From an optimization exercise on the open Yosys and OpenROAD flow, aimed at small area, a short achievable clock period and few clock cycles; shortcuts taken in it are not production practice.
RTL that was checked went through simulation tests only; none was proved equivalent to the original.
The series may have gaps, and a smaller design here may also do less where the tests do not look.
For runs 2, 3 and 8 to 10, only the layout was checked, not whether the RTL still works.
Power is estimated from default activity; no workload was simulated.

===== design/flow/config.mk =====
export PLATFORM = sky130hd
export DESIGN_NAME = mic_4r4c
export DESIGN_NICKNAME = mic_4r4c
export VERILOG_FILES = /design/flow/design.v
export SDC_FILE = /design/flow/constraint.sdc
export NUM_CORES = 4
export LEC_CHECK = 0
export CAP_MARGIN = 20
export CORE_MARGIN = 2
export CORE_UTILIZATION = 40
export SLEW_MARGIN = 20

===== design/flow/constraint.sdc =====
create_clock -name core_clock -period 5.0 [get_ports {clk}]
set_input_delay 1.0000 -clock core_clock [delete_from_list [all_inputs] [get_ports {clk}]]
set_output_delay 1.0000 -clock core_clock [all_outputs]
set_load 0.01 [all_outputs]

===== design/flow/design.v =====
module double_latch(input wire              clk,
		    input wire 		    reset,
		    input wire 		    s_valid,
		    output wire 	    s_ready,
		    input wire [WIDTH-1:0]  s_data,
		    output wire 	    m_valid,
		    input wire 		    m_ready,
		    output wire [WIDTH-1:0] m_data
		    );
   parameter WIDTH = 64;
   reg [WIDTH-1:0] 			    storage;
   reg [WIDTH-1:0] 			    storageB;
   reg [1:0] 				    state;
   assign s_ready 	= (state != 2);
   assign m_valid 	= (state != 0);
   assign m_data	= storage;
   always @(posedge clk)
     begin
	case (state)
	  0: begin
	     if (s_valid) begin
		storage <= s_data;
		state <= 1;
	     end
	  end
	  1: begin
	     if (s_valid) begin
		if (!m_ready) begin
		   storageB <= s_data;
		   state <= 2;
		end else   begin
		   storage <= s_data;
		end
	     end else if (m_ready) begin
		state <= 0;
		storage <= {WIDTH{1'bx}};
	     end
	  end
	  2: begin
	     if (m_ready) begin
		storageB <= {WIDTH{1'bx}};
	     storage <= storageB;
	     state <= 1;
	  end
	  end
	  default: begin
	  end
	endcase  
        if (reset) begin
           state <= 0;
        end
     end  
endmodule  
module i_steer4(input wire 	  clk,
		input wire 	   reset,
		input wire 	   I_TVALID,
		output wire 	   I_TREADY,
		input wire [63:0]  I_TDATA,
		input wire 	   I_TLAST,
		output wire 	   O0_TVALID,
		input wire 	   O0_TREADY,
		output wire [63:0] O0_TDATA,
		output wire 	   O0_TLAST,
		output wire 	   O1_TVALID,
		input wire 	   O1_TREADY,
		output wire [63:0] O1_TDATA,
		output wire 	   O1_TLAST,
		output wire 	   O2_TVALID,
		input wire 	   O2_TREADY,
		output wire [63:0] O2_TDATA,
		output wire 	   O2_TLAST,
		output wire 	   O3_TVALID,
		input wire 	   O3_TREADY,
		output wire [63:0] O3_TDATA,
		output wire 	   O3_TLAST
	    );
   parameter CONSUME_ROUTE = 0;		 
   parameter HDR_BIT = 30;		 
   wire [66:0] 			  storage_data_in;
   wire 			  s_valid;
   wire 			  s_ready;
   wire [66:0] 			  storage_data_out;
   wire 			  m_valid;
   wire 			  m_ready;
   wire [1:0]                     hdr_direction;
   wire [63:0]                    hdr_transformed;
   reg 				  is_header;
   reg [1:0] 			  routing_direction;
   double_latch #(.WIDTH(67))
     ST(.clk(clk), .reset(reset),
	.s_valid(s_valid), .s_ready(s_ready), .s_data(storage_data_in),
	.m_valid(m_valid), .m_ready(m_ready), .m_data(storage_data_out));
   wire [1:0] 			  out_direction = storage_data_out[65:64];
   assign s_valid       = I_TVALID;
   assign I_TREADY 	= s_ready;
   assign O0_TDATA	= storage_data_out[63:0];
   assign O1_TDATA	= storage_data_out[63:0];
   assign O2_TDATA	= storage_data_out[63:0];
   assign O3_TDATA	= storage_data_out[63:0];
   assign O0_TLAST      = storage_data_out[66];
   assign O1_TLAST      = storage_data_out[66];
   assign O2_TLAST      = storage_data_out[66];
   assign O3_TLAST      = storage_data_out[66];
   assign O0_TVALID     = out_direction == 2'b00 ? m_valid : 2'h0;
   assign O1_TVALID     = out_direction == 2'b01 ? m_valid : 2'h0;
   assign O2_TVALID     = out_direction == 2'b10 ? m_valid : 2'h0;
   assign O3_TVALID     = out_direction == 2'b11 ? m_valid : 2'h0;
   assign m_ready       = m_valid & (out_direction == 2'b00 ? O0_TREADY :
				     out_direction == 2'b01 ? O1_TREADY :
				     out_direction == 2'b10 ? O2_TREADY :
				     out_direction == 2'b11 ? O3_TREADY :
				     1'b0);
   assign hdr_direction = CONSUME_ROUTE ? I_TDATA[49:48] :  
                          I_TDATA[HDR_BIT+1:HDR_BIT];  
   assign hdr_transformed = { I_TDATA[63:56],
                              ( CONSUME_ROUTE ? {2'b00, I_TDATA[55:50]} : I_TDATA[55:48]),
                              I_TDATA[47:0] };
   assign storage_data_in[66:0] = {I_TLAST,
				   is_header ? hdr_direction : routing_direction,
				   is_header ? hdr_transformed : I_TDATA[63:0]};
   always @(posedge clk)
     begin
	if (s_ready && s_valid) begin
	   if (is_header) begin
	      routing_direction <= hdr_direction;
	      if (!I_TLAST) is_header <= 0;
	   end else begin
	      if (I_TLAST) is_header <= 1;
	   end
	end  
        if (reset) begin
	   is_header <= 1;
	   routing_direction <= 0;
	end
     end
endmodule
module i_merge4(input wire 	   clk,
		input wire 	   reset,
		input wire 	   I0_TVALID,
		output wire 	   I0_TREADY,
		input wire [63:0]  I0_TDATA,
		input wire 	   I0_TLAST,
		input wire 	   I1_TVALID,
		output wire 	   I1_TREADY,
		input wire [63:0]  I1_TDATA,
		input wire 	   I1_TLAST,
		input wire 	   I2_TVALID,
		output wire 	   I2_TREADY,
		input wire [63:0]  I2_TDATA,
		input wire 	   I2_TLAST,
		input wire 	   I3_TVALID,
		output wire 	   I3_TREADY,
		input wire [63:0]  I3_TDATA,
		input wire 	   I3_TLAST,
		output wire 	   O_TVALID,
		input wire 	   O_TREADY,
		output wire [63:0] O_TDATA,
		output wire 	   O_TLAST
		);
   parameter PROD_ROUTE = 1;	 
   localparam ID0 = 2'b00;
   localparam ID1 = 2'b01;
   localparam ID2 = 2'b10;
   localparam ID3 = 2'b11;
   reg 				  is_header;
   reg [1:0] 			  routing_direction;
   wire [1:0]			  input_select;
   wire [64:0] 			  storage_data_in;
   wire [64:0] 			  storage_data_out;
   wire 			  s_valid;
   wire 			  s_ready;
   wire 			  m_valid;
   wire 			  m_ready;
   double_latch #(.WIDTH(65))
     ST(.clk(clk), .reset(reset),
	.s_valid(s_valid), .s_ready(s_ready), .s_data(storage_data_in),
	.m_valid(m_valid), .m_ready(m_ready), .m_data(storage_data_out));
   assign I0_TREADY 	= s_ready &&
			  ((is_header && I0_TVALID) ||
			   (!is_header && (routing_direction == 0)));
   assign I1_TREADY 	= s_ready &&
			  ((is_header && !I0_TVALID && I1_TVALID) ||
			   (!is_header && (routing_direction == 1)));
   assign I2_TREADY 	= s_ready &&
			  ((is_header && !I0_TVALID && !I1_TVALID && I2_TVALID) ||
			   (!is_header && (routing_direction == 2)));
   assign I3_TREADY 	= s_ready &&
			  ((is_header && !I0_TVALID && !I1_TVALID && !I2_TVALID && I3_TVALID) ||
			   (!is_header && (routing_direction == 3)));
   assign O_TVALID      = m_valid;
   assign O_TDATA	= storage_data_out[63:0];
   assign O_TLAST       = storage_data_out[64];
   assign m_ready       = O_TREADY;
   assign input_select = is_header ? (I0_TVALID ? 0 :
				      I1_TVALID ? 1 :
				      I2_TVALID ? 2 :
				      I3_TVALID ? 3 :
				      2'b00) :
			 routing_direction;
   wire [63:0] 			  i0_hdr_transformed;
   wire [63:0] 			  i1_hdr_transformed;
   wire [63:0] 			  i2_hdr_transformed;
   wire [63:0] 			  i3_hdr_transformed;
   wire [63:0] 			  i0_din;
   wire [63:0] 			  i1_din;
   wire [63:0] 			  i2_din;
   wire [63:0] 			  i3_din;
   assign i0_hdr_transformed = { I0_TDATA[63:56],
                                 (PROD_ROUTE ? { I0_TDATA[53:48], ID0 } : I0_TDATA[55:48]),
                                 I0_TDATA[47:0] };
   assign i1_hdr_transformed = { I1_TDATA[63:56],
                                 (PROD_ROUTE ? { I1_TDATA[53:48], ID1 } : I1_TDATA[55:48]),
                                 I1_TDATA[47:0] };
   assign i2_hdr_transformed = { I2_TDATA[63:56],
                                 (PROD_ROUTE ? { I2_TDATA[53:48], ID2 } : I2_TDATA[55:48]),
                                 I2_TDATA[47:0] };
   assign i3_hdr_transformed = { I3_TDATA[63:56],
                                 (PROD_ROUTE ? { I3_TDATA[53:48], ID3 } : I3_TDATA[55:48]),
                                 I3_TDATA[47:0] };
   assign i0_din = is_header ? i0_hdr_transformed : I0_TDATA[63:0];
   assign i1_din = is_header ? i1_hdr_transformed : I1_TDATA[63:0];
   assign i2_din = is_header ? i2_hdr_transformed : I2_TDATA[63:0];
   assign i3_din = is_header ? i3_hdr_transformed : I3_TDATA[63:0];
   assign storage_data_in[64:0] = input_select == 0 ? {I0_TLAST, i0_din} :
				  input_select == 1 ? {I1_TLAST, i1_din} :
				  input_select == 2 ? {I2_TLAST, i2_din} :
				  input_select == 3 ? {I3_TLAST, i3_din} :
				  65'h0;
   assign s_valid = input_select == 0 ? I0_TVALID :
		    input_select == 1 ? I1_TVALID :
		    input_select == 2 ? I2_TVALID :
		    input_select == 3 ? I3_TVALID : 2'b00;
   always @(posedge clk)
     begin
	if (s_ready) begin
	   if (is_header) begin
	      if (I0_TVALID) begin
		 routing_direction <= 0;
		 if (!I0_TLAST) is_header <= 0;
	      end else if (I1_TVALID) begin
		 routing_direction <= 1;
		 if (!I1_TLAST) is_header <= 0;
	      end else if (I2_TVALID) begin
		 routing_direction <= 2;
		 if (!I2_TLAST) is_header <= 0;
	      end else if (I3_TVALID) begin
		 routing_direction <= 3;
		 if (!I3_TLAST) is_header <= 0;
	      end
	   end else begin  
	      if (routing_direction == 0 && I0_TVALID) begin
		 if (I0_TLAST) is_header <= 1;
	      end else if (routing_direction == 1 && I1_TVALID) begin
		 if (I1_TLAST) is_header <= 1;
	      end else if (routing_direction == 2 && I2_TVALID) begin
		 if (I2_TLAST) is_header <= 1;
	      end else if (routing_direction == 3 && I3_TVALID) begin
		 if (I3_TLAST) is_header <= 1;
	      end
	   end  
	end
	if (reset) begin
	   is_header <= 1;
	   routing_direction <= 0;
        end
     end
endmodule  
module mic_4r4c(input wire 	   clk,
		input wire 	   reset,
		input wire 	   R0I_TVALID,
		output wire 	   R0I_TREADY,
		input wire [63:0]  R0I_TDATA,
		input wire 	   R0I_TLAST,
		output wire 	   R0O_TVALID,
		input wire 	   R0O_TREADY,
		output wire [63:0] R0O_TDATA,
		output wire 	   R0O_TLAST,
		input wire 	   R1I_TVALID,
		output wire 	   R1I_TREADY,
		input wire [63:0]  R1I_TDATA,
		input wire 	   R1I_TLAST,
		output wire 	   R1O_TVALID,
		input wire 	   R1O_TREADY,
		output wire [63:0] R1O_TDATA,
		output wire 	   R1O_TLAST,
		input wire 	   R2I_TVALID,
		output wire 	   R2I_TREADY,
		input wire [63:0]  R2I_TDATA,
		input wire 	   R2I_TLAST,
		output wire 	   R2O_TVALID,
		input wire 	   R2O_TREADY,
		output wire [63:0] R2O_TDATA,
		output wire 	   R2O_TLAST,
		input wire 	   R3I_TVALID,
		output wire 	   R3I_TREADY,
		input wire [63:0]  R3I_TDATA,
		input wire 	   R3I_TLAST,
		output wire 	   R3O_TVALID,
		input wire 	   R3O_TREADY,
		output wire [63:0] R3O_TDATA,
		output wire 	   R3O_TLAST,
		output wire 	   C0O_TVALID,
		input wire 	   C0O_TREADY,
		output wire [63:0] C0O_TDATA,
		output wire 	   C0O_TLAST,
		input wire 	   C0I_TVALID,
		output wire 	   C0I_TREADY,
		input wire [63:0]  C0I_TDATA,
		input wire 	   C0I_TLAST,
		output wire 	   C1O_TVALID,
		input wire 	   C1O_TREADY,
		output wire [63:0] C1O_TDATA,
		output wire 	   C1O_TLAST,
		input wire 	   C1I_TVALID,
		output wire 	   C1I_TREADY,
		input wire [63:0]  C1I_TDATA,
		input wire 	   C1I_TLAST,
		output wire 	   C2O_TVALID,
		input wire 	   C2O_TREADY,
		output wire [63:0] C2O_TDATA,
		output wire 	   C2O_TLAST,
		input wire 	   C2I_TVALID,
		output wire 	   C2I_TREADY,
		input wire [63:0]  C2I_TDATA,
		input wire 	   C2I_TLAST,
		output wire 	   C3O_TVALID,
		input wire 	   C3O_TREADY,
		output wire [63:0] C3O_TDATA,
		output wire 	   C3O_TLAST,
		input wire 	   C3I_TVALID,
		output wire 	   C3I_TREADY,
		input wire [63:0]  C3I_TDATA,
		input wire 	   C3I_TLAST
		);
   parameter ROUTE_BIT = 30; 	 
   wire        r0c0_tv;
   wire        r0c0_tr;
   wire [63:0] r0c0_td;
   wire        r0c0_tl;
   wire        r0c1_tv;
   wire        r0c1_tr;
   wire [63:0] r0c1_td;
   wire        r0c1_tl;
   wire        r0c2_tv;
   wire        r0c2_tr;
   wire [63:0] r0c2_td;
   wire        r0c2_tl;
   wire        r0c3_tv;
   wire        r0c3_tr;
   wire [63:0] r0c3_td;
   wire        r0c3_tl;
   wire        r1c0_tv;
   wire        r1c0_tr;
   wire [63:0] r1c0_td;
   wire        r1c0_tl;
   wire        r1c1_tv;
   wire        r1c1_tr;
   wire [63:0] r1c1_td;
   wire        r1c1_tl;
   wire        r1c2_tv;
   wire        r1c2_tr;
   wire [63:0] r1c2_td;
   wire        r1c2_tl;
   wire        r1c3_tv;
   wire        r1c3_tr;
   wire [63:0] r1c3_td;
   wire        r1c3_tl;
   wire        r2c0_tv;
   wire        r2c0_tr;
   wire [63:0] r2c0_td;
   wire        r2c0_tl;
   wire        r2c1_tv;
   wire        r2c1_tr;
   wire [63:0] r2c1_td;
   wire        r2c1_tl;
   wire        r2c2_tv;
   wire        r2c2_tr;
   wire [63:0] r2c2_td;
   wire        r2c2_tl;
   wire        r2c3_tv;
   wire        r2c3_tr;
   wire [63:0] r2c3_td;
   wire        r2c3_tl;
   wire        r3c0_tv;
   wire        r3c0_tr;
   wire [63:0] r3c0_td;
   wire        r3c0_tl;
   wire        r3c1_tv;
   wire        r3c1_tr;
   wire [63:0] r3c1_td;
   wire        r3c1_tl;
   wire        r3c2_tv;
   wire        r3c2_tr;
   wire [63:0] r3c2_td;
   wire        r3c2_tl;
   wire        r3c3_tv;
   wire        r3c3_tr;
   wire [63:0] r3c3_td;
   wire        r3c3_tl;
   i_steer4
     #( .CONSUME_ROUTE(0), .HDR_BIT(ROUTE_BIT) )
   STEER_R0REQ
     (.clk(clk),
      .reset(reset),
      .I_TDATA(R0I_TDATA),
      .I_TVALID(R0I_TVALID),
      .I_TREADY(R0I_TREADY),
      .I_TLAST(R0I_TLAST),
      .O0_TDATA(r0c0_td),
      .O0_TVALID(r0c0_tv),
      .O0_TREADY(r0c0_tr),
      .O0_TLAST(r0c0_tl),
      .O1_TDATA(r0c1_td),
      .O1_TVALID(r0c1_tv),
      .O1_TREADY(r0c1_tr),
      .O1_TLAST(r0c1_tl),
      .O2_TDATA(r0c2_td),
      .O2_TVALID(r0c2_tv),
      .O2_TREADY(r0c2_tr),
      .O2_TLAST(r0c2_tl),
      .O3_TDATA(r0c3_td),
      .O3_TVALID(r0c3_tv),
      .O3_TREADY(r0c3_tr),
      .O3_TLAST(r0c3_tl)
      );
   i_steer4
     #( .CONSUME_ROUTE(0), .HDR_BIT(ROUTE_BIT) )
   STEER_R1REQ
     (.clk(clk),
      .reset(reset),
      .I_TDATA(R1I_TDATA),
      .I_TVALID(R1I_TVALID),
      .I_TREADY(R1I_TREADY),
      .I_TLAST(R1I_TLAST),
      .O0_TDATA(r1c0_td),
      .O0_TVALID(r1c0_tv),
      .O0_TREADY(r1c0_tr),
      .O0_TLAST(r1c0_tl),
      .O1_TDATA(r1c1_td),
      .O1_TVALID(r1c1_tv),
      .O1_TREADY(r1c1_tr),
      .O1_TLAST(r1c1_tl),
      .O2_TDATA(r1c2_td),
      .O2_TVALID(r1c2_tv),
      .O2_TREADY(r1c2_tr),
      .O2_TLAST(r1c2_tl),
      .O3_TDATA(r1c3_td),
      .O3_TVALID(r1c3_tv),
      .O3_TREADY(r1c3_tr),
      .O3_TLAST(r1c3_tl)
      );
   i_steer4
     #( .CONSUME_ROUTE(0), .HDR_BIT(ROUTE_BIT) )
   STEER_R2REQ
     (.clk(clk),
      .reset(reset),
      .I_TDATA(R2I_TDATA),
      .I_TVALID(R2I_TVALID),
      .I_TREADY(R2I_TREADY),
      .I_TLAST(R2I_TLAST),
      .O0_TDATA(r2c0_td),
      .O0_TVALID(r2c0_tv),
      .O0_TREADY(r2c0_tr),
      .O0_TLAST(r2c0_tl),
      .O1_TDATA(r2c1_td),
      .O1_TVALID(r2c1_tv),
      .O1_TREADY(r2c1_tr),
      .O1_TLAST(r2c1_tl),
      .O2_TDATA(r2c2_td),
      .O2_TVALID(r2c2_tv),
      .O2_TREADY(r2c2_tr),
      .O2_TLAST(r2c2_tl),
      .O3_TDATA(r2c3_td),
      .O3_TVALID(r2c3_tv),
      .O3_TREADY(r2c3_tr),
      .O3_TLAST(r2c3_tl)
      );
   i_steer4
     #( .CONSUME_ROUTE(0), .HDR_BIT(ROUTE_BIT) )
   STEER_R3REQ
     (.clk(clk),
      .reset(reset),
      .I_TDATA(R3I_TDATA),
      .I_TVALID(R3I_TVALID),
      .I_TREADY(R3I_TREADY),
      .I_TLAST(R3I_TLAST),
      .O0_TDATA(r3c0_td),
      .O0_TVALID(r3c0_tv),
      .O0_TREADY(r3c0_tr),
      .O0_TLAST(r3c0_tl),
      .O1_TDATA(r3c1_td),
      .O1_TVALID(r3c1_tv),
      .O1_TREADY(r3c1_tr),
      .O1_TLAST(r3c1_tl),
      .O2_TDATA(r3c2_td),
      .O2_TVALID(r3c2_tv),
      .O2_TREADY(r3c2_tr),
      .O2_TLAST(r3c2_tl),
      .O3_TDATA(r3c3_td),
      .O3_TVALID(r3c3_tv),
      .O3_TREADY(r3c3_tr),
      .O3_TLAST(r3c3_tl)
      );
   i_merge4
     #( .PROD_ROUTE(1) )
     C0MERGEREQ
       (.clk(clk),
	.reset(reset),
	.I0_TVALID(r0c0_tv),
	.I0_TREADY(r0c0_tr),
	.I0_TDATA(r0c0_td),
	.I0_TLAST(r0c0_tl),
	.I1_TVALID(r1c0_tv),
	.I1_TREADY(r1c0_tr),
	.I1_TDATA(r1c0_td),
	.I1_TLAST(r1c0_tl),
	.I2_TVALID(r2c0_tv),
	.I2_TREADY(r2c0_tr),
	.I2_TDATA(r2c0_td),
	.I2_TLAST(r2c0_tl),
	.I3_TVALID(r3c0_tv),
	.I3_TREADY(r3c0_tr),
	.I3_TDATA(r3c0_td),
	.I3_TLAST(r3c0_tl),
	.O_TVALID(C0O_TVALID),
	.O_TREADY(C0O_TREADY),
	.O_TDATA(C0O_TDATA),
	.O_TLAST(C0O_TLAST)
      );
   i_merge4
     #( .PROD_ROUTE(1) )
     C1MERGEREQ
       (.clk(clk),
	.reset(reset),
	.I0_TVALID(r0c1_tv),
	.I0_TREADY(r0c1_tr),
	.I0_TDATA(r0c1_td),
	.I0_TLAST(r0c1_tl),
	.I1_TVALID(r1c1_tv),
	.I1_TREADY(r1c1_tr),
	.I1_TDATA(r1c1_td),
	.I1_TLAST(r1c1_tl),
	.I2_TVALID(r2c1_tv),
	.I2_TREADY(r2c1_tr),
	.I2_TDATA(r2c1_td),
	.I2_TLAST(r2c1_tl),
	.I3_TVALID(r3c1_tv),
	.I3_TREADY(r3c1_tr),
	.I3_TDATA(r3c1_td),
	.I3_TLAST(r3c1_tl),
	.O_TVALID(C1O_TVALID),
	.O_TREADY(C1O_TREADY),
	.O_TDATA(C1O_TDATA),
	.O_TLAST(C1O_TLAST)
      );
   i_merge4
     #( .PROD_ROUTE(1) )
     C2MERGEREQ
       (.clk(clk),
	.reset(reset),
	.I0_TVALID(r0c2_tv),
	.I0_TREADY(r0c2_tr),
	.I0_TDATA(r0c2_td),
	.I0_TLAST(r0c2_tl),
	.I1_TVALID(r1c2_tv),
	.I1_TREADY(r1c2_tr),
	.I1_TDATA(r1c2_td),
	.I1_TLAST(r1c2_tl),
	.I2_TVALID(r2c2_tv),
	.I2_TREADY(r2c2_tr),
	.I2_TDATA(r2c2_td),
	.I2_TLAST(r2c2_tl),
	.I3_TVALID(r3c2_tv),
	.I3_TREADY(r3c2_tr),
	.I3_TDATA(r3c2_td),
	.I3_TLAST(r3c2_tl),
	.O_TVALID(C2O_TVALID),
	.O_TREADY(C2O_TREADY),
	.O_TDATA(C2O_TDATA),
	.O_TLAST(C2O_TLAST)
      );
      i_merge4
     #( .PROD_ROUTE(1) )
     C3MERGEREQ
       (.clk(clk),
	.reset(reset),
	.I0_TVALID(r0c3_tv),
	.I0_TREADY(r0c3_tr),
	.I0_TDATA(r0c3_td),
	.I0_TLAST(r0c3_tl),
	.I1_TVALID(r1c3_tv),
	.I1_TREADY(r1c3_tr),
	.I1_TDATA(r1c3_td),
	.I1_TLAST(r1c3_tl),
	.I2_TVALID(r2c3_tv),
	.I2_TREADY(r2c3_tr),
	.I2_TDATA(r2c3_td),
	.I2_TLAST(r2c3_tl),
	.I3_TVALID(r3c3_tv),
	.I3_TREADY(r3c3_tr),
	.I3_TDATA(r3c3_td),
	.I3_TLAST(r3c3_tl),
	.O_TVALID(C3O_TVALID),
	.O_TREADY(C3O_TREADY),
	.O_TDATA(C3O_TDATA),
	.O_TLAST(C3O_TLAST)
      );
   wire        c0r0_tv;
   wire        c0r0_tr;
   wire [63:0] c0r0_td;
   wire        c0r0_tl;
   wire        c0r1_tv;
   wire        c0r1_tr;
   wire [63:0] c0r1_td;
   wire        c0r1_tl;
   wire        c0r2_tv;
   wire        c0r2_tr;
   wire [63:0] c0r2_td;
   wire        c0r2_tl;
   wire        c0r3_tv;
   wire        c0r3_tr;
   wire [63:0] c0r3_td;
   wire        c0r3_tl;
   wire        c1r0_tv;
   wire        c1r0_tr;
   wire [63:0] c1r0_td;
   wire        c1r0_tl;
   wire        c1r1_tv;
   wire        c1r1_tr;
   wire [63:0] c1r1_td;
   wire        c1r1_tl;
   wire        c1r2_tv;
   wire        c1r2_tr;
   wire [63:0] c1r2_td;
   wire        c1r2_tl;
   wire        c1r3_tv;
   wire        c1r3_tr;
   wire [63:0] c1r3_td;
   wire        c1r3_tl;
   wire        c2r0_tv;
   wire        c2r0_tr;
   wire [63:0] c2r0_td;
   wire        c2r0_tl;
   wire        c2r1_tv;
   wire        c2r1_tr;
   wire [63:0] c2r1_td;
   wire        c2r1_tl;
   wire        c2r2_tv;
   wire        c2r2_tr;
   wire [63:0] c2r2_td;
   wire        c2r2_tl;
   wire        c2r3_tv;
   wire        c2r3_tr;
   wire [63:0] c2r3_td;
   wire        c2r3_tl;
   wire        c3r0_tv;
   wire        c3r0_tr;
   wire [63:0] c3r0_td;
   wire        c3r0_tl;
   wire        c3r1_tv;
   wire        c3r1_tr;
   wire [63:0] c3r1_td;
   wire        c3r1_tl;
   wire        c3r2_tv;
   wire        c3r2_tr;
   wire [63:0] c3r2_td;
   wire        c3r2_tl;
   wire        c3r3_tv;
   wire        c3r3_tr;
   wire [63:0] c3r3_td;
   wire        c3r3_tl;
   i_steer4
     #( .CONSUME_ROUTE(1) )
     STEER_C0RESP
       (.clk(clk),
	.reset(reset),
	.I_TVALID(C0I_TVALID),
	.I_TREADY(C0I_TREADY),
	.I_TDATA(C0I_TDATA),
	.I_TLAST(C0I_TLAST),
	.O0_TVALID(c0r0_tv),
	.O0_TREADY(c0r0_tr),
	.O0_TDATA(c0r0_td),
	.O0_TLAST(c0r0_tl),
	.O1_TVALID(c0r1_tv),
	.O1_TREADY(c0r1_tr),
	.O1_TDATA(c0r1_td),
	.O1_TLAST(c0r1_tl),
	.O2_TVALID(c0r2_tv),
	.O2_TREADY(c0r2_tr),
	.O2_TDATA(c0r2_td),
	.O2_TLAST(c0r2_tl),
	.O3_TVALID(c0r3_tv),
	.O3_TREADY(c0r3_tr),
	.O3_TDATA(c0r3_td),
	.O3_TLAST(c0r3_tl)
	);
   i_steer4
     #( .CONSUME_ROUTE(1) )
     STEER_C1RESP
       (.clk(clk),
	.reset(reset),
	.I_TVALID(C1I_TVALID),
	.I_TREADY(C1I_TREADY),
	.I_TDATA(C1I_TDATA),
	.I_TLAST(C1I_TLAST),
	.O0_TVALID(c1r0_tv),
	.O0_TREADY(c1r0_tr),
	.O0_TDATA(c1r0_td),
	.O0_TLAST(c1r0_tl),
	.O1_TVALID(c1r1_tv),
	.O1_TREADY(c1r1_tr),
	.O1_TDATA(c1r1_td),
	.O1_TLAST(c1r1_tl),
	.O2_TVALID(c1r2_tv),
	.O2_TREADY(c1r2_tr),
	.O2_TDATA(c1r2_td),
	.O2_TLAST(c1r2_tl),
	.O3_TVALID(c1r3_tv),
	.O3_TREADY(c1r3_tr),
	.O3_TDATA(c1r3_td),
	.O3_TLAST(c1r3_tl)
	);
   i_steer4
     #( .CONSUME_ROUTE(1) )
     STEER_C2RESP
       (.clk(clk),
	.reset(reset),
	.I_TVALID(C2I_TVALID),
	.I_TREADY(C2I_TREADY),
	.I_TDATA(C2I_TDATA),
	.I_TLAST(C2I_TLAST),
	.O0_TVALID(c2r0_tv),
	.O0_TREADY(c2r0_tr),
	.O0_TDATA(c2r0_td),
	.O0_TLAST(c2r0_tl),
	.O1_TVALID(c2r1_tv),
	.O1_TREADY(c2r1_tr),
	.O1_TDATA(c2r1_td),
	.O1_TLAST(c2r1_tl),
	.O2_TVALID(c2r2_tv),
	.O2_TREADY(c2r2_tr),
	.O2_TDATA(c2r2_td),
	.O2_TLAST(c2r2_tl),
	.O3_TVALID(c2r3_tv),
	.O3_TREADY(c2r3_tr),
	.O3_TDATA(c2r3_td),
	.O3_TLAST(c2r3_tl)
	);
   i_steer4
     #( .CONSUME_ROUTE(1) )
     STEER_C3RESP
       (.clk(clk),
	.reset(reset),
	.I_TVALID(C3I_TVALID),
	.I_TREADY(C3I_TREADY),
	.I_TDATA(C3I_TDATA),
	.I_TLAST(C3I_TLAST),
	.O0_TVALID(c3r0_tv),
	.O0_TREADY(c3r0_tr),
	.O0_TDATA(c3r0_td),
	.O0_TLAST(c3r0_tl),
	.O1_TVALID(c3r1_tv),
	.O1_TREADY(c3r1_tr),
	.O1_TDATA(c3r1_td),
	.O1_TLAST(c3r1_tl),
	.O2_TVALID(c3r2_tv),
	.O2_TREADY(c3r2_tr),
	.O2_TDATA(c3r2_td),
	.O2_TLAST(c3r2_tl),
	.O3_TVALID(c3r3_tv),
	.O3_TREADY(c3r3_tr),
	.O3_TDATA(c3r3_td),
	.O3_TLAST(c3r3_tl)
	);
   i_merge4
     #( .PROD_ROUTE(0) )
     MERGE_R0RESP
       (.clk(clk),
	.reset(reset),
	.I0_TVALID(c0r0_tv),
	.I0_TREADY(c0r0_tr),
	.I0_TDATA(c0r0_td),
	.I0_TLAST(c0r0_tl),
	.I1_TVALID(c1r0_tv),
	.I1_TREADY(c1r0_tr),
	.I1_TDATA(c1r0_td),
	.I1_TLAST(c1r0_tl),
	.I2_TVALID(c2r0_tv),
	.I2_TREADY(c2r0_tr),
	.I2_TDATA(c2r0_td),
	.I2_TLAST(c2r0_tl),
        .I3_TVALID(c3r0_tv),
	.I3_TREADY(c3r0_tr),
	.I3_TDATA(c3r0_td),
	.I3_TLAST(c3r0_tl),
	.O_TVALID(R0O_TVALID),
	.O_TREADY(R0O_TREADY),
	.O_TDATA(R0O_TDATA),
	.O_TLAST(R0O_TLAST)
	);
   i_merge4
     #( .PROD_ROUTE(0) )
     MERGE_R1RESP
       (.clk(clk),
	.reset(reset),
	.I0_TVALID(c0r1_tv),
	.I0_TREADY(c0r1_tr),
	.I0_TDATA(c0r1_td),
	.I0_TLAST(c0r1_tl),
	.I1_TVALID(c1r1_tv),
	.I1_TREADY(c1r1_tr),
	.I1_TDATA(c1r1_td),
	.I1_TLAST(c1r1_tl),
	.I2_TVALID(c2r1_tv),
	.I2_TREADY(c2r1_tr),
	.I2_TDATA(c2r1_td),
	.I2_TLAST(c2r1_tl),
        .I3_TVALID(c3r1_tv),
	.I3_TREADY(c3r1_tr),
	.I3_TDATA(c3r1_td),
	.I3_TLAST(c3r1_tl),
	.O_TVALID(R1O_TVALID),
	.O_TREADY(R1O_TREADY),
	.O_TDATA(R1O_TDATA),
	.O_TLAST(R1O_TLAST)
	);
   i_merge4
     #( .PROD_ROUTE(0) )
     MERGE_R2RESP
       (.clk(clk),
	.reset(reset),
	.I0_TVALID(c0r2_tv),
	.I0_TREADY(c0r2_tr),
	.I0_TDATA(c0r2_td),
	.I0_TLAST(c0r2_tl),
	.I1_TVALID(c1r2_tv),
	.I1_TREADY(c1r2_tr),
	.I1_TDATA(c1r2_td),
	.I1_TLAST(c1r2_tl),
	.I2_TVALID(c2r2_tv),
	.I2_TREADY(c2r2_tr),
	.I2_TDATA(c2r2_td),
	.I2_TLAST(c2r2_tl),
        .I3_TVALID(c3r2_tv),
	.I3_TREADY(c3r2_tr),
	.I3_TDATA(c3r2_td),
	.I3_TLAST(c3r2_tl),
	.O_TVALID(R2O_TVALID),
	.O_TREADY(R2O_TREADY),
	.O_TDATA(R2O_TDATA),
	.O_TLAST(R2O_TLAST)
	);
   i_merge4
     #( .PROD_ROUTE(0) )
     MERGE_R3RESP
       (.clk(clk),
	.reset(reset),
	.I0_TVALID(c0r3_tv),
	.I0_TREADY(c0r3_tr),
	.I0_TDATA(c0r3_td),
	.I0_TLAST(c0r3_tl),
	.I1_TVALID(c1r3_tv),
	.I1_TREADY(c1r3_tr),
	.I1_TDATA(c1r3_td),
	.I1_TLAST(c1r3_tl),
	.I2_TVALID(c2r3_tv),
	.I2_TREADY(c2r3_tr),
	.I2_TDATA(c2r3_td),
	.I2_TLAST(c2r3_tl),
        .I3_TVALID(c3r3_tv),
	.I3_TREADY(c3r3_tr),
	.I3_TDATA(c3r3_td),
	.I3_TLAST(c3r3_tl),
	.O_TVALID(R3O_TVALID),
	.O_TREADY(R3O_TREADY),
	.O_TDATA(R3O_TDATA),
	.O_TLAST(R3O_TLAST)
	);
endmodule

===== design/flow/run.sh =====
#!/bin/bash
# synth_recipe.tcl (not shown) runs the flow's synth.tcl, then flattens the netlist and writes it again
# the make line also repeats each setting of config.mk as NAME=value (left out here)
make -C /OpenROAD-flow-scripts/flow DESIGN_CONFIG=/design/flow/config.mk WORK_HOME=/design/flow/orfs CLKGATE_MAP_FILE= SYNTH_SCRIPT=/design/flow/synth_recipe.tcl finish

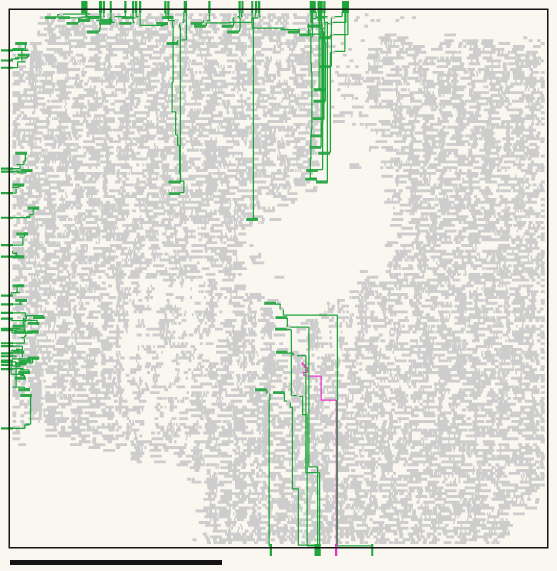
Figure 1: run 1, wires at chosen ports, followed through buffers.
Scale bar: 200 um.
- R1O_TVALID: magenta (bits 1; direction output; end cells 1; buffers 1; wire 208 um)
- C0O_TDATA: green (bits 64; direction output; end cells 64; buffers 64; wire 4460 um)
Port Buffers: 1073
I/O pin count: 1074

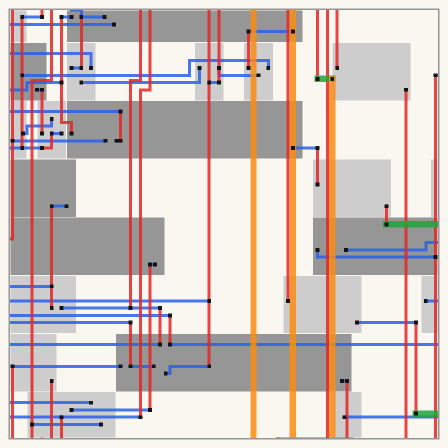
Figure 2: run 1, layout detail.
Window x 243 to 263, y 142 to 162 um. Cells in gray, sequential cells in the stronger gray; small squares are vias.
- met4: orange
- met3: green
- met2: red
- met1: blue
- most frequent: nand2_1 (6), edfxtp_1 (4), clkdlybuf4s50_1 (4)
- cells with their middle in the window: 18
- sequential cells in the window: 5

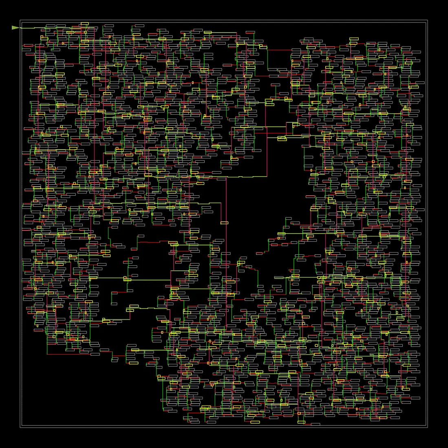
Figure 3: run 1, clock routing.
Inserted Clock Buffers: 232
CTS Sinks: 2192
skew final: 0.1105 ns

==> impl_metrics.json, run 1 <==
{
  "synth_top_cell_area_share_pct": 62.84,
  "ir_drop_v": 0.0005472,
  "clockRootBuffer": "clkbuf_16",
  "worst-path-max-fanout": 25,
  "worst_slew_pin_slew_ns": 1.233,
  "hp-class": "register to register",
  "fp-row-count": 184,
  "synth.distinct_cells": 86,
  "vias": 72193,
  "fin_crit_sh_pct": 83.94,
  "drt_iter0_drc": 7578,
  "synth_xor_area_share_pct": 0.008679,
  "grt-ovfl-total": 0,
  "finalSetupTns_ns": 0,
  "synth.area.top_cells": "edfxtp_1 63%, nand2_1 8.6%, mux2i_1 8.2%",
  "die_area_sq_mm": 0.2563,
  "status": "finished clean",
  "r2r_setup_slack_ns": 0.80,
  "gp_congestion": 0.9080,
  "place_area_sq_mm": 0.1161,
  "synth_compound_area_share_pct": 5.826,
  "required_ns": 5.58,
  "wl_um": 385600,
  "synth_seq_cells": 2192,
  "relSlewSlack_pct": 17.81,
  "stdcell_area_sq_mm": 0.1242,
  "ys_seq_area_share_pct": 64.43,
  "fmax_mhz": 238.3,
  "layout_common_cells": "2321 x nand2_1, 2112 x edfxtp_1, 1072 x clkdlybuf4s50_1, 821 x mux2i_1, 555 x mux2_2"
}
Testbench counts for the RTL of run 1, summed over its fixed seeds: cycles 13,277.
## run 1: state kept, by name, summed over array words and instances, names as in the netlist, 67 cells and up
| signal | count |
|---|---|
| STEER_C0RESP.ST.storage | 67 |
| STEER_C0RESP.ST.storageB | 67 |
| STEER_C1RESP.ST.storage | 67 |
| STEER_C1RESP.ST.storageB | 67 |
| STEER_C2RESP.ST.storage | 67 |
| STEER_C2RESP.ST.storageB | 67 |
| STEER_C3RESP.ST.storage | 67 |
| STEER_C3RESP.ST.storageB | 67 |
| STEER_R0REQ.ST.storage | 67 |
| STEER_R0REQ.ST.storageB | 67 |
| STEER_R1REQ.ST.storage | 67 |
| STEER_R1REQ.ST.storageB | 67 |
| STEER_R2REQ.ST.storage | 67 |
| STEER_R2REQ.ST.storageB | 67 |
| STEER_R3REQ.ST.storage | 67 |
| STEER_R3REQ.ST.storageB | 67 |
## run 1: per-layer routing
metal  vias to the layer above  GRT usage (%)
li1                      31495              -
met1                     36038          37.58
met2                      3921          47.59
met3                       709          5.678
met4                        30          13.63
met5                         -              0
## run 1: synth_stat cells (32+ instances only)
library cell	instances
buf_1	32
nand2_1	2325
edfxtp_1	2112
o22ai_1	34
nor2_1	324
nand3_1	35
and3_1	61
clkbuf_1	339
nor2b_1	51
and2_1	132
a31oi_1	144
o21ai_0	84
buf_2	122
nor3_1	32
mux2i_1	822
dfxtp_1	80
a211oi_1	166
inv_1	67
mux2_2	557
a21oi_1	292
## run 1: area by class of cell
class	count	area [sq um]	share of cell area (%)
Inverter	78	307.8	0.2479
Tap cell	3348	4189	3.373
Clock buffer	274	6033	4.858
Antenna cell	38	95.09	0.07657
Multi-Input combinational cell	5370	33980	27.37
Timing Repair Buffer	1240	12620	10.16
Clock inverter	166	1934	1.558
Sequential cell	2192	65020	52.36
## run 1: per-stage QoR
step / setup slack (ns) / utilization (%) / hold slack (ns)
3_3_place_gp: 0.8688 / 46.23 / 0.4655
5_1_grt: 0.5441 / 49.44 / 0.4359
3_5_place_dp: 0.8461 / 46.23 / 0.4903
4_1_cts: 0.7353 / 49.40 / 0.4051
6_report: 0.8028 / 49.44 / 0.4029
2_1_floorplan: 0.01248 / - / 0.4536
## run 1: kinds of logic (layout without fill, tap and decap cells)
kind of cell,Yosys count,after routing
AND/OR/NAND/NOR,3051,3051
XOR/XNOR,1,1
other,0,38
AO/OA/AOI/OAI,905,905
multiplexers,1392,1392
flip-flops,2192,2192
adder cells (fa/ha/maj),21,21
buffers and inverters,602,1758
## run 1: critical path, stage by stage, from the launching register on
cell     delay, ns
dfxtp_1       0.58
nor2_1        0.22
or3_1         0.54
a311o_2       0.53
o32ai_1       0.64
o21a_1        0.27
mux2i_1       0.14
o21ai_4       0.63
buf_12        0.29
## run 1: power by group
group / internal, mW / switching [mW]
combinational: 14.4 / 21.5
sequential: 29.8 / 4.66
clock: 10.2 / 7.85
## run 1: worst paths after layout
path | startpoint | cells after the start | to
hold / removal | MERGE_R3RESP.ST.storageB[8]$_DFFE_PP_ | 2 | MERGE_R3RESP.ST.storage[8]$_DFFE_PP_
setup / recovery | STEER_R1REQ.ST.state[1]$_SDFFE_PP0P_ | 8 | STEER_R1REQ.ST.storage[36]$_DFFE_PP_
hold reg to reg | MERGE_R3RESP.ST.storageB[8]$_DFFE_PP_ | 2 | MERGE_R3RESP.ST.storage[8]$_DFFE_PP_
setup reg to reg | STEER_R1REQ.ST.state[1]$_SDFFE_PP0P_ | 8 | STEER_R1REQ.ST.storage[36]$_DFFE_PP_
## Run 2: files that changed since run 1, shown whole
==> design/flow/design.v <==
module i_merge4(input wire          clk,
		input wire          reset,
		input wire [3:0]    i_valid,
		output wire [3:0]   i_ready,
		input wire [255:0]  i_data,
		input wire [3:0]    i_last,
		output wire [3:0]   o_valid,
		input wire [3:0]    o_ready,
		output wire [255:0] o_data,
		output wire [3:0]   o_last);
   parameter REQ = 1;
   reg [3:0] act;
   reg [3:0] first;
   reg [7:0] route;
   wire [3:0] hdr = ~act | first;
   reg [3:0]   hreq [0:3];	 
   reg [3:0]   own  [0:3];	 
   reg [3:0]   gnt  [0:3];	 
   reg [255:0] xd;		 
   reg [1:0]   hdest [0:3];
   reg [3:0]   rdy;
   reg [3:0]   ovalid, olast;
   reg [255:0] odata;
   integer     i, j;
   always @(*) begin
      for (i = 0; i < 4; i = i + 1) begin
	 hdest[i] = REQ ? i_data[64*i+30 +: 2] : i_data[64*i+48 +: 2];
	 xd[64*i +: 64] = i_data[64*i +: 64];
	 if (hdr[i]) begin
	    if (REQ)
	      xd[64*i+48 +: 8] = {i_data[64*i+48 +: 6], i[1:0]};
	    else
	      xd[64*i+48 +: 8] = {2'b00, i_data[64*i+50 +: 6]};
	 end
      end
      for (j = 0; j < 4; j = j + 1) begin
	 for (i = 0; i < 4; i = i + 1) begin
	    hreq[j][i] = ~act[i] & i_valid[i] & (hdest[i] == j);
	    own[j][i]  = act[i] & (route[2*i +: 2] == j);
	 end
	 gnt[j] = own[j];
	 if (own[j] == 4'b0) begin
	    if (hreq[j][0])      gnt[j] = 4'b0001;
	    else if (hreq[j][1]) gnt[j] = 4'b0010;
	    else if (hreq[j][2]) gnt[j] = 4'b0100;
	    else if (hreq[j][3]) gnt[j] = 4'b1000;
	 end
	 ovalid[j] = |(gnt[j] & i_valid);
	 olast[j]  = |(gnt[j] & i_last);
	 odata[64*j +: 64] = 64'h0;
	 for (i = 0; i < 4; i = i + 1)
	   if (gnt[j][i]) odata[64*j +: 64] = odata[64*j +: 64] | xd[64*i +: 64];
      end
      for (i = 0; i < 4; i = i + 1)
	rdy[i] = (gnt[0][i] & o_ready[0]) | (gnt[1][i] & o_ready[1]) |
		 (gnt[2][i] & o_ready[2]) | (gnt[3][i] & o_ready[3]);
   end
   assign o_valid = ovalid;
   assign o_last  = olast;
   assign o_data  = odata;
   assign i_ready = rdy;
   wire [3:0] granted = gnt[0] | gnt[1] | gnt[2] | gnt[3];
   always @(posedge clk) begin
      for (i = 0; i < 4; i = i + 1) begin
	 if (!act[i]) begin
	    route[2*i +: 2] <= hdest[i];
	    first[i] <= ~rdy[i];
	    act[i] <= i_valid[i] & granted[i] & ~(rdy[i] & i_last[i]);
	 end else if (i_valid[i] & rdy[i]) begin
	    first[i] <= 1'b0;
	    if (i_last[i]) act[i] <= 1'b0;
	 end
      end
      if (reset)
	act <= 4'b0;
   end
endmodule
module mic_4r4c(input wire 	   clk,
		input wire 	   reset,
		input wire 	   R0I_TVALID,
		output wire 	   R0I_TREADY,
		input wire [63:0]  R0I_TDATA,
		input wire 	   R0I_TLAST,
		output wire 	   R0O_TVALID,
		input wire 	   R0O_TREADY,
		output wire [63:0] R0O_TDATA,
		output wire 	   R0O_TLAST,
		input wire 	   R1I_TVALID,
		output wire 	   R1I_TREADY,
		input wire [63:0]  R1I_TDATA,
		input wire 	   R1I_TLAST,
		output wire 	   R1O_TVALID,
		input wire 	   R1O_TREADY,
		output wire [63:0] R1O_TDATA,
		output wire 	   R1O_TLAST,
		input wire 	   R2I_TVALID,
		output wire 	   R2I_TREADY,
		input wire [63:0]  R2I_TDATA,
		input wire 	   R2I_TLAST,
		output wire 	   R2O_TVALID,
		input wire 	   R2O_TREADY,
		output wire [63:0] R2O_TDATA,
		output wire 	   R2O_TLAST,
		input wire 	   R3I_TVALID,
		output wire 	   R3I_TREADY,
		input wire [63:0]  R3I_TDATA,
		input wire 	   R3I_TLAST,
		output wire 	   R3O_TVALID,
		input wire 	   R3O_TREADY,
		output wire [63:0] R3O_TDATA,
		output wire 	   R3O_TLAST,
		output wire 	   C0O_TVALID,
		input wire 	   C0O_TREADY,
		output wire [63:0] C0O_TDATA,
		output wire 	   C0O_TLAST,
		input wire 	   C0I_TVALID,
		output wire 	   C0I_TREADY,
		input wire [63:0]  C0I_TDATA,
		input wire 	   C0I_TLAST,
		output wire 	   C1O_TVALID,
		input wire 	   C1O_TREADY,
		output wire [63:0] C1O_TDATA,
		output wire 	   C1O_TLAST,
		input wire 	   C1I_TVALID,
		output wire 	   C1I_TREADY,
		input wire [63:0]  C1I_TDATA,
		input wire 	   C1I_TLAST,
		output wire 	   C2O_TVALID,
		input wire 	   C2O_TREADY,
		output wire [63:0] C2O_TDATA,
		output wire 	   C2O_TLAST,
		input wire 	   C2I_TVALID,
		output wire 	   C2I_TREADY,
		input wire [63:0]  C2I_TDATA,
		input wire 	   C2I_TLAST,
		output wire 	   C3O_TVALID,
		input wire 	   C3O_TREADY,
		output wire [63:0] C3O_TDATA,
		output wire 	   C3O_TLAST,
		input wire 	   C3I_TVALID,
		output wire 	   C3I_TREADY,
		input wire [63:0]  C3I_TDATA,
		input wire 	   C3I_TLAST
		);
   wire [3:0]   rq_ov, rs_ov, rq_ol, rs_ol;
   wire [255:0] rq_od, rs_od;
   wire [3:0]   rq_ir, rs_ir;
   i_merge4 #(.REQ(1)) REQ_XBAR
     (.clk(clk), .reset(reset),
      .i_valid({R3I_TVALID, R2I_TVALID, R1I_TVALID, R0I_TVALID}),
      .i_ready(rq_ir),
      .i_data({R3I_TDATA, R2I_TDATA, R1I_TDATA, R0I_TDATA}),
      .i_last({R3I_TLAST, R2I_TLAST, R1I_TLAST, R0I_TLAST}),
      .o_valid(rq_ov),
      .o_ready({C3O_TREADY, C2O_TREADY, C1O_TREADY, C0O_TREADY}),
      .o_data(rq_od),
      .o_last(rq_ol));
   i_merge4 #(.REQ(0)) RSP_XBAR
     (.clk(clk), .reset(reset),
      .i_valid({C3I_TVALID, C2I_TVALID, C1I_TVALID, C0I_TVALID}),
      .i_ready(rs_ir),
      .i_data({C3I_TDATA, C2I_TDATA, C1I_TDATA, C0I_TDATA}),
      .i_last({C3I_TLAST, C2I_TLAST, C1I_TLAST, C0I_TLAST}),
      .o_valid(rs_ov),
      .o_ready({R3O_TREADY, R2O_TREADY, R1O_TREADY, R0O_TREADY}),
      .o_data(rs_od),
      .o_last(rs_ol));
   assign {R3I_TREADY, R2I_TREADY, R1I_TREADY, R0I_TREADY} = rq_ir;
   assign {C3I_TREADY, C2I_TREADY, C1I_TREADY, C0I_TREADY} = rs_ir;
   assign {C3O_TVALID, C2O_TVALID, C1O_TVALID, C0O_TVALID} = rq_ov;
   assign {C3O_TLAST, C2O_TLAST, C1O_TLAST, C0O_TLAST} = rq_ol;
   assign {C3O_TDATA, C2O_TDATA, C1O_TDATA, C0O_TDATA} = rq_od;
   assign {R3O_TVALID, R2O_TVALID, R1O_TVALID, R0O_TVALID} = rs_ov;
   assign {R3O_TLAST, R2O_TLAST, R1O_TLAST, R0O_TLAST} = rs_ol;
   assign {R3O_TDATA, R2O_TDATA, R1O_TDATA, R0O_TDATA} = rs_od;
endmodule
==> run 2 against run 1 <==
  * Synthesized cell count fell by 73%
  * The flow now stops in I/O pin placement (3_2_place_iop)
  * Synthesized area fell by 86%
==> impl_metrics.json, run 2 <==
{
  "ys_seq_area_share_pct": 6.333,
  "synth_seq_cells": 32,
  "syn_avg_cell_area_sq_um": 6.257,
  "synth_top_cell_area_share_pct": 33.18,
  "synthFlopType": "edfxtp_1",
  "error": "[ERROR PPL-0024] Number of IO pins (1074) exceeds maximum number of available positions (682). Increase the die perimeter from 761.88um to 1460.64um.",
  "die_y_um": 190.5,
  "die_w_um": 190.5,
  "synth.area.top_cells": "a222oi_1 33%, nand2_1 26%, edfxtp_1 5.2%",
  "synth.distinct_cells": 68,
  "yosys_warnings": 10,
  "netlist_instances": 2223,
  "fp-row-count": 68,
  "ys_top_cells_by_count": "948 x nand2_1, 461 x a222oi_1, 159 x clkbuf_1",
  "initial_core_util_pct": 40.46,
  "netlist_area_sq_mm": 0.01391,
  "synth_edf_count": 24,
  "syn_nets": 2761,
  "async_reset_ff_share_pct": 0,
  "synthMostInstantiatedCell": "nand2_1",
  "status": "aborted with a tool error",
  "synth_top_area_cell": "a222oi_1",
  "lastStage": "I/O pin placement (3_2_place_iop)"
}
[run 2: logic make-up after synthesis]
| logic type | synth area share (%) |
|---|---|
| buf+inv | 8.483 |
| simple gates | 36.96 |
| compound gates | 43.87 |
| flops | 6.333 |
| mux | 4.345 |
## Run 3: files that changed since run 2, shown whole
removed: design/flow/run.sh
==> design/flow/design.v <==
module i_merge4(input wire          clk,
		input wire          reset,
		input wire [3:0]    i_valid,
		output wire [3:0]   i_ready,
		input wire [255:0]  i_data,
		input wire [3:0]    i_last,
		output wire [3:0]   o_valid,
		input wire [3:0]    o_ready,
		output wire [255:0] o_data,
		output wire [3:0]   o_last,
		output wire [3:0]   hgo,
		output wire [7:0]   hdst,
		input wire [3:0]    park_v,
		input wire [7:0]    park_sel);
   parameter REQ = 1;
   reg [3:0] first;
   reg [3:0] busy;
   reg [3:0] sel [0:3];		 
   reg [1:0]   hd [0:3];	 
   reg [3:0]   ok [0:3];	 
   reg [3:0]   wt [0:3];	 
   reg [255:0] xd;		 
   reg [3:0]   rdy, tk;
   reg [3:0]   ovalid, olast;
   reg [255:0] odata;
   reg [7:0]   hdst_r;
   integer     i, j;
   always @(*) begin
      for (i = 0; i < 4; i = i + 1) begin
	 hd[i] = REQ ? i_data[64*i+30 +: 2] : i_data[64*i+48 +: 2];
	 hdst_r[2*i +: 2] = hd[i];
	 xd[64*i +: 64] = i_data[64*i +: 64];
	 if (first[i]) begin
	    if (REQ)
	      xd[64*i+48 +: 8] = {i_data[64*i+48 +: 6], i[1:0]};
	    else
	      xd[64*i+48 +: 8] = {2'b00, i_data[64*i+50 +: 6]};
	 end
      end
      for (j = 0; j < 4; j = j + 1) begin
	 for (i = 0; i < 4; i = i + 1)
	   ok[j][i] = sel[j][i] & (first[i] ? (hd[i] == j) : busy[j]);
	 ovalid[j] = |(ok[j] & i_valid);
	 olast[j]  = |(sel[j] & i_last);
	 odata[64*j +: 64] = 64'h0;
	 for (i = 0; i < 4; i = i + 1)
	   if (sel[j][i]) odata[64*j +: 64] = odata[64*j +: 64] | xd[64*i +: 64];
      end
      for (i = 0; i < 4; i = i + 1) begin
	 rdy[i] = (ok[0][i] & o_ready[0]) | (ok[1][i] & o_ready[1]) |
		  (ok[2][i] & o_ready[2]) | (ok[3][i] & o_ready[3]);
	 tk[i] = i_valid[i] & rdy[i];
      end
      for (j = 0; j < 4; j = j + 1)
	for (i = 0; i < 4; i = i + 1)
	  wt[j][i] = i_valid[i] & first[i] & (hd[i] == j) & ~tk[i];
   end
   assign o_valid = ovalid;
   assign o_last  = olast;
   assign o_data  = odata;
   assign i_ready = rdy;
   assign hgo     = tk & first;
   assign hdst    = hdst_r;
   wire [3:0] otake = ovalid & o_ready;
   wire [3:0] busy_n = (otake & ~olast) | (~otake & (busy | ovalid));
   always @(posedge clk) begin
      for (i = 0; i < 4; i = i + 1)
	if (tk[i]) first[i] <= i_last[i];
      busy <= busy_n;
      for (j = 0; j < 4; j = j + 1)
	if (!busy_n[j]) begin
	   if (wt[j][0])      sel[j] <= 4'b0001;
	   else if (wt[j][1]) sel[j] <= 4'b0010;
	   else if (wt[j][2]) sel[j] <= 4'b0100;
	   else if (wt[j][3]) sel[j] <= 4'b1000;
	   else if (park_v[j]) sel[j] <= 4'b0001 << park_sel[2*j +: 2];
	end
      if (reset) begin
	 first <= 4'b1111;
	 busy <= 4'b0000;
	 for (j = 0; j < 4; j = j + 1) sel[j] <= 4'b0001;
      end
   end
endmodule
module mic_4r4c(input wire 	   clk,
		input wire 	   reset,
		input wire 	   R0I_TVALID,
		output wire 	   R0I_TREADY,
		input wire [63:0]  R0I_TDATA,
		input wire 	   R0I_TLAST,
		output wire 	   R0O_TVALID,
		input wire 	   R0O_TREADY,
		output wire [63:0] R0O_TDATA,
		output wire 	   R0O_TLAST,
		input wire 	   R1I_TVALID,
		output wire 	   R1I_TREADY,
		input wire [63:0]  R1I_TDATA,
		input wire 	   R1I_TLAST,
		output wire 	   R1O_TVALID,
		input wire 	   R1O_TREADY,
		output wire [63:0] R1O_TDATA,
		output wire 	   R1O_TLAST,
		input wire 	   R2I_TVALID,
		output wire 	   R2I_TREADY,
		input wire [63:0]  R2I_TDATA,
		input wire 	   R2I_TLAST,
		output wire 	   R2O_TVALID,
		input wire 	   R2O_TREADY,
		output wire [63:0] R2O_TDATA,
		output wire 	   R2O_TLAST,
		input wire 	   R3I_TVALID,
		output wire 	   R3I_TREADY,
		input wire [63:0]  R3I_TDATA,
		input wire 	   R3I_TLAST,
		output wire 	   R3O_TVALID,
		input wire 	   R3O_TREADY,
		output wire [63:0] R3O_TDATA,
		output wire 	   R3O_TLAST,
		output wire 	   C0O_TVALID,
		input wire 	   C0O_TREADY,
		output wire [63:0] C0O_TDATA,
		output wire 	   C0O_TLAST,
		input wire 	   C0I_TVALID,
		output wire 	   C0I_TREADY,
		input wire [63:0]  C0I_TDATA,
		input wire 	   C0I_TLAST,
		output wire 	   C1O_TVALID,
		input wire 	   C1O_TREADY,
		output wire [63:0] C1O_TDATA,
		output wire 	   C1O_TLAST,
		input wire 	   C1I_TVALID,
		output wire 	   C1I_TREADY,
		input wire [63:0]  C1I_TDATA,
		input wire 	   C1I_TLAST,
		output wire 	   C2O_TVALID,
		input wire 	   C2O_TREADY,
		output wire [63:0] C2O_TDATA,
		output wire 	   C2O_TLAST,
		input wire 	   C2I_TVALID,
		output wire 	   C2I_TREADY,
		input wire [63:0]  C2I_TDATA,
		input wire 	   C2I_TLAST,
		output wire 	   C3O_TVALID,
		input wire 	   C3O_TREADY,
		output wire [63:0] C3O_TDATA,
		output wire 	   C3O_TLAST,
		input wire 	   C3I_TVALID,
		output wire 	   C3I_TREADY,
		input wire [63:0]  C3I_TDATA,
		input wire 	   C3I_TLAST
		);
   wire [3:0]   rq_ov, rs_ov, rq_ol, rs_ol;
   wire [255:0] rq_od, rs_od;
   wire [3:0]   rq_ir, rs_ir;
   wire [3:0]   rq_hgo;
   wire [7:0]   rq_hdst;
   i_merge4 #(.REQ(1)) REQ_XBAR
     (.clk(clk), .reset(reset),
      .i_valid({R3I_TVALID, R2I_TVALID, R1I_TVALID, R0I_TVALID}),
      .i_ready(rq_ir),
      .i_data({R3I_TDATA, R2I_TDATA, R1I_TDATA, R0I_TDATA}),
      .i_last({R3I_TLAST, R2I_TLAST, R1I_TLAST, R0I_TLAST}),
      .o_valid(rq_ov),
      .o_ready({C3O_TREADY, C2O_TREADY, C1O_TREADY, C0O_TREADY}),
      .o_data(rq_od),
      .o_last(rq_ol),
      .hgo(rq_hgo), .hdst(rq_hdst),
      .park_v(4'b0), .park_sel(8'b0));
   i_merge4 #(.REQ(0)) RSP_XBAR
     (.clk(clk), .reset(reset),
      .i_valid({C3I_TVALID, C2I_TVALID, C1I_TVALID, C0I_TVALID}),
      .i_ready(rs_ir),
      .i_data({C3I_TDATA, C2I_TDATA, C1I_TDATA, C0I_TDATA}),
      .i_last({C3I_TLAST, C2I_TLAST, C1I_TLAST, C0I_TLAST}),
      .o_valid(rs_ov),
      .o_ready({R3O_TREADY, R2O_TREADY, R1O_TREADY, R0O_TREADY}),
      .o_data(rs_od),
      .o_last(rs_ol),
      .hgo(), .hdst(),
      .park_v(rq_hgo), .park_sel(rq_hdst));
   assign {R3I_TREADY, R2I_TREADY, R1I_TREADY, R0I_TREADY} = rq_ir;
   assign {C3I_TREADY, C2I_TREADY, C1I_TREADY, C0I_TREADY} = rs_ir;
   assign {C3O_TVALID, C2O_TVALID, C1O_TVALID, C0O_TVALID} = rq_ov;
   assign {C3O_TLAST, C2O_TLAST, C1O_TLAST, C0O_TLAST} = rq_ol;
   assign {C3O_TDATA, C2O_TDATA, C1O_TDATA, C0O_TDATA} = rq_od;
   assign {R3O_TVALID, R2O_TVALID, R1O_TVALID, R0O_TVALID} = rs_ov;
   assign {R3O_TLAST, R2O_TLAST, R1O_TLAST, R0O_TLAST} = rs_ol;
   assign {R3O_TDATA, R2O_TDATA, R1O_TDATA, R0O_TDATA} = rs_od;
endmodule
==> design/flow/flow/run.sh <==
#!/bin/bash
# Standard ORFS layout, with two changes to how it is made:
#  - port buffers are buf_2 cells instead of the default choice;
#  - IO pins may sit one routing track apart, so the die can be smaller.
set -uo pipefail
bash standard.sh \
  "BUFFER_PORTS_ARGS=-buffer_cell sky130_fd_sc_hd__buf_2" \
  "PLACE_PINS_ARGS=-min_distance 1 -min_distance_in_tracks" \
  finish > standard.log 2>&1
==> design/flow/standard.sh <==
#!/bin/bash
# synth_recipe.tcl (not shown) runs the flow's synth.tcl, then flattens the netlist and writes it again
# the make line also repeats each setting of config.mk as NAME=value (left out here)
make -C /OpenROAD-flow-scripts/flow DESIGN_CONFIG=/design/flow/config.mk WORK_HOME=/design/flow/orfs CLKGATE_MAP_FILE= SYNTH_SCRIPT=/design/flow/synth_recipe.tcl "${@:-finish}"
==> design/flow/config.mk <==
export PLATFORM = sky130hd
export DESIGN_NAME = mic_4r4c
export DESIGN_NICKNAME = mic_4r4c
export VERILOG_FILES = /design/flow/design.v
export SDC_FILE = /design/flow/constraint.sdc
export NUM_CORES = 4
export LEC_CHECK = 0
export CAP_MARGIN = 20
export CORE_AREA = 2 2 198 198
export DIE_AREA = 0 0 200 200
export SLEW_MARGIN = 20
==> run 3 against run 2 <==
  * The run fails in global routing (5_1_grt)
  * Synthesized area up 9.2%
  * Synthesized cell count rose by 6.6%
==> impl_metrics.json, run 3 <==
{
  "pin_count": 1074,
  "ctsLongestPathBuffers": 2,
  "netlist_area_sq_mm": 0.01518,
  "place_ws_ns": 1.585,
  "grt_pass1_wl_um": 184400,
  "synth_top_cell_area_share_pct": 51.43,
  "cts_made_buffers": 5,
  "error": "[ERROR GRT-0116] Global routing finished with congestion. Check the congestion regions in the DRC Viewer.",
  "htreeDepth": 2,
  "synthFlopType": "dfxtp_1",
  "synth_edf_count": 0,
  "ys_top_cells_by_count": "1040 x a22oi_1, 602 x nand2_1, 170 x clkbuf_1",
  "status": "aborted with a tool error",
  "track_usage_pct": 61.63,
  "syn_avg_cell_area_sq_um": 6.406,
  "lastStage": "global routing (5_1_grt)",
  "die_y_um": 200,
  "grt_max_degree": 69,
  "async_reset_ff_share_pct": 0,
  "fp-row-count": 71,
  "hold_buffers": 0,
  "cts.sinks": 48,
  "first_global_vias": 26870,
  "ys_seq_area_share_pct": 6.329,
  "yosys_warnings": 10,
  "netlist_instances": 2370,
  "synth_seq_cells": 48,
  "numPortBuffers": 1073,
  "initial_core_util_pct": 40.21,
  "ctsResizeCount": 0,
  "syn_nets": 2908,
  "gp_congestion": 1.246,
  "die_w_um": 200,
  "grt-ovfl-total": 116,
  "synth.area.top_cells": "a22oi_1 51%, nand2_1 15%, dfxtp_1 6.3%",
  "post-cts-setup-buffer-count": 0,
  "clockRootBuffer": "clkbuf_16",
  "dp_cells": 3737,
  "synth_top_area_cell": "a22oi_1",
  "dpl.hpwl_um": 89330,
  "synthMostInstantiatedCell": "a22oi_1",
  "synth.distinct_cells": 71
}
-- run 3: changes by cell type after synthesis, sizes merged, moves of 18 or more --
cell	previous run	this run
mux2i	48	30
o211ai	0	22
o22a	18	0
nand2	948	602
nand3	63	20
edfxtp	24	0
nor2b	2	36
o221ai	18	0
dfxtp	8	48
mux2	1	50
a22oi	11	1040
o22ai	31	0
nor2	70	23
a222oi	461	0
-- run 3: how the worst max path moves through the flow --
stage,startpoint,end,slack (ns),cells past startpoint
after CTS,REQ_XBAR.sel[2][0]$_SDFFE_PP1P_,R0I_TREADY,1.50,4
after detailed placement,C2I_TDATA[48],R2O_TVALID,1.58,6
after global placement,C2I_TDATA[48],R2O_TVALID,1.61,6
after floorplan,C2I_TDATA[49],C2I_TREADY,2.03,5
-- run 3: kinds of logic after synthesis --
group | count (synthesis) | synth area share, %
buffers and inverters | 283 | 7.261
DFF | 48 | 6.329
AOI/OAI and AO/OA | 1168 | 57.52
and+or+nand+nor | 791 | 22.94
muxes | 80 | 5.950
-- run 3: stage by stage --
| step | utilization, % | area (sq um) | power, mW |
|---|---|---|---|
| 2_1_floorplan | - | 15180 | 2.176 |
| 3_3_place_gp | 54.52 | 20580 | 3.859 |
| 3_5_place_dp | 54.52 | 20580 | 3.882 |
| 4_1_cts | 54.99 | 20760 | 4.300 |
-- run 3: routing by layer --
metal  track usage (%)  GRT overflow
met1             69.10             1
met2             81.47            89
met3             38.91             1
met4             47.90            24
met5             9.383             1
-- run 3: power groups by stage --
stage               Combinational, mW  Clock, mW  Sequential, mW
floorplan                        1.73          0           0.443
global placement                 3.19          0           0.664
detailed placement               3.22          0           0.665
CTS                              3.23      0.414           0.656
## Run 4: what changed since run 3
--- a/design/flow/design.v
+++ b/design/flow/design.v
@@ -54,5 +54,5 @@
       for (j = 0; j < 4; j = j + 1)
 	for (i = 0; i < 4; i = i + 1)
-	  wt[j][i] = i_valid[i] & first[i] & (hd[i] == j) & ~tk[i];
+	  wt[j][i] = i_valid[i] & first[i] & (hd[i] == j) & ~sel[j][i];
    end
    assign o_valid = ovalid;
@@ -155,4 +155,6 @@
    wire [3:0]   rq_hgo;
    wire [7:0]   rq_hdst;
+   wire [3:0]   rs_fin = rs_ov & rs_ol & {R3O_TREADY, R2O_TREADY, R1O_TREADY, R0O_TREADY};
+   wire [1:0]   rs_fin_id = rs_fin[0] ? 2'd0 : rs_fin[1] ? 2'd1 : rs_fin[2] ? 2'd2 : 2'd3;
    i_merge4 #(.REQ(1)) REQ_XBAR
      (.clk(clk), .reset(reset),
@@ -166,5 +168,5 @@
       .o_last(rq_ol),
       .hgo(rq_hgo), .hdst(rq_hdst),
-      .park_v(4'b0), .park_sel(8'b0));
+      .park_v({4{|rs_fin}}), .park_sel({4{rs_fin_id}}));
    i_merge4 #(.REQ(0)) RSP_XBAR
      (.clk(clk), .reset(reset),
--- a/design/flow/config.mk
+++ b/design/flow/config.mk
@@ -7,5 +7,6 @@
 export LEC_CHECK = 0
 export CAP_MARGIN = 20
-export CORE_AREA = 2 2 198 198
-export DIE_AREA = 0 0 200 200
+export CORE_AREA = 2 2 228 228
+export DIE_AREA = 0 0 230 230
+export SETUP_SLACK_MARGIN = 2.0
 export SLEW_MARGIN = 20
==> run 4 against run 3 <==
  * The flow again stops in global routing (5_1_grt)
  * Synthesized area is 1.0% higher
  * Synthesized cell count is 0.55% higher
==> impl_metrics.json, run 4 <==
{
  "die_y_um": 230,
  "async_reset_ff_share_pct": 0,
  "synth.area.top_cells": "a22oi_1 51%, nand2_1 14%, dfxtp_1 6.3%",
  "status": "aborted with a tool error",
  "track_usage_pct": 45.12,
  "netlist_area_sq_mm": 0.01534,
  "grt-ovfl-total": 26,
  "synth_edf_count": 0,
  "synthFlopType": "dfxtp_1",
  "synth_top_cell_area_share_pct": 50.52,
  "fp-row-count": 82,
  "grt_pass1_wl_um": 181400,
  "synth.distinct_cells": 56,
  "lastStage": "global routing (5_1_grt)",
  "syn_nets": 2921,
  "die_w_um": 230,
  "pin_count": 1074,
  "synth_seq_cells": 48,
  "htreeDepth": 2,
  "synth_top_area_cell": "a22oi_1",
  "error": "[ERROR GRT-0116] Global routing finished with congestion. Check the congestion regions in the DRC Viewer.",
  "cts_made_buffers": 5,
  "ctsLongestPathBuffers": 2,
  "syn_avg_cell_area_sq_um": 6.436,
  "numPortBuffers": 1073,
  "netlist_instances": 2383,
  "hold_buffers": 0,
  "grt_max_degree": 70,
  "ys_seq_area_share_pct": 6.266,
  "dpl.hpwl_um": 84210,
  "synthMostInstantiatedCell": "a22oi_1"
}
Testbench counts for the RTL of run 4, summed over its fixed seeds: cycles 9,374.
## run 4: power groups by stage
stage / clock network (mW) / logic (mW) / registers (mW)
3_5_place_dp: 0 / 4.03 / 0.720
3_3_place_gp: 0 / 4.03 / 0.720
4_1_cts: 0.470 / 4.10 / 0.715
2_1_floorplan: 0 / 2.22 / 0.462
## run 4: per-stage QoR
| stage | worst slack, ns | util (%) | hold WS [ns] | area (sq um) | cells |
|---|---|---|---|---|---|
| after floorplan | 1.946 | - | 0.5173 | 15350 | 2383 |
| after detailed placement | 1.476 | 41.64 | 0.4927 | 20930 | 3907 |
| after CTS | 1.858 | 43.18 | 0.5086 | 21710 | 3942 |
| after global placement | 1.503 | 41.64 | 0.4822 | 20930 | 3907 |
## run 4: how the worst min path moves through the flow
stage | startpoint | to | slack, ns | depth (start not counted)
4_1_cts | RSP_XBAR.sel[1][2]$_SDFFE_PP0P_ | RSP_XBAR.sel[1][2]$_SDFFE_PP0P_ | 0.51 | 2
3_5_place_dp | RSP_XBAR.sel[1][2]$_SDFFE_PP0P_ | RSP_XBAR.sel[1][2]$_SDFFE_PP0P_ | 0.49 | 2
3_3_place_gp | RSP_XBAR.sel[1][2]$_SDFFE_PP0P_ | RSP_XBAR.sel[1][2]$_SDFFE_PP0P_ | 0.48 | 2
2_1_floorplan | REQ_XBAR.busy[3]$_SDFF_PP0_ | REQ_XBAR.busy[3]$_SDFF_PP0_ | 0.52 | 2
## run 4: repair_timing
| action | in CTS |
|---|---|
| gates resized for setup | 112 |
| endpoints found under the setup margin | 376 |
| setup buffers | 27 |
| pin swaps | 22 |
| gates cloned | 0 |
## run 4: per-layer routing
layer	global-route usage, %	overflow
met5	7.537	0
met4	33.17	9
met3	27.98	0
met2	63.00	17
met1	48.75	0
## run 4: cells by family after synthesis
| logic type | Yosys count | share of synthesized area, % |
|---|---|---|
| and+or+nand+nor | 773 | 22.22 |
| AOI/OAI and AO/OA | 1202 | 59.14 |
| DFF | 48 | 6.266 |
| muxes | 75 | 5.319 |
| buffers and inverters | 285 | 7.057 |
## Run 5: what changed since run 4
--- a/design/flow/config.mk
+++ b/design/flow/config.mk
@@ -7,6 +7,6 @@
 export LEC_CHECK = 0
 export CAP_MARGIN = 20
-export CORE_AREA = 2 2 228 228
-export DIE_AREA = 0 0 230 230
+export CORE_AREA = 2 2 248 248
+export DIE_AREA = 0 0 250 250
 export SETUP_SLACK_MARGIN = 2.0
 export SLEW_MARGIN = 20
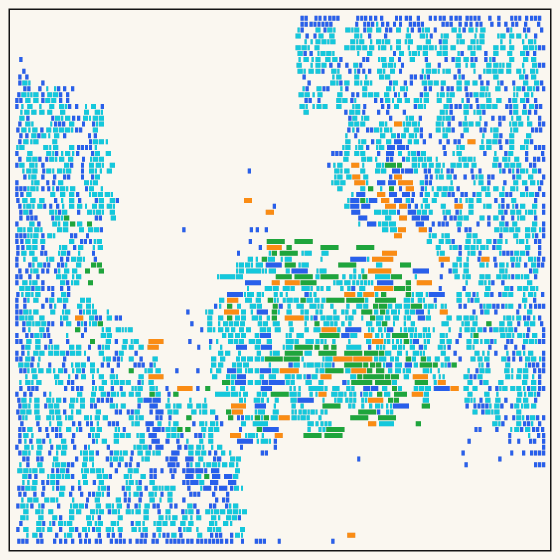
Figure 4: run 5, cells by drive strength.
- drive 3 to 4: green (cells 120)
- drive 6 and up: orange (cells 61)
- drive 1 or less: cyan (cells 1973)
- drive 2: blue (cells 1136)
Buffers, non-clock: 1162
synthesis-to-layout area growth: 46.83%
Final Worst Setup Slack: 1.810 ns
Design Area, Final: 0.02252 sq mm

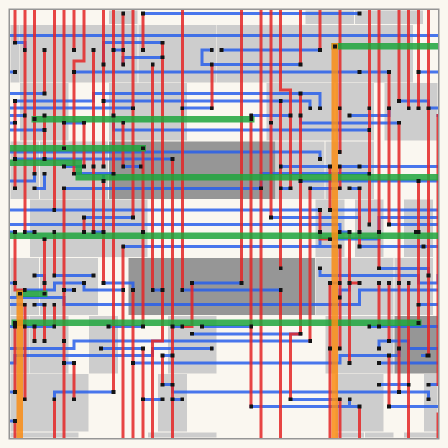
Figure 5: run 5, layout detail.
Window x 115 to 135, y 65 to 85 um. Cells in gray, sequential cells in the stronger gray; small squares are vias.
- met4: orange
- met1: blue
- met2: red
- met3: green
- most frequent: o2111ai_2 (3), nor4_1 (3)
- netlist names of flops here include: REQ_XBAR.sel (2)
- cells with their middle in the window: 28
- sequential cells in the window: 2

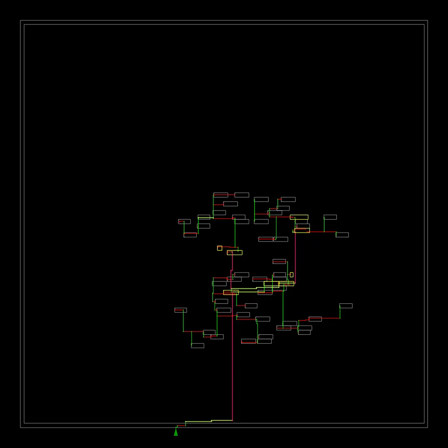
Figure 6: run 5, clock routing.
Worst-Skew Late Latency: 0.31 ns
CTS Sinks: 48
clock-net power: 0.404 mW
skew final: 0.01254 ns
Inserted Clock Buffers: 5

==> run 5 against run 4 <==
  * The run now finishes clean
  * Synthesized cell count unchanged
  * Synthesized area unchanged
==> impl_metrics.json, run 5 <==
{
  "synth.distinct_cells": 56,
  "syn_avg_cell_area_sq_um": 6.436,
  "critPathLaunch": "C2I_TDATA[49]",
  "track_usage_pct": 37.10,
  "place_area_sq_mm": 0.02111,
  "synth.area.top_cells": "a22oi_1 51%, nand2_1 14%, dfxtp_1 6.3%",
  "pin_count": 1074,
  "dpl.hpwl_um": 88020,
  "htreeDepth": 2,
  "r2r_setup_slack_ns": 2.21,
  "synth_top_cell_area_share_pct": 50.52,
  "multiInputGateArea_sq_mm": 0.01351,
  "crit_path_end_kind": "output pin",
  "die_y_um": 250,
  "synth_seq_cells": 48,
  "async_reset_ff_share_pct": 0,
  "netlist_area_sq_mm": 0.01534,
  "synth_top_area_cell": "a22oi_1",
  "reg2reg_depth": 8,
  "hold_buffers": 0,
  "ctsLongestPathBuffers": 2,
  "grt_max_degree": 69,
  "grt_pass1_wl_um": 175700,
  "leakagePower_nw": 10.74,
  "worst-path-max-fanout": 7,
  "grt-ovfl-total": 0,
  "synth_edf_count": 0,
  "numPortBuffers": 1073,
  "synthFlopType": "dfxtp_1",
  "drc_errors": 0,
  "netlist_instances": 2383,
  "fp-row-count": 90,
  "status": "finished clean"
}
## run 5: cell counts after synthesis
Identical to the previous run, type by type.
## run 5: through the flow
stage / setup WS, ns / total power, mW / instances
floorplan: 1.946 / 2.685 / 2383
global placement: 1.496 / 4.777 / 4021
detailed placement: 1.441 / 4.775 / 4021
CTS: 1.845 / 5.255 / 4053
global route: 1.783 / 5.773 / 4122
finish: 1.810 / 5.611 / 4146
## run 5: critical path, delay by kind of cell
kind            cells  cell delay (ns)
compound gates      1             0.22
simple gates        2             0.68
buf+inv             2             0.27
## run 5: final cells by class
cell class | instances | area share (%)
well taps | 782 | 4.345
inverters | 22 | 0.3667
diodes | 74 | 0.8224
multi-input cells | 2050 | 60.00
repair buffers | 1162 | 28.95
flip-flops and latches | 48 | 4.767
clock buffers | 5 | 0.5556
clock inverters | 3 | 0.1889
## run 5: what timing repair did
item / 4_1_cts / 5_1_grt
setup endpoints to repair: 370 / 113
setup buffers: 24 / 19
gates cloned: 0 / 0
gates resized for setup: 131 / 76
pin swaps: 32 / 25
## run 5: power groups by stage
stage          registers [mW]  logic (mW)  clock network [mW]
2_1_floorplan           0.462        2.22                   0
3_3_place_gp            0.776        4.00                   0
3_5_place_dp            0.777        4.00                   0
4_1_cts                 0.766        4.09               0.403
5_1_grt                 0.789        4.56               0.423
6_report                0.789        4.42               0.404
## run 5: metal layers
| metal | vias to the layer above | wire, um | track usage (%) |
|---|---|---|---|
| li1 | 11387 | - | - |
| met5 | - | 249 | 4.556 |
| met2 | 2756 | 51250 | 54.88 |
| met4 | 38 | 12140 | 27.10 |
| met3 | 718 | 21020 | 19.86 |
| met1 | 12688 | 40450 | 39.77 |
## run 5: cell families (layout without fill, tap and decap cells)
logic type | after synthesis | after routing | share of synthesized area (%)
other | 0 | 74 | 0
flip-flops | 48 | 48 | 6.266
multiplexers | 75 | 75 | 5.319
AND/OR/NAND/NOR | 773 | 773 | 22.22
AO/OA/AOI/OAI | 1202 | 1202 | 59.14
buffers and inverters | 285 | 1192 | 7.057
## run 5: worst max-delay path by stage
stage / endpoint / slack (ns)
floorplan: REQ_XBAR.sel[0][3]$_SDFFE_PP0P_ / 1.95
global placement: REQ_XBAR.sel[0][3]$_SDFFE_PP0P_ / 1.50
detailed placement: REQ_XBAR.sel[0][3]$_SDFFE_PP0P_ / 1.44
CTS: R2O_TVALID / 1.84
global route: R2O_TVALID / 1.78
finish: R2O_TVALID / 1.81
## Run 6: what changed since run 5
==> design/flow/flow/run.sh (replaced) <==
#!/bin/bash
# Standard ORFS layout, with two changes to how it is made:
#  - port buffers are buf_1 cells instead of the default choice;
#  - IO pins may sit one routing track apart, so the die can be smaller.
set -uo pipefail
bash standard.sh \
  "BUFFER_PORTS_ARGS=-buffer_cell sky130_fd_sc_hd__buf_1" \
  "PLACE_PINS_ARGS=-min_distance 1 -min_distance_in_tracks" \
  finish > standard.log 2>&1
--- a/design/flow/config.mk
+++ b/design/flow/config.mk
@@ -6,7 +6,8 @@
 export NUM_CORES = 4
 export LEC_CHECK = 0
+export ABC_CLOCK_PERIOD_IN_PS = 1500
 export CAP_MARGIN = 20
-export CORE_AREA = 2 2 248 248
-export DIE_AREA = 0 0 250 250
+export CORE_AREA = 2 2 238 238
+export DIE_AREA = 0 0 240 240
 export SETUP_SLACK_MARGIN = 2.0
 export SLEW_MARGIN = 20
==> run 6 against run 5 <==
  * Synthesized cell count unchanged
  * The flow now stops in global routing (5_1_grt)
  * Synthesized area unchanged
==> impl_metrics.json, run 6 <==
{
  "fp-row-count": 86,
  "status": "aborted with a tool error",
  "synth.area.top_cells": "a22oi_1 51%, nand2_1 14%, dfxtp_1 6.3%",
  "numPortBuffers": 1073,
  "die_w_um": 240,
  "grt-ovfl-total": 13,
  "cts_made_buffers": 5,
  "netlist_instances": 2383,
  "dpl.hpwl_um": 81380,
  "error": "[ERROR GRT-0116] Global routing finished with congestion. Check the congestion regions in the DRC Viewer.",
  "netlist_area_sq_mm": 0.01534,
  "synthFlopType": "dfxtp_1",
  "syn_nets": 2921,
  "synth_edf_count": 0,
  "synth_top_area_cell": "a22oi_1",
  "die_y_um": 240,
  "hold_buffers": 0,
  "track_usage_pct": 38.45,
  "ctsLongestPathBuffers": 2,
  "pin_count": 1074,
  "htreeDepth": 2,
  "cts.sinks": 48,
  "syn_avg_cell_area_sq_um": 6.436,
  "lastStage": "global routing (5_1_grt)",
  "async_reset_ff_share_pct": 0,
  "grt_max_degree": 70,
  "synth.distinct_cells": 56,
  "synth_seq_cells": 48,
  "synth_top_cell_area_share_pct": 50.52,
  "synthMostInstantiatedCell": "a22oi_1",
  "grt_pass1_wl_um": 167500
}
-- run 6: cell counts after synthesis --
Identical to the previous run, type by type.
-- run 6: per-stage QoR --
step / util (%) / setup WS, ns / cell area [sq um] / std cells
after floorplan: - / 1.946 / 15350 / 2383
after CTS: 37.13 / 1.852 / 20460 / 4013
after detailed placement: 35.75 / 1.314 / 19700 / 3983
after global placement: 35.75 / 1.365 / 19700 / 3983
-- run 6: cell families after synthesis --
| family | count (synthesis) | share of synthesized area (%) |
|---|---|---|
| compound gates | 1202 | 59.14 |
| buf+inv | 285 | 7.057 |
| mux | 75 | 5.319 |
| simple gates | 773 | 22.22 |
| flops | 48 | 6.266 |
-- run 6: timing repair --
action | CTS
setup buffers | 22
pin swaps | 24
hold endpoints to repair | 0
gates resized for setup | 148
endpoints found under the setup margin | 447
-- run 6: routing by layer --
layer	GRT usage [%]	overflow
met3	23.25	0
met2	55.02	12
met5	5.108	0
met4	32.67	1
met1	39.33	0
-- run 6: power groups by stage --
stage / sequential, mW / combinational (mW) / clock (mW)
2_1_floorplan: 0.462 / 2.22 / 0
3_5_place_dp: 0.700 / 3.73 / 0
3_3_place_gp: 0.700 / 3.73 / 0
4_1_cts: 0.694 / 3.80 / 0.403
-- run 6: worst min path at each step --
stage                                          from                         endpoint  cells past startpoint
CTS                 REQ_XBAR.sel[1][2]$_SDFFE_PP0P_  REQ_XBAR.sel[1][2]$_SDFFE_PP0P_                      2
floorplan               REQ_XBAR.busy[3]$_SDFF_PP0_      REQ_XBAR.busy[3]$_SDFF_PP0_                      2
detailed placement  REQ_XBAR.sel[1][2]$_SDFFE_PP0P_  REQ_XBAR.sel[1][2]$_SDFFE_PP0P_                      2
global placement    REQ_XBAR.sel[1][2]$_SDFFE_PP0P_  REQ_XBAR.sel[1][2]$_SDFFE_PP0P_                      2
## Run 7: what changed since run 6
--- a/design/flow/config.mk
+++ b/design/flow/config.mk
@@ -6,5 +6,4 @@
 export NUM_CORES = 4
 export LEC_CHECK = 0
-export ABC_CLOCK_PERIOD_IN_PS = 1500
 export CAP_MARGIN = 20
 export CORE_AREA = 2 2 238 238
==> run 7 against run 6 <==
  * The flow again stops in global routing (5_1_grt)
  * Synthesized cell count stayed put
  * Synthesized area stayed put
==> impl_metrics.json, run 7 <==
{
  "htreeDepth": 2,
  "first_global_vias": 25811,
  "error": "[ERROR GRT-0116] Global routing finished with congestion. Check the congestion regions in the DRC Viewer.",
  "dp_cells": 3983,
  "synth.area.top_cells": "a22oi_1 51%, nand2_1 14%, dfxtp_1 6.3%",
  "ctsLongestPathBuffers": 2,
  "grt-ovfl-total": 13,
  "synth_seq_cells": 48,
  "synth_top_cell_area_share_pct": 50.52,
  "pin_count": 1074,
  "fp-row-count": 86,
  "synth.distinct_cells": 56,
  "die_w_um": 240,
  "lastStage": "global routing (5_1_grt)",
  "synth_top_area_cell": "a22oi_1",
  "syn_nets": 2921,
  "die_y_um": 240,
  "async_reset_ff_share_pct": 0,
  "status": "aborted with a tool error",
  "initial_core_util_pct": 27.84,
  "grt_pass1_wl_um": 167500,
  "synthFlopType": "dfxtp_1",
  "ys_seq_area_share_pct": 6.266,
  "synth_edf_count": 0,
  "netlist_area_sq_mm": 0.01534,
  "synthMostInstantiatedCell": "a22oi_1",
  "grt_max_degree": 70,
  "numPortBuffers": 1073,
  "syn_avg_cell_area_sq_um": 6.436,
  "track_usage_pct": 38.45,
  "cts_made_buffers": 5,
  "cts.sinks": 48,
  "netlist_instances": 2383,
  "place_area_sq_mm": 0.01970,
  "dpl.hpwl_um": 81380
}
[run 7: cell counts after synthesis]
Identical to the previous run, type by type.
[run 7: worst min-delay path by stage]
| stage | from | endpoint | cells after the start |
|---|---|---|---|
| 3_5_place_dp | REQ_XBAR.sel[1][2]$_SDFFE_PP0P_ | REQ_XBAR.sel[1][2]$_SDFFE_PP0P_ | 2 |
| 4_1_cts | REQ_XBAR.sel[1][2]$_SDFFE_PP0P_ | REQ_XBAR.sel[1][2]$_SDFFE_PP0P_ | 2 |
| 3_3_place_gp | REQ_XBAR.sel[1][2]$_SDFFE_PP0P_ | REQ_XBAR.sel[1][2]$_SDFFE_PP0P_ | 2 |
| 2_1_floorplan | REQ_XBAR.busy[3]$_SDFF_PP0_ | REQ_XBAR.busy[3]$_SDFF_PP0_ | 2 |
[run 7: power by group through the flow]
stage	logic, mW	clock network (mW)	registers, mW
floorplan	2.22	0	0.462
CTS	3.80	0.403	0.694
global placement	3.73	0	0.700
detailed placement	3.73	0	0.700
[run 7: repair_timing]
item                                    CTS
endpoints found under the setup margin  447
resized for setup                       148
setup buffers                            22
pin swaps                                24
hold buffers                              0
[run 7: cells by family after synthesis]
family / Yosys count / share of synthesized area (%)
AOI/OAI and AO/OA: 1202 / 59.14
and+or+nand+nor: 773 / 22.22
buffers and inverters: 285 / 7.057
muxes: 75 / 5.319
DFF: 48 / 6.266
[run 7: per-layer routing]
metal  track usage [%]  GRT overflow
met1             39.33             0
met2             55.02            12
met3             23.25             0
met4             32.67             1
met5             5.108             0
[run 7: through the flow]
step / total power, mW / setup slack, ns
floorplan: 2.685 / 1.946
global placement: 4.430 / 1.365
detailed placement: 4.425 / 1.314
CTS: 4.899 / 1.852
## Run 8: what changed since run 7
--- a/design/flow/design.v
+++ b/design/flow/design.v
@@ -18,4 +18,6 @@
    reg [3:0] sel [0:3];		 
    reg [1:0]   hd [0:3];	 
+   reg [3:0]   sp [0:3];
+   reg [3:0]   q  [0:3];
    reg [3:0]   ok [0:3];	 
    reg [3:0]   wt [0:3];	 
@@ -39,7 +41,10 @@
       end
       for (j = 0; j < 4; j = j + 1) begin
-	 for (i = 0; i < 4; i = i + 1)
-	   ok[j][i] = sel[j][i] & (first[i] ? (hd[i] == j) : busy[j]);
-	 ovalid[j] = |(ok[j] & i_valid);
+	 for (i = 0; i < 4; i = i + 1) begin
+	    sp[j][i] = sel[j][i] & (first[i] | busy[j]);
+	    q[j][i]  = ~first[i] | (hd[i] == j);
+	    ok[j][i] = sp[j][i] & q[j][i];
+	 end
+	 ovalid[j] = |(sp[j] & q[j] & i_valid);
 	 olast[j]  = |(sel[j] & i_last);
 	 odata[64*j +: 64] = 64'h0;
==> run 8 against run 7 <==
  * The flow again stops in global routing (5_1_grt)
  * Synthesized cell count hardly changed
  * Synthesized area grew 0.27%
==> impl_metrics.json, run 8 <==
{
  "grt_pass1_wl_um": 184000,
  "synthMostInstantiatedCell": "a22oi_1",
  "numPortBuffers": 1073,
  "netlist_area_sq_mm": 0.01538,
  "error": "[ERROR GRT-0116] Global routing finished with congestion. Check the congestion regions in the DRC Viewer.",
  "synth.area.top_cells": "a22oi_1 51%, nand2_1 14%, dfxtp_1 6.2%",
  "grt_max_degree": 70,
  "ys_seq_area_share_pct": 6.249,
  "lastStage": "global routing (5_1_grt)",
  "netlist_instances": 2385,
  "ctsLongestPathBuffers": 2,
  "synth.distinct_cells": 71,
  "syn_avg_cell_area_sq_um": 6.447,
  "htreeDepth": 2,
  "status": "aborted with a tool error",
  "die_w_um": 240,
  "async_reset_ff_share_pct": 0,
  "fp-row-count": 86,
  "grt-ovfl-total": 30,
  "syn_nets": 2923,
  "synth_edf_count": 0,
  "track_usage_pct": 43.17,
  "initial_core_util_pct": 27.91,
  "synthFlopType": "dfxtp_1",
  "dpl.hpwl_um": 86880,
  "cts.sinks": 48
}
## run 8: cell count changes after synthesis, moves of 4 or more
cell | before | now
a22o_1 | 4 | 0
a211oi_1 | 1 | 6
clkbuf_1 | 172 | 178
buf_1 | 83 | 67
a22oi_1 | 1032 | 1040
a221o_1 | 4 | 0
a31oi_1 | 0 | 5
## run 8: cell families after synthesis
group	count (synthesis)	synth area share (%)
muxes	74	5.224
and+or+nand+nor	777	22.38
AOI/OAI and AO/OA	1203	58.62
buffers and inverters	283	7.518
DFF	48	6.249
## run 8: power groups by stage
stage	Clock [mW]	Combinational [mW]	Sequential [mW]
after floorplan	0	2.23	0.463
after global placement	0	3.71	0.798
after detailed placement	0	3.70	0.798
after CTS	0.409	3.80	0.782
## run 8: what timing repair did
| item | 4_1_cts |
|---|---|
| cloned | 2 |
| buffers inserted | 23 |
| endpoints found under the setup margin | 458 |
| pin swaps | 20 |
| gates resized for setup | 154 |
## run 8: metal layers
metal / global-route usage, % / GRT overflow
met5: 10.65 / 0
met4: 31.83 / 4
met3: 29.17 / 0
met2: 59.63 / 24
met1: 45.37 / 2
## run 8: stage by stage
stage	hold slack [ns]	setup slack (ns)	instances	cell area (sq um)
floorplan	0.5173	2.011	2385	15380
global placement	0.5549	1.437	3990	19650
detailed placement	0.5515	1.380	3990	19650
CTS	0.5681	1.875	4023	20550
## run 8: how the worst max path moves through the flow
stage / start / endpoint / slack [ns] / cells after the start
after floorplan: C2I_TDATA[49] / R0O_TVALID / 2.01 / 3
after global placement: R1I_TDATA[31] / R1I_TREADY / 1.44 / 5
after detailed placement: R3I_TDATA[31] / R3I_TREADY / 1.38 / 5
after CTS: C1I_TDATA[49] / R2O_TVALID / 1.88 / 5
## Run 9: what changed since run 8
==> design/flow/flow/run.sh (replaced) <==
#!/bin/bash
# Standard ORFS layout, with three changes to how it is made:
#  - slow stacked OR/NOR-type cells are added to the don't-use list (for
#    synthesis and repair), so the valid/ready logic maps to faster gates;
#  - port buffers are buf_1 cells instead of the default choice;
#  - IO pins may sit one routing track apart, so the die can be smaller.
set -uo pipefail
slow=""
for c in or3 or3b or4 or4b or4bb nor3 nor3b nor4 nor4b nor4bb o41a o41ai a41o a41oi \
         o2111a o2111ai a2111o a2111oi o311a o311ai a311o a311oi; do
  for d in 0 1 2 4; do slow="$slow sky130_fd_sc_hd__${c}_$d"; done
done
export DONT_USE_CELLS="$slow"
bash standard.sh \
  "BUFFER_PORTS_ARGS=-buffer_cell sky130_fd_sc_hd__buf_1" \
  "PLACE_PINS_ARGS=-min_distance 1 -min_distance_in_tracks" \
  finish > standard.log 2>&1
==> run 9 against run 8 <==
  * The run again fails in global routing (5_1_grt)
  * Synthesized area unchanged
  * Synthesized cell count unchanged
==> impl_metrics.json, run 9 <==
{
  "htreeDepth": 2,
  "die_w_um": 240,
  "grt-ovfl-total": 30,
  "grt_max_degree": 70,
  "synth_top_cell_area_share_pct": 50.77,
  "grt_pass1_wl_um": 184000,
  "track_usage_pct": 43.17,
  "synth_top_area_cell": "a22oi_1",
  "status": "aborted with a tool error",
  "synth.distinct_cells": 71,
  "clockRootBuffer": "clkbuf_16",
  "numPortBuffers": 1073,
  "gp_congestion": 1.148,
  "synthMostInstantiatedCell": "a22oi_1",
  "synth.area.top_cells": "a22oi_1 51%, nand2_1 14%, dfxtp_1 6.2%",
  "netlist_instances": 2385,
  "netlist_area_sq_mm": 0.01538,
  "synth_edf_count": 0,
  "cts.sinks": 48,
  "ctsLongestPathBuffers": 2,
  "initial_core_util_pct": 27.91,
  "dpl.hpwl_um": 86880,
  "ys_top_cells_by_count": "1040 x a22oi_1, 583 x nand2_1, 178 x clkbuf_1",
  "lastStage": "global routing (5_1_grt)",
  "synthFlopType": "dfxtp_1",
  "ys_seq_area_share_pct": 6.249,
  "async_reset_ff_share_pct": 0,
  "die_y_um": 240,
  "syn_nets": 2923,
  "error": "[ERROR GRT-0116] Global routing finished with congestion. Check the congestion regions in the DRC Viewer.",
  "syn_avg_cell_area_sq_um": 6.447,
  "fp-row-count": 86,
  "cts_made_buffers": 5
}
run 9: cell counts after synthesis:
No cell type changed its count.
run 9: how the worst max path moves through the flow:
| stage | from | end | slack, ns | cells after the start |
|---|---|---|---|---|
| 2_1_floorplan | C2I_TDATA[49] | R0O_TVALID | 2.01 | 3 |
| 3_3_place_gp | R1I_TDATA[31] | R1I_TREADY | 1.44 | 5 |
| 3_5_place_dp | R3I_TDATA[31] | R3I_TREADY | 1.38 | 5 |
| 4_1_cts | C1I_TDATA[49] | R2O_TVALID | 1.88 | 5 |
run 9: cells by family after synthesis:
logic type | Yosys count | share of synthesized area (%)
AO/OA/AOI/OAI | 1203 | 58.62
buffers and inverters | 283 | 7.518
flip-flops | 48 | 6.249
multiplexers | 74 | 5.224
AND/OR/NAND/NOR | 777 | 22.38
run 9: stage by stage:
stage | power, mW | cells | util [%] | setup WS [ns] | area (sq um)
3_5_place_dp | 4.502 | 3990 | 35.67 | 1.380 | 19650
2_1_floorplan | 2.688 | 2385 | - | 2.011 | 15380
3_3_place_gp | 4.508 | 3990 | 35.67 | 1.437 | 19650
4_1_cts | 4.991 | 4023 | 37.30 | 1.875 | 20550
run 9: repair_timing:
| item | in CTS |
|---|---|
| endpoints found under the setup margin | 458 |
| gates cloned | 2 |
| setup buffers | 23 |
| gates resized for setup | 154 |
| pin swaps | 20 |
run 9: power by group through the flow:
stage,clock network [mW],registers (mW),logic (mW)
detailed placement,0,0.798,3.70
CTS,0.409,0.782,3.80
global placement,0,0.798,3.71
floorplan,0,0.463,2.23
run 9: per-layer routing:
metal  GRT overflow  track usage, %
met5              0           10.65
met2             24           59.63
met3              0           29.17
met4              4           31.83
met1              2           45.37
## Run 10: what changed since run 9
--- a/design/flow/flow/run.sh
+++ b/design/flow/flow/run.sh
@@ -7,10 +7,18 @@
 set -uo pipefail
 slow=""
-for c in or3 or3b or4 or4b or4bb nor3 nor3b nor4 nor4b nor4bb o41a o41ai a41o a41oi \
-         o2111a o2111ai a2111o a2111oi o311a o311ai a311o a311oi; do
-  for d in 0 1 2 4; do slow="$slow sky130_fd_sc_hd__${c}_$d"; done
+for c in a2111o_1 a2111o_2 a2111o_4 a2111oi_0 a2111oi_1 a2111oi_2 a2111oi_4 a311o_1 \
+         a311o_2 a311o_4 a311oi_1 a311oi_2 a311oi_4 a41o_1 a41o_2 a41o_4 \
+         a41oi_1 a41oi_2 a41oi_4 nor3_1 nor3_2 nor3_4 nor3b_1 nor3b_2 \
+         nor3b_4 nor4_1 nor4_2 nor4_4 nor4b_1 nor4b_2 nor4b_4 nor4bb_1 \
+         nor4bb_2 nor4bb_4 o2111a_1 o2111a_2 o2111a_4 o2111ai_1 o2111ai_2 o2111ai_4 \
+         o311a_1 o311a_2 o311a_4 o311ai_0 o311ai_1 o311ai_2 o311ai_4 o41a_1 \
+         o41a_2 o41a_4 o41ai_1 o41ai_2 o41ai_4 or3_1 or3_2 or3_4 \
+         or3b_1 or3b_2 or3b_4 or4_1 or4_2 or4_4 or4b_1 or4b_2 \
+         or4b_4 or4bb_1 or4bb_2 or4bb_4; do
+  slow="$slow sky130_fd_sc_hd__$c"
 done
-export DONT_USE_CELLS="$slow"
+base=$(sed -n '/DONT_USE_CELLS +=/,/^$/p' "$FLOW_HOME/platforms/sky130hd/config.mk" | grep -o 'sky130_fd_sc_hd__[a-z0-9_]*' | tr '\n' ' ')
 bash standard.sh \
+  "DONT_USE_CELLS=$base$slow" \
   "BUFFER_PORTS_ARGS=-buffer_cell sky130_fd_sc_hd__buf_1" \
   "PLACE_PINS_ARGS=-min_distance 1 -min_distance_in_tracks" \
--- a/design/flow/config.mk
+++ b/design/flow/config.mk
@@ -7,6 +7,6 @@
 export LEC_CHECK = 0
 export CAP_MARGIN = 20
-export CORE_AREA = 2 2 238 238
-export DIE_AREA = 0 0 240 240
+export CORE_AREA = 2 2 248 248
+export DIE_AREA = 0 0 250 250
 export SETUP_SLACK_MARGIN = 2.0
 export SLEW_MARGIN = 20
==> run 10 against run 9 <==
  * The flow again stops in global routing (5_1_grt)
  * Synthesized area decreased by 1.5%
  * Synthesized cell count shrank 0.17%
==> impl_metrics.json, run 10 <==
{
  "dpl.hpwl_um": 81420,
  "initial_core_util_pct": 25.18,
  "place_area_sq_mm": 0.01965,
  "pin_count": 1074,
  "synth_top_cell_area_share_pct": 51.61,
  "htreeDepth": 2,
  "first_global_vias": 25817,
  "synthMostInstantiatedCell": "a22oi_1",
  "cts.sinks": 48,
  "gp_congestion": 1.117,
  "cts_made_buffers": 5,
  "async_reset_ff_share_pct": 0,
  "grt_max_degree": 67,
  "die_y_um": 250,
  "ys_seq_area_share_pct": 6.346,
  "hold_buffers": 0,
  "synth_top_area_cell": "a22oi_1",
  "synth_seq_cells": 48,
  "track_usage_pct": 35.85,
  "synth.area.top_cells": "a22oi_1 52%, nand2_1 14%, dfxtp_1 6.3%",
  "netlist_instances": 2381,
  "numPortBuffers": 1073,
  "clockRootBuffer": "clkbuf_16",
  "fp-row-count": 90,
  "error": "[ERROR GRT-0116] Global routing finished with congestion. Check the congestion regions in the DRC Viewer.",
  "synth.distinct_cells": 44,
  "synthFlopType": "dfxtp_1",
  "grt_pass1_wl_um": 169800,
  "syn_avg_cell_area_sq_um": 6.360,
  "synth_edf_count": 0,
  "lastStage": "global routing (5_1_grt)",
  "dp_cells": 4029,
  "ys_top_cells_by_count": "1041 x a22oi_1, 576 x nand2_1, 172 x clkbuf_1",
  "place_ws_ns": 1.523,
  "die_w_um": 250,
  "status": "aborted with a tool error",
  "grt-ovfl-total": 1,
  "yosys_warnings": 14,
  "ctsLongestPathBuffers": 2,
  "netlist_area_sq_mm": 0.01514,
  "syn_nets": 2919
}
[run 10: how the worst max path moves through the flow]
| stage | from | slack [ns] | to |
|---|---|---|---|
| 2_1_floorplan | C0I_TDATA[49] | 1.97 | REQ_XBAR.sel[1][0]$_SDFFE_PP1P_ |
| 4_1_cts | R3I_TDATA[31] | 1.81 | R3I_TREADY |
| 3_3_place_gp | R0I_TDATA[30] | 1.56 | R0I_TREADY |
| 3_5_place_dp | R1I_TDATA[30] | 1.52 | R1I_TREADY |
[run 10: layer usage]
| layer | track usage [%] | overflow |
|---|---|---|
| met3 | 21.25 | 0 |
| met5 | 5.792 | 0 |
| met4 | 29.94 | 1 |
| met1 | 37.03 | 0 |
| met2 | 51.37 | 0 |
[run 10: timing repair]
| item | CTS |
|---|---|
| buffers inserted | 10 |
| pin swaps | 11 |
| gates resized for setup | 110 |
| setup endpoints to repair | 437 |
[run 10: logic make-up after synthesis]
kind of cell           share of synthesized area, %
AO/OA/AOI/OAI                                 57.68
AND/OR/NAND/NOR                               23.98
buffers and inverters                         6.652
multiplexers                                  5.346
flip-flops                                    6.346
[run 10: power by group through the flow]
stage	Combinational (mW)	Clock, mW	Sequential [mW]
3_3_place_gp	3.51	0	0.769
4_1_cts	3.55	0.341	0.764
2_1_floorplan	2.13	0	0.456
3_5_place_dp	3.52	0	0.771
## Run 11: what changed since run 10
--- a/design/flow/design.v
+++ b/design/flow/design.v
@@ -1,2 +1,14 @@
+module i_steer4(input wire       en,
+		input wire       first,
+		input wire [1:0] d,
+		output wire      q);
+   parameter J = 0;
+   assign q = en & (~first | (d == J));
+endmodule
+module i_andor4(input wire [3:0] s,
+		input wire [3:0] a,
+		output wire      y);
+   assign y = |(s & a);
+endmodule
 module i_merge4(input wire          clk,
 		input wire          reset,
@@ -46,5 +58,4 @@
 	    ok[j][i] = sp[j][i] & q[j][i];
 	 end
-	 ovalid[j] = |(sp[j] & q[j] & i_valid);
 	 olast[j]  = |(sel[j] & i_last);
 	 odata[64*j +: 64] = 64'h0;
@@ -52,12 +63,33 @@
 	   if (sel[j][i]) odata[64*j +: 64] = odata[64*j +: 64] | xd[64*i +: 64];
       end
-      for (i = 0; i < 4; i = i + 1) begin
-	 rdy[i] = (ok[0][i] & o_ready[0]) | (ok[1][i] & o_ready[1]) |
-		  (ok[2][i] & o_ready[2]) | (ok[3][i] & o_ready[3]);
-	 tk[i] = i_valid[i] & rdy[i];
-      end
       for (j = 0; j < 4; j = j + 1)
 	for (i = 0; i < 4; i = i + 1)
 	  wt[j][i] = i_valid[i] & first[i] & (hd[i] == j) & ~sel[j][i];
+   end
+   wire [3:0] tv [0:3];		 
+   wire [3:0] tr [0:3];		 
+   wire [3:0] ov_w, rdy_w;
+   genvar gi, gj;
+   generate
+      for (gj = 0; gj < 4; gj = gj + 1) begin : G_J
+	 for (gi = 0; gi < 4; gi = gi + 1) begin : G_I
+	    i_steer4 #(.J(gj)) QV
+	      (.en(i_valid[gi]), .first(first[gi]),
+	       .d(REQ ? i_data[64*gi+30 +: 2] : i_data[64*gi+48 +: 2]),
+	       .q(tv[gj][gi]));
+	    i_steer4 #(.J(gj)) QR
+	      (.en(o_ready[gj]), .first(first[gi]),
+	       .d(REQ ? i_data[64*gi+30 +: 2] : i_data[64*gi+48 +: 2]),
+	       .q(tr[gi][gj]));
+	 end
+	 i_andor4 OV (.s(sp[gj]), .a(tv[gj]), .y(ov_w[gj]));
+	 i_andor4 RD (.s({sp[3][gj], sp[2][gj], sp[1][gj], sp[0][gj]}),
+		      .a(tr[gj]), .y(rdy_w[gj]));
+      end
+   endgenerate
+   always @(*) begin
+      ovalid = ov_w;
+      rdy = rdy_w;
+      tk = i_valid & rdy_w;
    end
    assign o_valid = ovalid;
--- a/design/flow/flow/run.sh
+++ b/design/flow/flow/run.sh
@@ -3,5 +3,5 @@
 #  - slow stacked OR/NOR-type cells are added to the don't-use list (for
 #    synthesis and repair), so the valid/ready logic maps to faster gates;
-#  - port buffers are buf_1 cells instead of the default choice;
+#  - port buffers are buf_2 cells instead of the default choice;
 #  - IO pins may sit one routing track apart, so the die can be smaller.
 set -uo pipefail
@@ -21,5 +21,5 @@
 bash standard.sh \
   "DONT_USE_CELLS=$base$slow" \
-  "BUFFER_PORTS_ARGS=-buffer_cell sky130_fd_sc_hd__buf_1" \
+  "BUFFER_PORTS_ARGS=-buffer_cell sky130_fd_sc_hd__buf_2" \
   "PLACE_PINS_ARGS=-min_distance 1 -min_distance_in_tracks" \
   finish > standard.log 2>&1
--- a/design/flow/config.mk
+++ b/design/flow/config.mk
@@ -7,6 +7,8 @@
 export LEC_CHECK = 0
 export CAP_MARGIN = 20
-export CORE_AREA = 2 2 248 248
-export DIE_AREA = 0 0 250 250
+export CORE_AREA = 2 2 258 258
+export DIE_AREA = 0 0 260 260
 export SETUP_SLACK_MARGIN = 2.0
 export SLEW_MARGIN = 20
+export SYNTH_HIERARCHICAL = 1
+export SYNTH_MINIMUM_KEEP_SIZE = 0
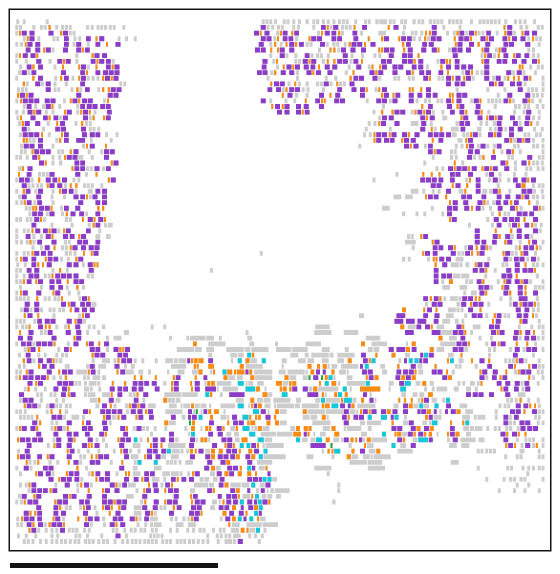
Figure 7: run 11, gate-type map.
Scale bar: 100 um.
- AND and OR gates: cyan (cells 66; where south)
- inverting AOI/OAI gates: purple (cells 1167; where widely spread)
- inverters: green (cells 5; where south)
- NAND gates: orange (cells 689; where widely spread)
Layout Cells excl Fill: 4221
fraction of area in multi-input gates: 62.06%

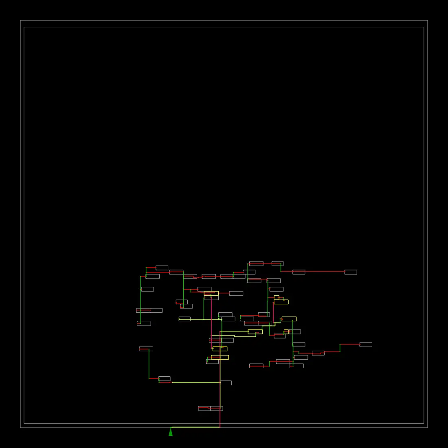
Figure 8: run 11, clock routing.
skew final: 0.01015 ns
clock-net power: 0.420 mW
final-layout clock buffer total: 5

==> run 11 against run 10 <==
  * Now clean on timing, DRC and antenna
  * Synthesized area up 4.1%
  * Synthesized cell count up 2.8%
==> impl_metrics.json, run 11 <==
{
  "status": "finished clean",
  "hold_buffers": 0,
  "worst_slack_ns": 1.997,
  "grt-ovfl-total": 0,
  "die_y_um": 260,
  "fp-row-count": 93,
  "numPortBuffers": 1073,
  "pin_count": 1074,
  "gp_congestion": 1.033,
  "syn_nets": 2986,
  "dpl.hpwl_um": 91400,
  "cts.clk_slew.worst_paths_ns": 0.07,
  "first_global_vias": 24846,
  "grt_max_degree": 69,
  "clockRootBuffer": "clkbuf_16",
  "htreeDepth": 2,
  "ctsLongestPathBuffers": 2,
  "grt_pass1_wl_um": 174300,
  "track_usage_pct": 33.84,
  "cts.sinks": 48,
  "netlist_area_sq_mm": 0.01576,
  "netlist_instances": 2448,
  "worst-path-max-fanout": 14,
  "drt_iter0_drc": 5192,
  "yosys_warnings": 32,
  "hp-class": "register to register",
  "cts_made_buffers": 5,
  "initial_core_util_pct": 24.41,
  "die_w_um": 260,
  "drive_gt1_share_pct": 38.31,
  "syn_avg_cell_area_sq_um": 6.438
}
Testbench counts for the RTL of run 11, summed over its fixed seeds: cycles 9,374.
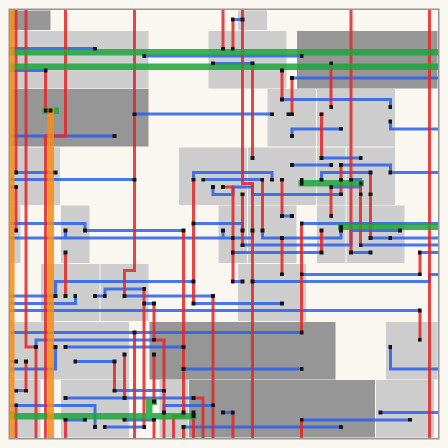
Figure 9: run 11, layout detail.
Window x 120 to 140, y 68 to 88 um. Cells in gray, sequential cells in the stronger gray; small squares are vias.
- met4: orange
- met1: blue
- met2: red
- met3: green
- sequential cells in the window: 4
- netlist names of flops here include: REQ_XBAR.sel (3), RSP_XBAR.sel (1)
- most frequent: dfxtp_4 (4), mux2i_1 (4)
- cells with their middle in the window: 28

[run 11: through the flow]
stage	util (%)	power [mW]	cells	hold WS [ns]	instance area [sq um]
3_3_place_gp	33.37	6.424	4160	0.5911	21550
3_5_place_dp	33.37	6.413	4160	0.6073	21550
6_report	34.47	7.305	4221	0.6460	22260
4_1_cts	33.91	6.887	4168	0.6260	21900
5_1_grt	34.42	7.530	4207	0.6776	22230
2_1_floorplan	-	3.625	2448	0.4830	15760
[run 11: worst paths after layout]
check	startpoint	slack (ns)	end
max	C0I_TDATA[49]	2.00	R1O_TDATA[49]
min	RSP_XBAR.sel[2][2]$_SDFFE_PP0P_	0.65	RSP_XBAR.sel[2][2]$_SDFFE_PP0P_
max reg2reg	RSP_XBAR.first[2]$_SDFFE_PP1P_	2.32	REQ_XBAR.sel[1][1]$_SDFFE_PP0P_
min reg2reg	RSP_XBAR.sel[2][2]$_SDFFE_PP0P_	0.65	RSP_XBAR.sel[2][2]$_SDFFE_PP0P_
[run 11: layout make-up]
class / instances / area [sq um]
Timing Repair Buffer: 1125 / 5997
Clock inverter: 3 / 46.29
Tap cell: 855 / 1070
Clock buffer: 5 / 125.1
Multi-Input combinational cell: 2132 / 13820
Antenna cell: 48 / 120.1
Fill cell: 7177 / 42320
Inverter: 5 / 18.77
Sequential cell: 48 / 1069
[run 11: power groups by stage]
stage | clock network [mW] | logic [mW] | registers, mW
3_5_place_dp | 0 | 5.55 | 0.861
6_report | 0.420 | 5.99 | 0.892
3_3_place_gp | 0 | 5.56 | 0.866
5_1_grt | 0.446 | 6.20 | 0.887
4_1_cts | 0.429 | 5.60 | 0.860
2_1_floorplan | 0 | 3.12 | 0.503
[run 11: metal layers]
layer / vias to the layer above / share of wire [%] / track usage, %
met2: 2803 / 40 / 49.14
met3: 664 / 17 / 16.84
li1: 11437 / - / -
met1: 12718 / 33 / 37.97
met5: - / 0.20 / 1.923
met4: 24 / 9.2 / 24.57
[run 11: repair_timing]
| item | CTS | global route |
|---|---|---|
| buffers inserted | 0 | 5 |
| pin swaps | 3 | 5 |
| gates resized for setup | 64 | 48 |
| gates cloned | 0 | 0 |
| endpoints found under the setup margin | 336 | 112 |
[run 11: worst min-delay path, stage by stage, from the launching register on]
cell and delay, ns:
dfxtp_2 0.43, nand2b_1 0.11, mux2i_1 0.06
## Run 12: what changed since run 11
--- a/design/flow/design.v
+++ b/design/flow/design.v
@@ -1,14 +1,2 @@
-module i_steer4(input wire       en,
-		input wire       first,
-		input wire [1:0] d,
-		output wire      q);
-   parameter J = 0;
-   assign q = en & (~first | (d == J));
-endmodule
-module i_andor4(input wire [3:0] s,
-		input wire [3:0] a,
-		output wire      y);
-   assign y = |(s & a);
-endmodule
 module i_merge4(input wire          clk,
 		input wire          reset,
@@ -30,6 +18,4 @@
    reg [3:0] sel [0:3];		 
    reg [1:0]   hd [0:3];	 
-   reg [3:0]   sp [0:3];
-   reg [3:0]   q  [0:3];
    reg [3:0]   ok [0:3];	 
    reg [3:0]   wt [0:3];	 
@@ -53,9 +39,7 @@
       end
       for (j = 0; j < 4; j = j + 1) begin
-	 for (i = 0; i < 4; i = i + 1) begin
-	    sp[j][i] = sel[j][i] & (first[i] | busy[j]);
-	    q[j][i]  = ~first[i] | (hd[i] == j);
-	    ok[j][i] = sp[j][i] & q[j][i];
-	 end
+	 for (i = 0; i < 4; i = i + 1)
+	   ok[j][i] = sel[j][i] & (first[i] ? (hd[i] == j) : busy[j]);
+	 ovalid[j] = |(ok[j] & i_valid);
 	 olast[j]  = |(sel[j] & i_last);
 	 odata[64*j +: 64] = 64'h0;
@@ -63,33 +47,12 @@
 	   if (sel[j][i]) odata[64*j +: 64] = odata[64*j +: 64] | xd[64*i +: 64];
       end
+      for (i = 0; i < 4; i = i + 1) begin
+	 rdy[i] = (ok[0][i] & o_ready[0]) | (ok[1][i] & o_ready[1]) |
+		  (ok[2][i] & o_ready[2]) | (ok[3][i] & o_ready[3]);
+	 tk[i] = i_valid[i] & rdy[i];
+      end
       for (j = 0; j < 4; j = j + 1)
 	for (i = 0; i < 4; i = i + 1)
 	  wt[j][i] = i_valid[i] & first[i] & (hd[i] == j) & ~sel[j][i];
-   end
-   wire [3:0] tv [0:3];		 
-   wire [3:0] tr [0:3];		 
-   wire [3:0] ov_w, rdy_w;
-   genvar gi, gj;
-   generate
-      for (gj = 0; gj < 4; gj = gj + 1) begin : G_J
-	 for (gi = 0; gi < 4; gi = gi + 1) begin : G_I
-	    i_steer4 #(.J(gj)) QV
-	      (.en(i_valid[gi]), .first(first[gi]),
-	       .d(REQ ? i_data[64*gi+30 +: 2] : i_data[64*gi+48 +: 2]),
-	       .q(tv[gj][gi]));
-	    i_steer4 #(.J(gj)) QR
-	      (.en(o_ready[gj]), .first(first[gi]),
-	       .d(REQ ? i_data[64*gi+30 +: 2] : i_data[64*gi+48 +: 2]),
-	       .q(tr[gi][gj]));
-	 end
-	 i_andor4 OV (.s(sp[gj]), .a(tv[gj]), .y(ov_w[gj]));
-	 i_andor4 RD (.s({sp[3][gj], sp[2][gj], sp[1][gj], sp[0][gj]}),
-		      .a(tr[gj]), .y(rdy_w[gj]));
-      end
-   endgenerate
-   always @(*) begin
-      ovalid = ov_w;
-      rdy = rdy_w;
-      tk = i_valid & rdy_w;
    end
    assign o_valid = ovalid;
==> design/flow/flow/run.sh (replaced) <==
#!/bin/bash
# Standard ORFS layout, with two changes to how it is made:
#  - IO pins are placed by flow/pins.tcl (each data bit's pins side by side)
#    before ORFS's pin placer runs, which then has nothing left to place;
#  - port buffers are buf_2 cells instead of the default choice.
set -uo pipefail
bash standard.sh \
  "PRE_IO_PLACEMENT_TCL=$PWD/flow/pins.tcl" \
  "BUFFER_PORTS_ARGS=-buffer_cell sky130_fd_sc_hd__buf_2" \
  finish > standard.log 2>&1
==> design/flow/flow/pins.tcl (new file) <==
# Place every IO pin: request half on the top edge, response half on the
# bottom edge, each data bit's 8 pins side by side, control pins in the middle.
set block [ord::get_db_block]
set die [$block getDieArea]
set dbu [[$block getTech] getDbUnitsPerMicron]
set W [expr {double([$die xMax]) / $dbu}]
set H [expr {double([$die yMax]) / $dbu}]

proc edge_list {side} {
  set L {}
  if {$side eq "top"} {
    set ins {R0I R1I R2I R3I}; set outs {C0O C1O C2O C3O}
    set bits {}
    for {set b 0} {$b < 32} {incr b} { lappend bits $b }
    lappend bits ctl
    for {set b 32} {$b < 64} {incr b} { lappend bits $b }
  } else {
    set ins {C0I C1I C2I C3I}; set outs {R0O R1O R2O R3O}
    set bits {}
    for {set b 18} {$b < 50} {incr b} { lappend bits $b }
    lappend bits ctl
    for {set b 50} {$b < 64} {incr b} { lappend bits $b }
    for {set b 0} {$b < 18} {incr b} { lappend bits $b }
  }
  foreach b $bits {
    if {$b eq "ctl"} {
      foreach k {0 1 2 3} {
        set i [lindex $ins $k]; set o [lindex $outs $k]
        lappend L ${i}_TVALID ${i}_TLAST ${i}_TREADY ${o}_TVALID ${o}_TLAST ${o}_TREADY
      }
    } else {
      foreach k {0 1 2 3} {
        lappend L "[lindex $ins $k]_TDATA\[$b\]" "[lindex $outs $k]_TDATA\[$b\]"
      }
    }
  }
  return $L
}

# met2 tracks: pitch 0.46 um, offset 0.23 um
foreach side {top bottom} {
  set L [edge_list $side]
  set n [llength $L]
  set ntr [expr {int(($W - 0.46) / 0.46)}]
  set step [expr {$ntr / $n}]
  if {$step < 1} { set step 1 }
  set first [expr {($ntr - ($n - 1) * $step) / 2}]
  set y [expr {$side eq "top" ? $H : 0}]
  set k 0
  foreach p $L {
    set x [expr {0.23 + 0.46 * ($first + $k * $step)}]
    place_pin -pin_name $p -layer met2 -location [list $x $y] -force_to_die_boundary
    incr k
  }
}
# met3 tracks: pitch 0.68 um, offset 0.34 um
set ym [expr {0.34 + 0.68 * int($H / 2 / 0.68)}]
place_pin -pin_name clk -layer met3 -location [list 0 $ym] -force_to_die_boundary
place_pin -pin_name reset -layer met3 -location [list $W $ym] -force_to_die_boundary
==> design/flow/config.mk (replaced) <==
export PLATFORM = sky130hd
export DESIGN_NAME = mic_4r4c
export DESIGN_NICKNAME = mic_4r4c
export VERILOG_FILES = /design/flow/design.v
export SDC_FILE = /design/flow/constraint.sdc
export NUM_CORES = 4
export LEC_CHECK = 0
export CAP_MARGIN = 20
export CORE_AREA = 2 2 268 148
export DIE_AREA = 0 0 270 150
export SETUP_SLACK_MARGIN = 2.0
export SLEW_MARGIN = 20
==> run 12 against run 11 <==
  * Synthesized cell count decreased by 2.7%
  * The run now fails in global routing (5_1_grt)
  * Synthesized area fell by 2.7%
==> impl_metrics.json, run 12 <==
{
  "status": "aborted with a tool error",
  "lastStage": "global routing (5_1_grt)",
  "error": "[ERROR GRT-0116] Global routing finished with congestion. Check the congestion regions in the DRC Viewer.",
  "clockRootBuffer": "clkbuf_16",
  "track_usage_pct": 57.88,
  "cts_made_buffers": 5,
  "synth_seq_cells": 48,
  "netlist_area_sq_mm": 0.01534,
  "first_global_vias": 27774,
  "async_reset_ff_share_pct": 0,
  "synthMostInstantiatedCell": "a22oi_1",
  "synth.distinct_cells": 56,
  "syn_nets": 2921,
  "hold_buffers": 0,
  "fp-row-count": 53,
  "synth_top_area_cell": "a22oi_1",
  "netlist_instances": 2383,
  "ctsLongestPathBuffers": 2,
  "die_w_um": 270,
  "synth_top_cell_area_share_pct": 50.52,
  "initial_core_util_pct": 40.08,
  "place_area_sq_mm": 0.02083,
  "numPortBuffers": 1073,
  "grt-ovfl-total": 48,
  "die_y_um": 150,
  "htreeDepth": 2,
  "syn_avg_cell_area_sq_um": 6.436,
  "gp_congestion": 1.114,
  "pin_count": 0,
  "yosys_warnings": 10,
  "grt_pass1_wl_um": 180600,
  "dpl.hpwl_um": 82940,
  "grt_max_degree": 68,
  "cts.sinks": 48
}
Testbench counts for the RTL of run 12, summed over its fixed seeds: cycles 9,374.
==> run 12: how the worst min path moves through the flow <==
stage,end,slack (ns)
floorplan,REQ_XBAR.busy[3]$_SDFF_PP0_,0.52
global placement,RSP_XBAR.sel[1][3]$_SDFFE_PP0P_,0.58
detailed placement,RSP_XBAR.sel[1][3]$_SDFFE_PP0P_,0.57
CTS,RSP_XBAR.sel[1][3]$_SDFFE_PP0P_,0.59
==> run 12: cell families after synthesis <==
| group | Yosys count | synth area share (%) |
|---|---|---|
| buf+inv | 285 | 7.057 |
| compound gates | 1202 | 59.14 |
| flops | 48 | 6.266 |
| mux | 75 | 5.319 |
| simple gates | 773 | 22.22 |
==> run 12: what timing repair did <==
action	in CTS
pin swaps	35
setup endpoints to repair	357
gates resized for setup	110
setup buffers	43
==> run 12: power by group through the flow <==
stage	clock, mW	combinational [mW]	sequential [mW]
2_1_floorplan	0	2.22	0.462
3_3_place_gp	0	3.93	0.723
3_5_place_dp	0	3.97	0.718
4_1_cts	0.368	4.05	0.713
==> run 12: metal layers <==
layer | global-route usage (%) | GRT overflow
met5 | 7.177 | 0
met4 | 45.31 | 16
met3 | 32.77 | 0
met2 | 75.09 | 32
met1 | 68.52 | 0
==> run 12: metrics by stage <==
stage | hold slack [ns] | std cells | util (%) | setup slack [ns] | power (mW)
4_1_cts | 0.5860 | 3819 | 56.66 | 1.859 | 5.130
3_5_place_dp | 0.5669 | 3768 | 54.43 | 1.158 | 4.691
3_3_place_gp | 0.5780 | 3768 | 54.43 | 1.215 | 4.651
2_1_floorplan | 0.5173 | 2383 | - | 1.946 | 2.685
## Run 13: what changed since run 12
--- a/design/flow/config.mk
+++ b/design/flow/config.mk
@@ -7,6 +7,6 @@
 export LEC_CHECK = 0
 export CAP_MARGIN = 20
-export CORE_AREA = 2 2 268 148
-export DIE_AREA = 0 0 270 150
-export SETUP_SLACK_MARGIN = 2.0
+export CORE_AREA = 2 2 268 178
+export DIE_AREA = 0 0 270 180
+export SETUP_SLACK_MARGIN = 2.3
 export SLEW_MARGIN = 20
==> run 13 against run 12 <==
  * The flow again stops in global routing (5_1_grt)
  * Synthesized area stayed put
  * Synthesized cell count is the same
==> impl_metrics.json, run 13 <==
{
  "synth_top_area_cell": "a22oi_1",
  "synthFlopType": "dfxtp_1",
  "async_reset_ff_share_pct": 0,
  "syn_nets": 2921,
  "synth_seq_cells": 48,
  "die_w_um": 270,
  "fp-row-count": 64,
  "synth_top_cell_area_share_pct": 50.52,
  "synth.distinct_cells": 56,
  "gp_congestion": 1.049,
  "synth.area.mux_share_pct": 5.319,
  "synth_compound_area_share_pct": 59.14,
  "grt_pass1_wl_um": 196800,
  "initial_core_util_pct": 33.19,
  "yosys_warnings": 10,
  "clockRootBuffer": "clkbuf_16",
  "hold_buffers": 0,
  "synth.area.top_cells": "a22oi_1 51%, nand2_1 14%, dfxtp_1 6.3%",
  "status": "aborted with a tool error",
  "cts_made_buffers": 5,
  "netlist_instances": 2383,
  "yosys.area_share.simple_pct": 22.22,
  "first_global_vias": 28435,
  "error": "[ERROR GRT-0116] Global routing finished with congestion. Check the congestion regions in the DRC Viewer.",
  "ys_seq_area_share_pct": 6.266,
  "htreeDepth": 2,
  "synthMostInstantiatedCell": "a22oi_1",
  "track_usage_pct": 53.20,
  "synth_top_family_by_area": "compound AO/OA/AOI/OAI gates",
  "lastStage": "global routing (5_1_grt)",
  "netlist_area_sq_mm": 0.01534,
  "dp_cells": 3862,
  "cts.sinks": 48,
  "syn_avg_cell_area_sq_um": 6.436,
  "die_y_um": 180,
  "dpl.hpwl_um": 79840,
  "pin_count": 0,
  "synth_xor_area_share_pct": 0,
  "ctsLongestPathBuffers": 2,
  "synth_fa_ha_area_share_pct": 0,
  "grt_max_degree": 68,
  "grt-ovfl-total": 48,
  "place_ws_ns": 1.184,
  "numPortBuffers": 1073,
  "synth_edf_count": 0,
  "ys_top_cells_by_count": "1032 x a22oi_1, 581 x nand2_1, 172 x clkbuf_1"
}
-- run 13: cell counts after synthesis --
No cell type changed its count.
-- run 13: layer usage --
layer / GRT usage, % / overflow
met3: 28.76 / 0
met4: 42.13 / 11
met2: 68.90 / 37
met1: 63.79 / 0
met5: 3.314 / 0
-- run 13: how the worst max path moves through the flow --
stage | cells past startpoint | slack, ns | to
floorplan | 7 | 1.95 | REQ_XBAR.sel[0][3]$_SDFFE_PP0P_
CTS | 5 | 1.88 | R2O_TVALID
detailed placement | 7 | 1.18 | REQ_XBAR.sel[0][3]$_SDFFE_PP0P_
global placement | 7 | 1.25 | REQ_XBAR.sel[0][3]$_SDFFE_PP0P_
-- run 13: through the flow --
step / hold slack [ns] / cell area, sq um / utilization [%] / total power [mW]
4_1_cts: 0.6579 / 23800 / 51.51 / 5.527
3_5_place_dp: 0.6245 / 20970 / 45.38 / 4.679
2_1_floorplan: 0.5171 / 15460 / - / 2.695
3_3_place_gp: 0.6400 / 20970 / 45.38 / 4.638
-- run 13: what timing repair did --
action	4_1_cts
setup endpoints to repair	545
setup buffers	68
pin swaps	188
cloned	2
gates resized for setup	449
-- run 13: power by group through the flow --
stage                     Combinational (mW)  Sequential [mW]  Clock (mW)
after CTS                               4.45            0.715       0.361
after detailed placement                3.84            0.834           0
after global placement                  3.80            0.841           0
after floorplan                         2.23            0.462           0
-- run 13: logic make-up after synthesis --
family	after synthesis
DFF	48
muxes	75
buffers and inverters	285
and+or+nand+nor	773
AOI/OAI and AO/OA	1202

[port drivers added, routing unchanged]
The results above use ideal ports. As a check the final layouts listed here were re-extracted and re-timed, cells and wires unchanged. Step 1, drivers: a clkbuf_16 drives clk and a buf_2 each remaining input, both assumed. Step 2, shift: input delay + t, output delay - t, t = (earliest + latest rising clock arrival at the registers) / 2. This alone moves slack from input paths to output paths. Slacks: ideal / step 1 / step 2; pairs: ideal / step 1.
run | t, ns | setup WS [ns] | worst hold slack (ns) | latest minus earliest clock arrival (ns) | worst slew at a driven data input, ns
run 1 | 0.985 | 0.803 / 0.717 / 0.803 | 0.403 / 0.403 / 0.403 | 0.115 / 0.115 | 0.25
run 5 | 0.345 | 1.810 / 1.691 / 1.688 | 0.636 / 0.636 / 0.636 | 0.012 / 0.013 | 0.37
run 11 | 0.340 | 1.997 / 1.923 / 1.740 | 0.646 / 0.646 / 0.646 | 0.010 / 0.010 | 0.20
After both steps setup and hold are still met in every run listed. For run 11, which loses most, drivers alone change the setup slack by -0.074 ns; drivers and shift together by -0.257 ns.
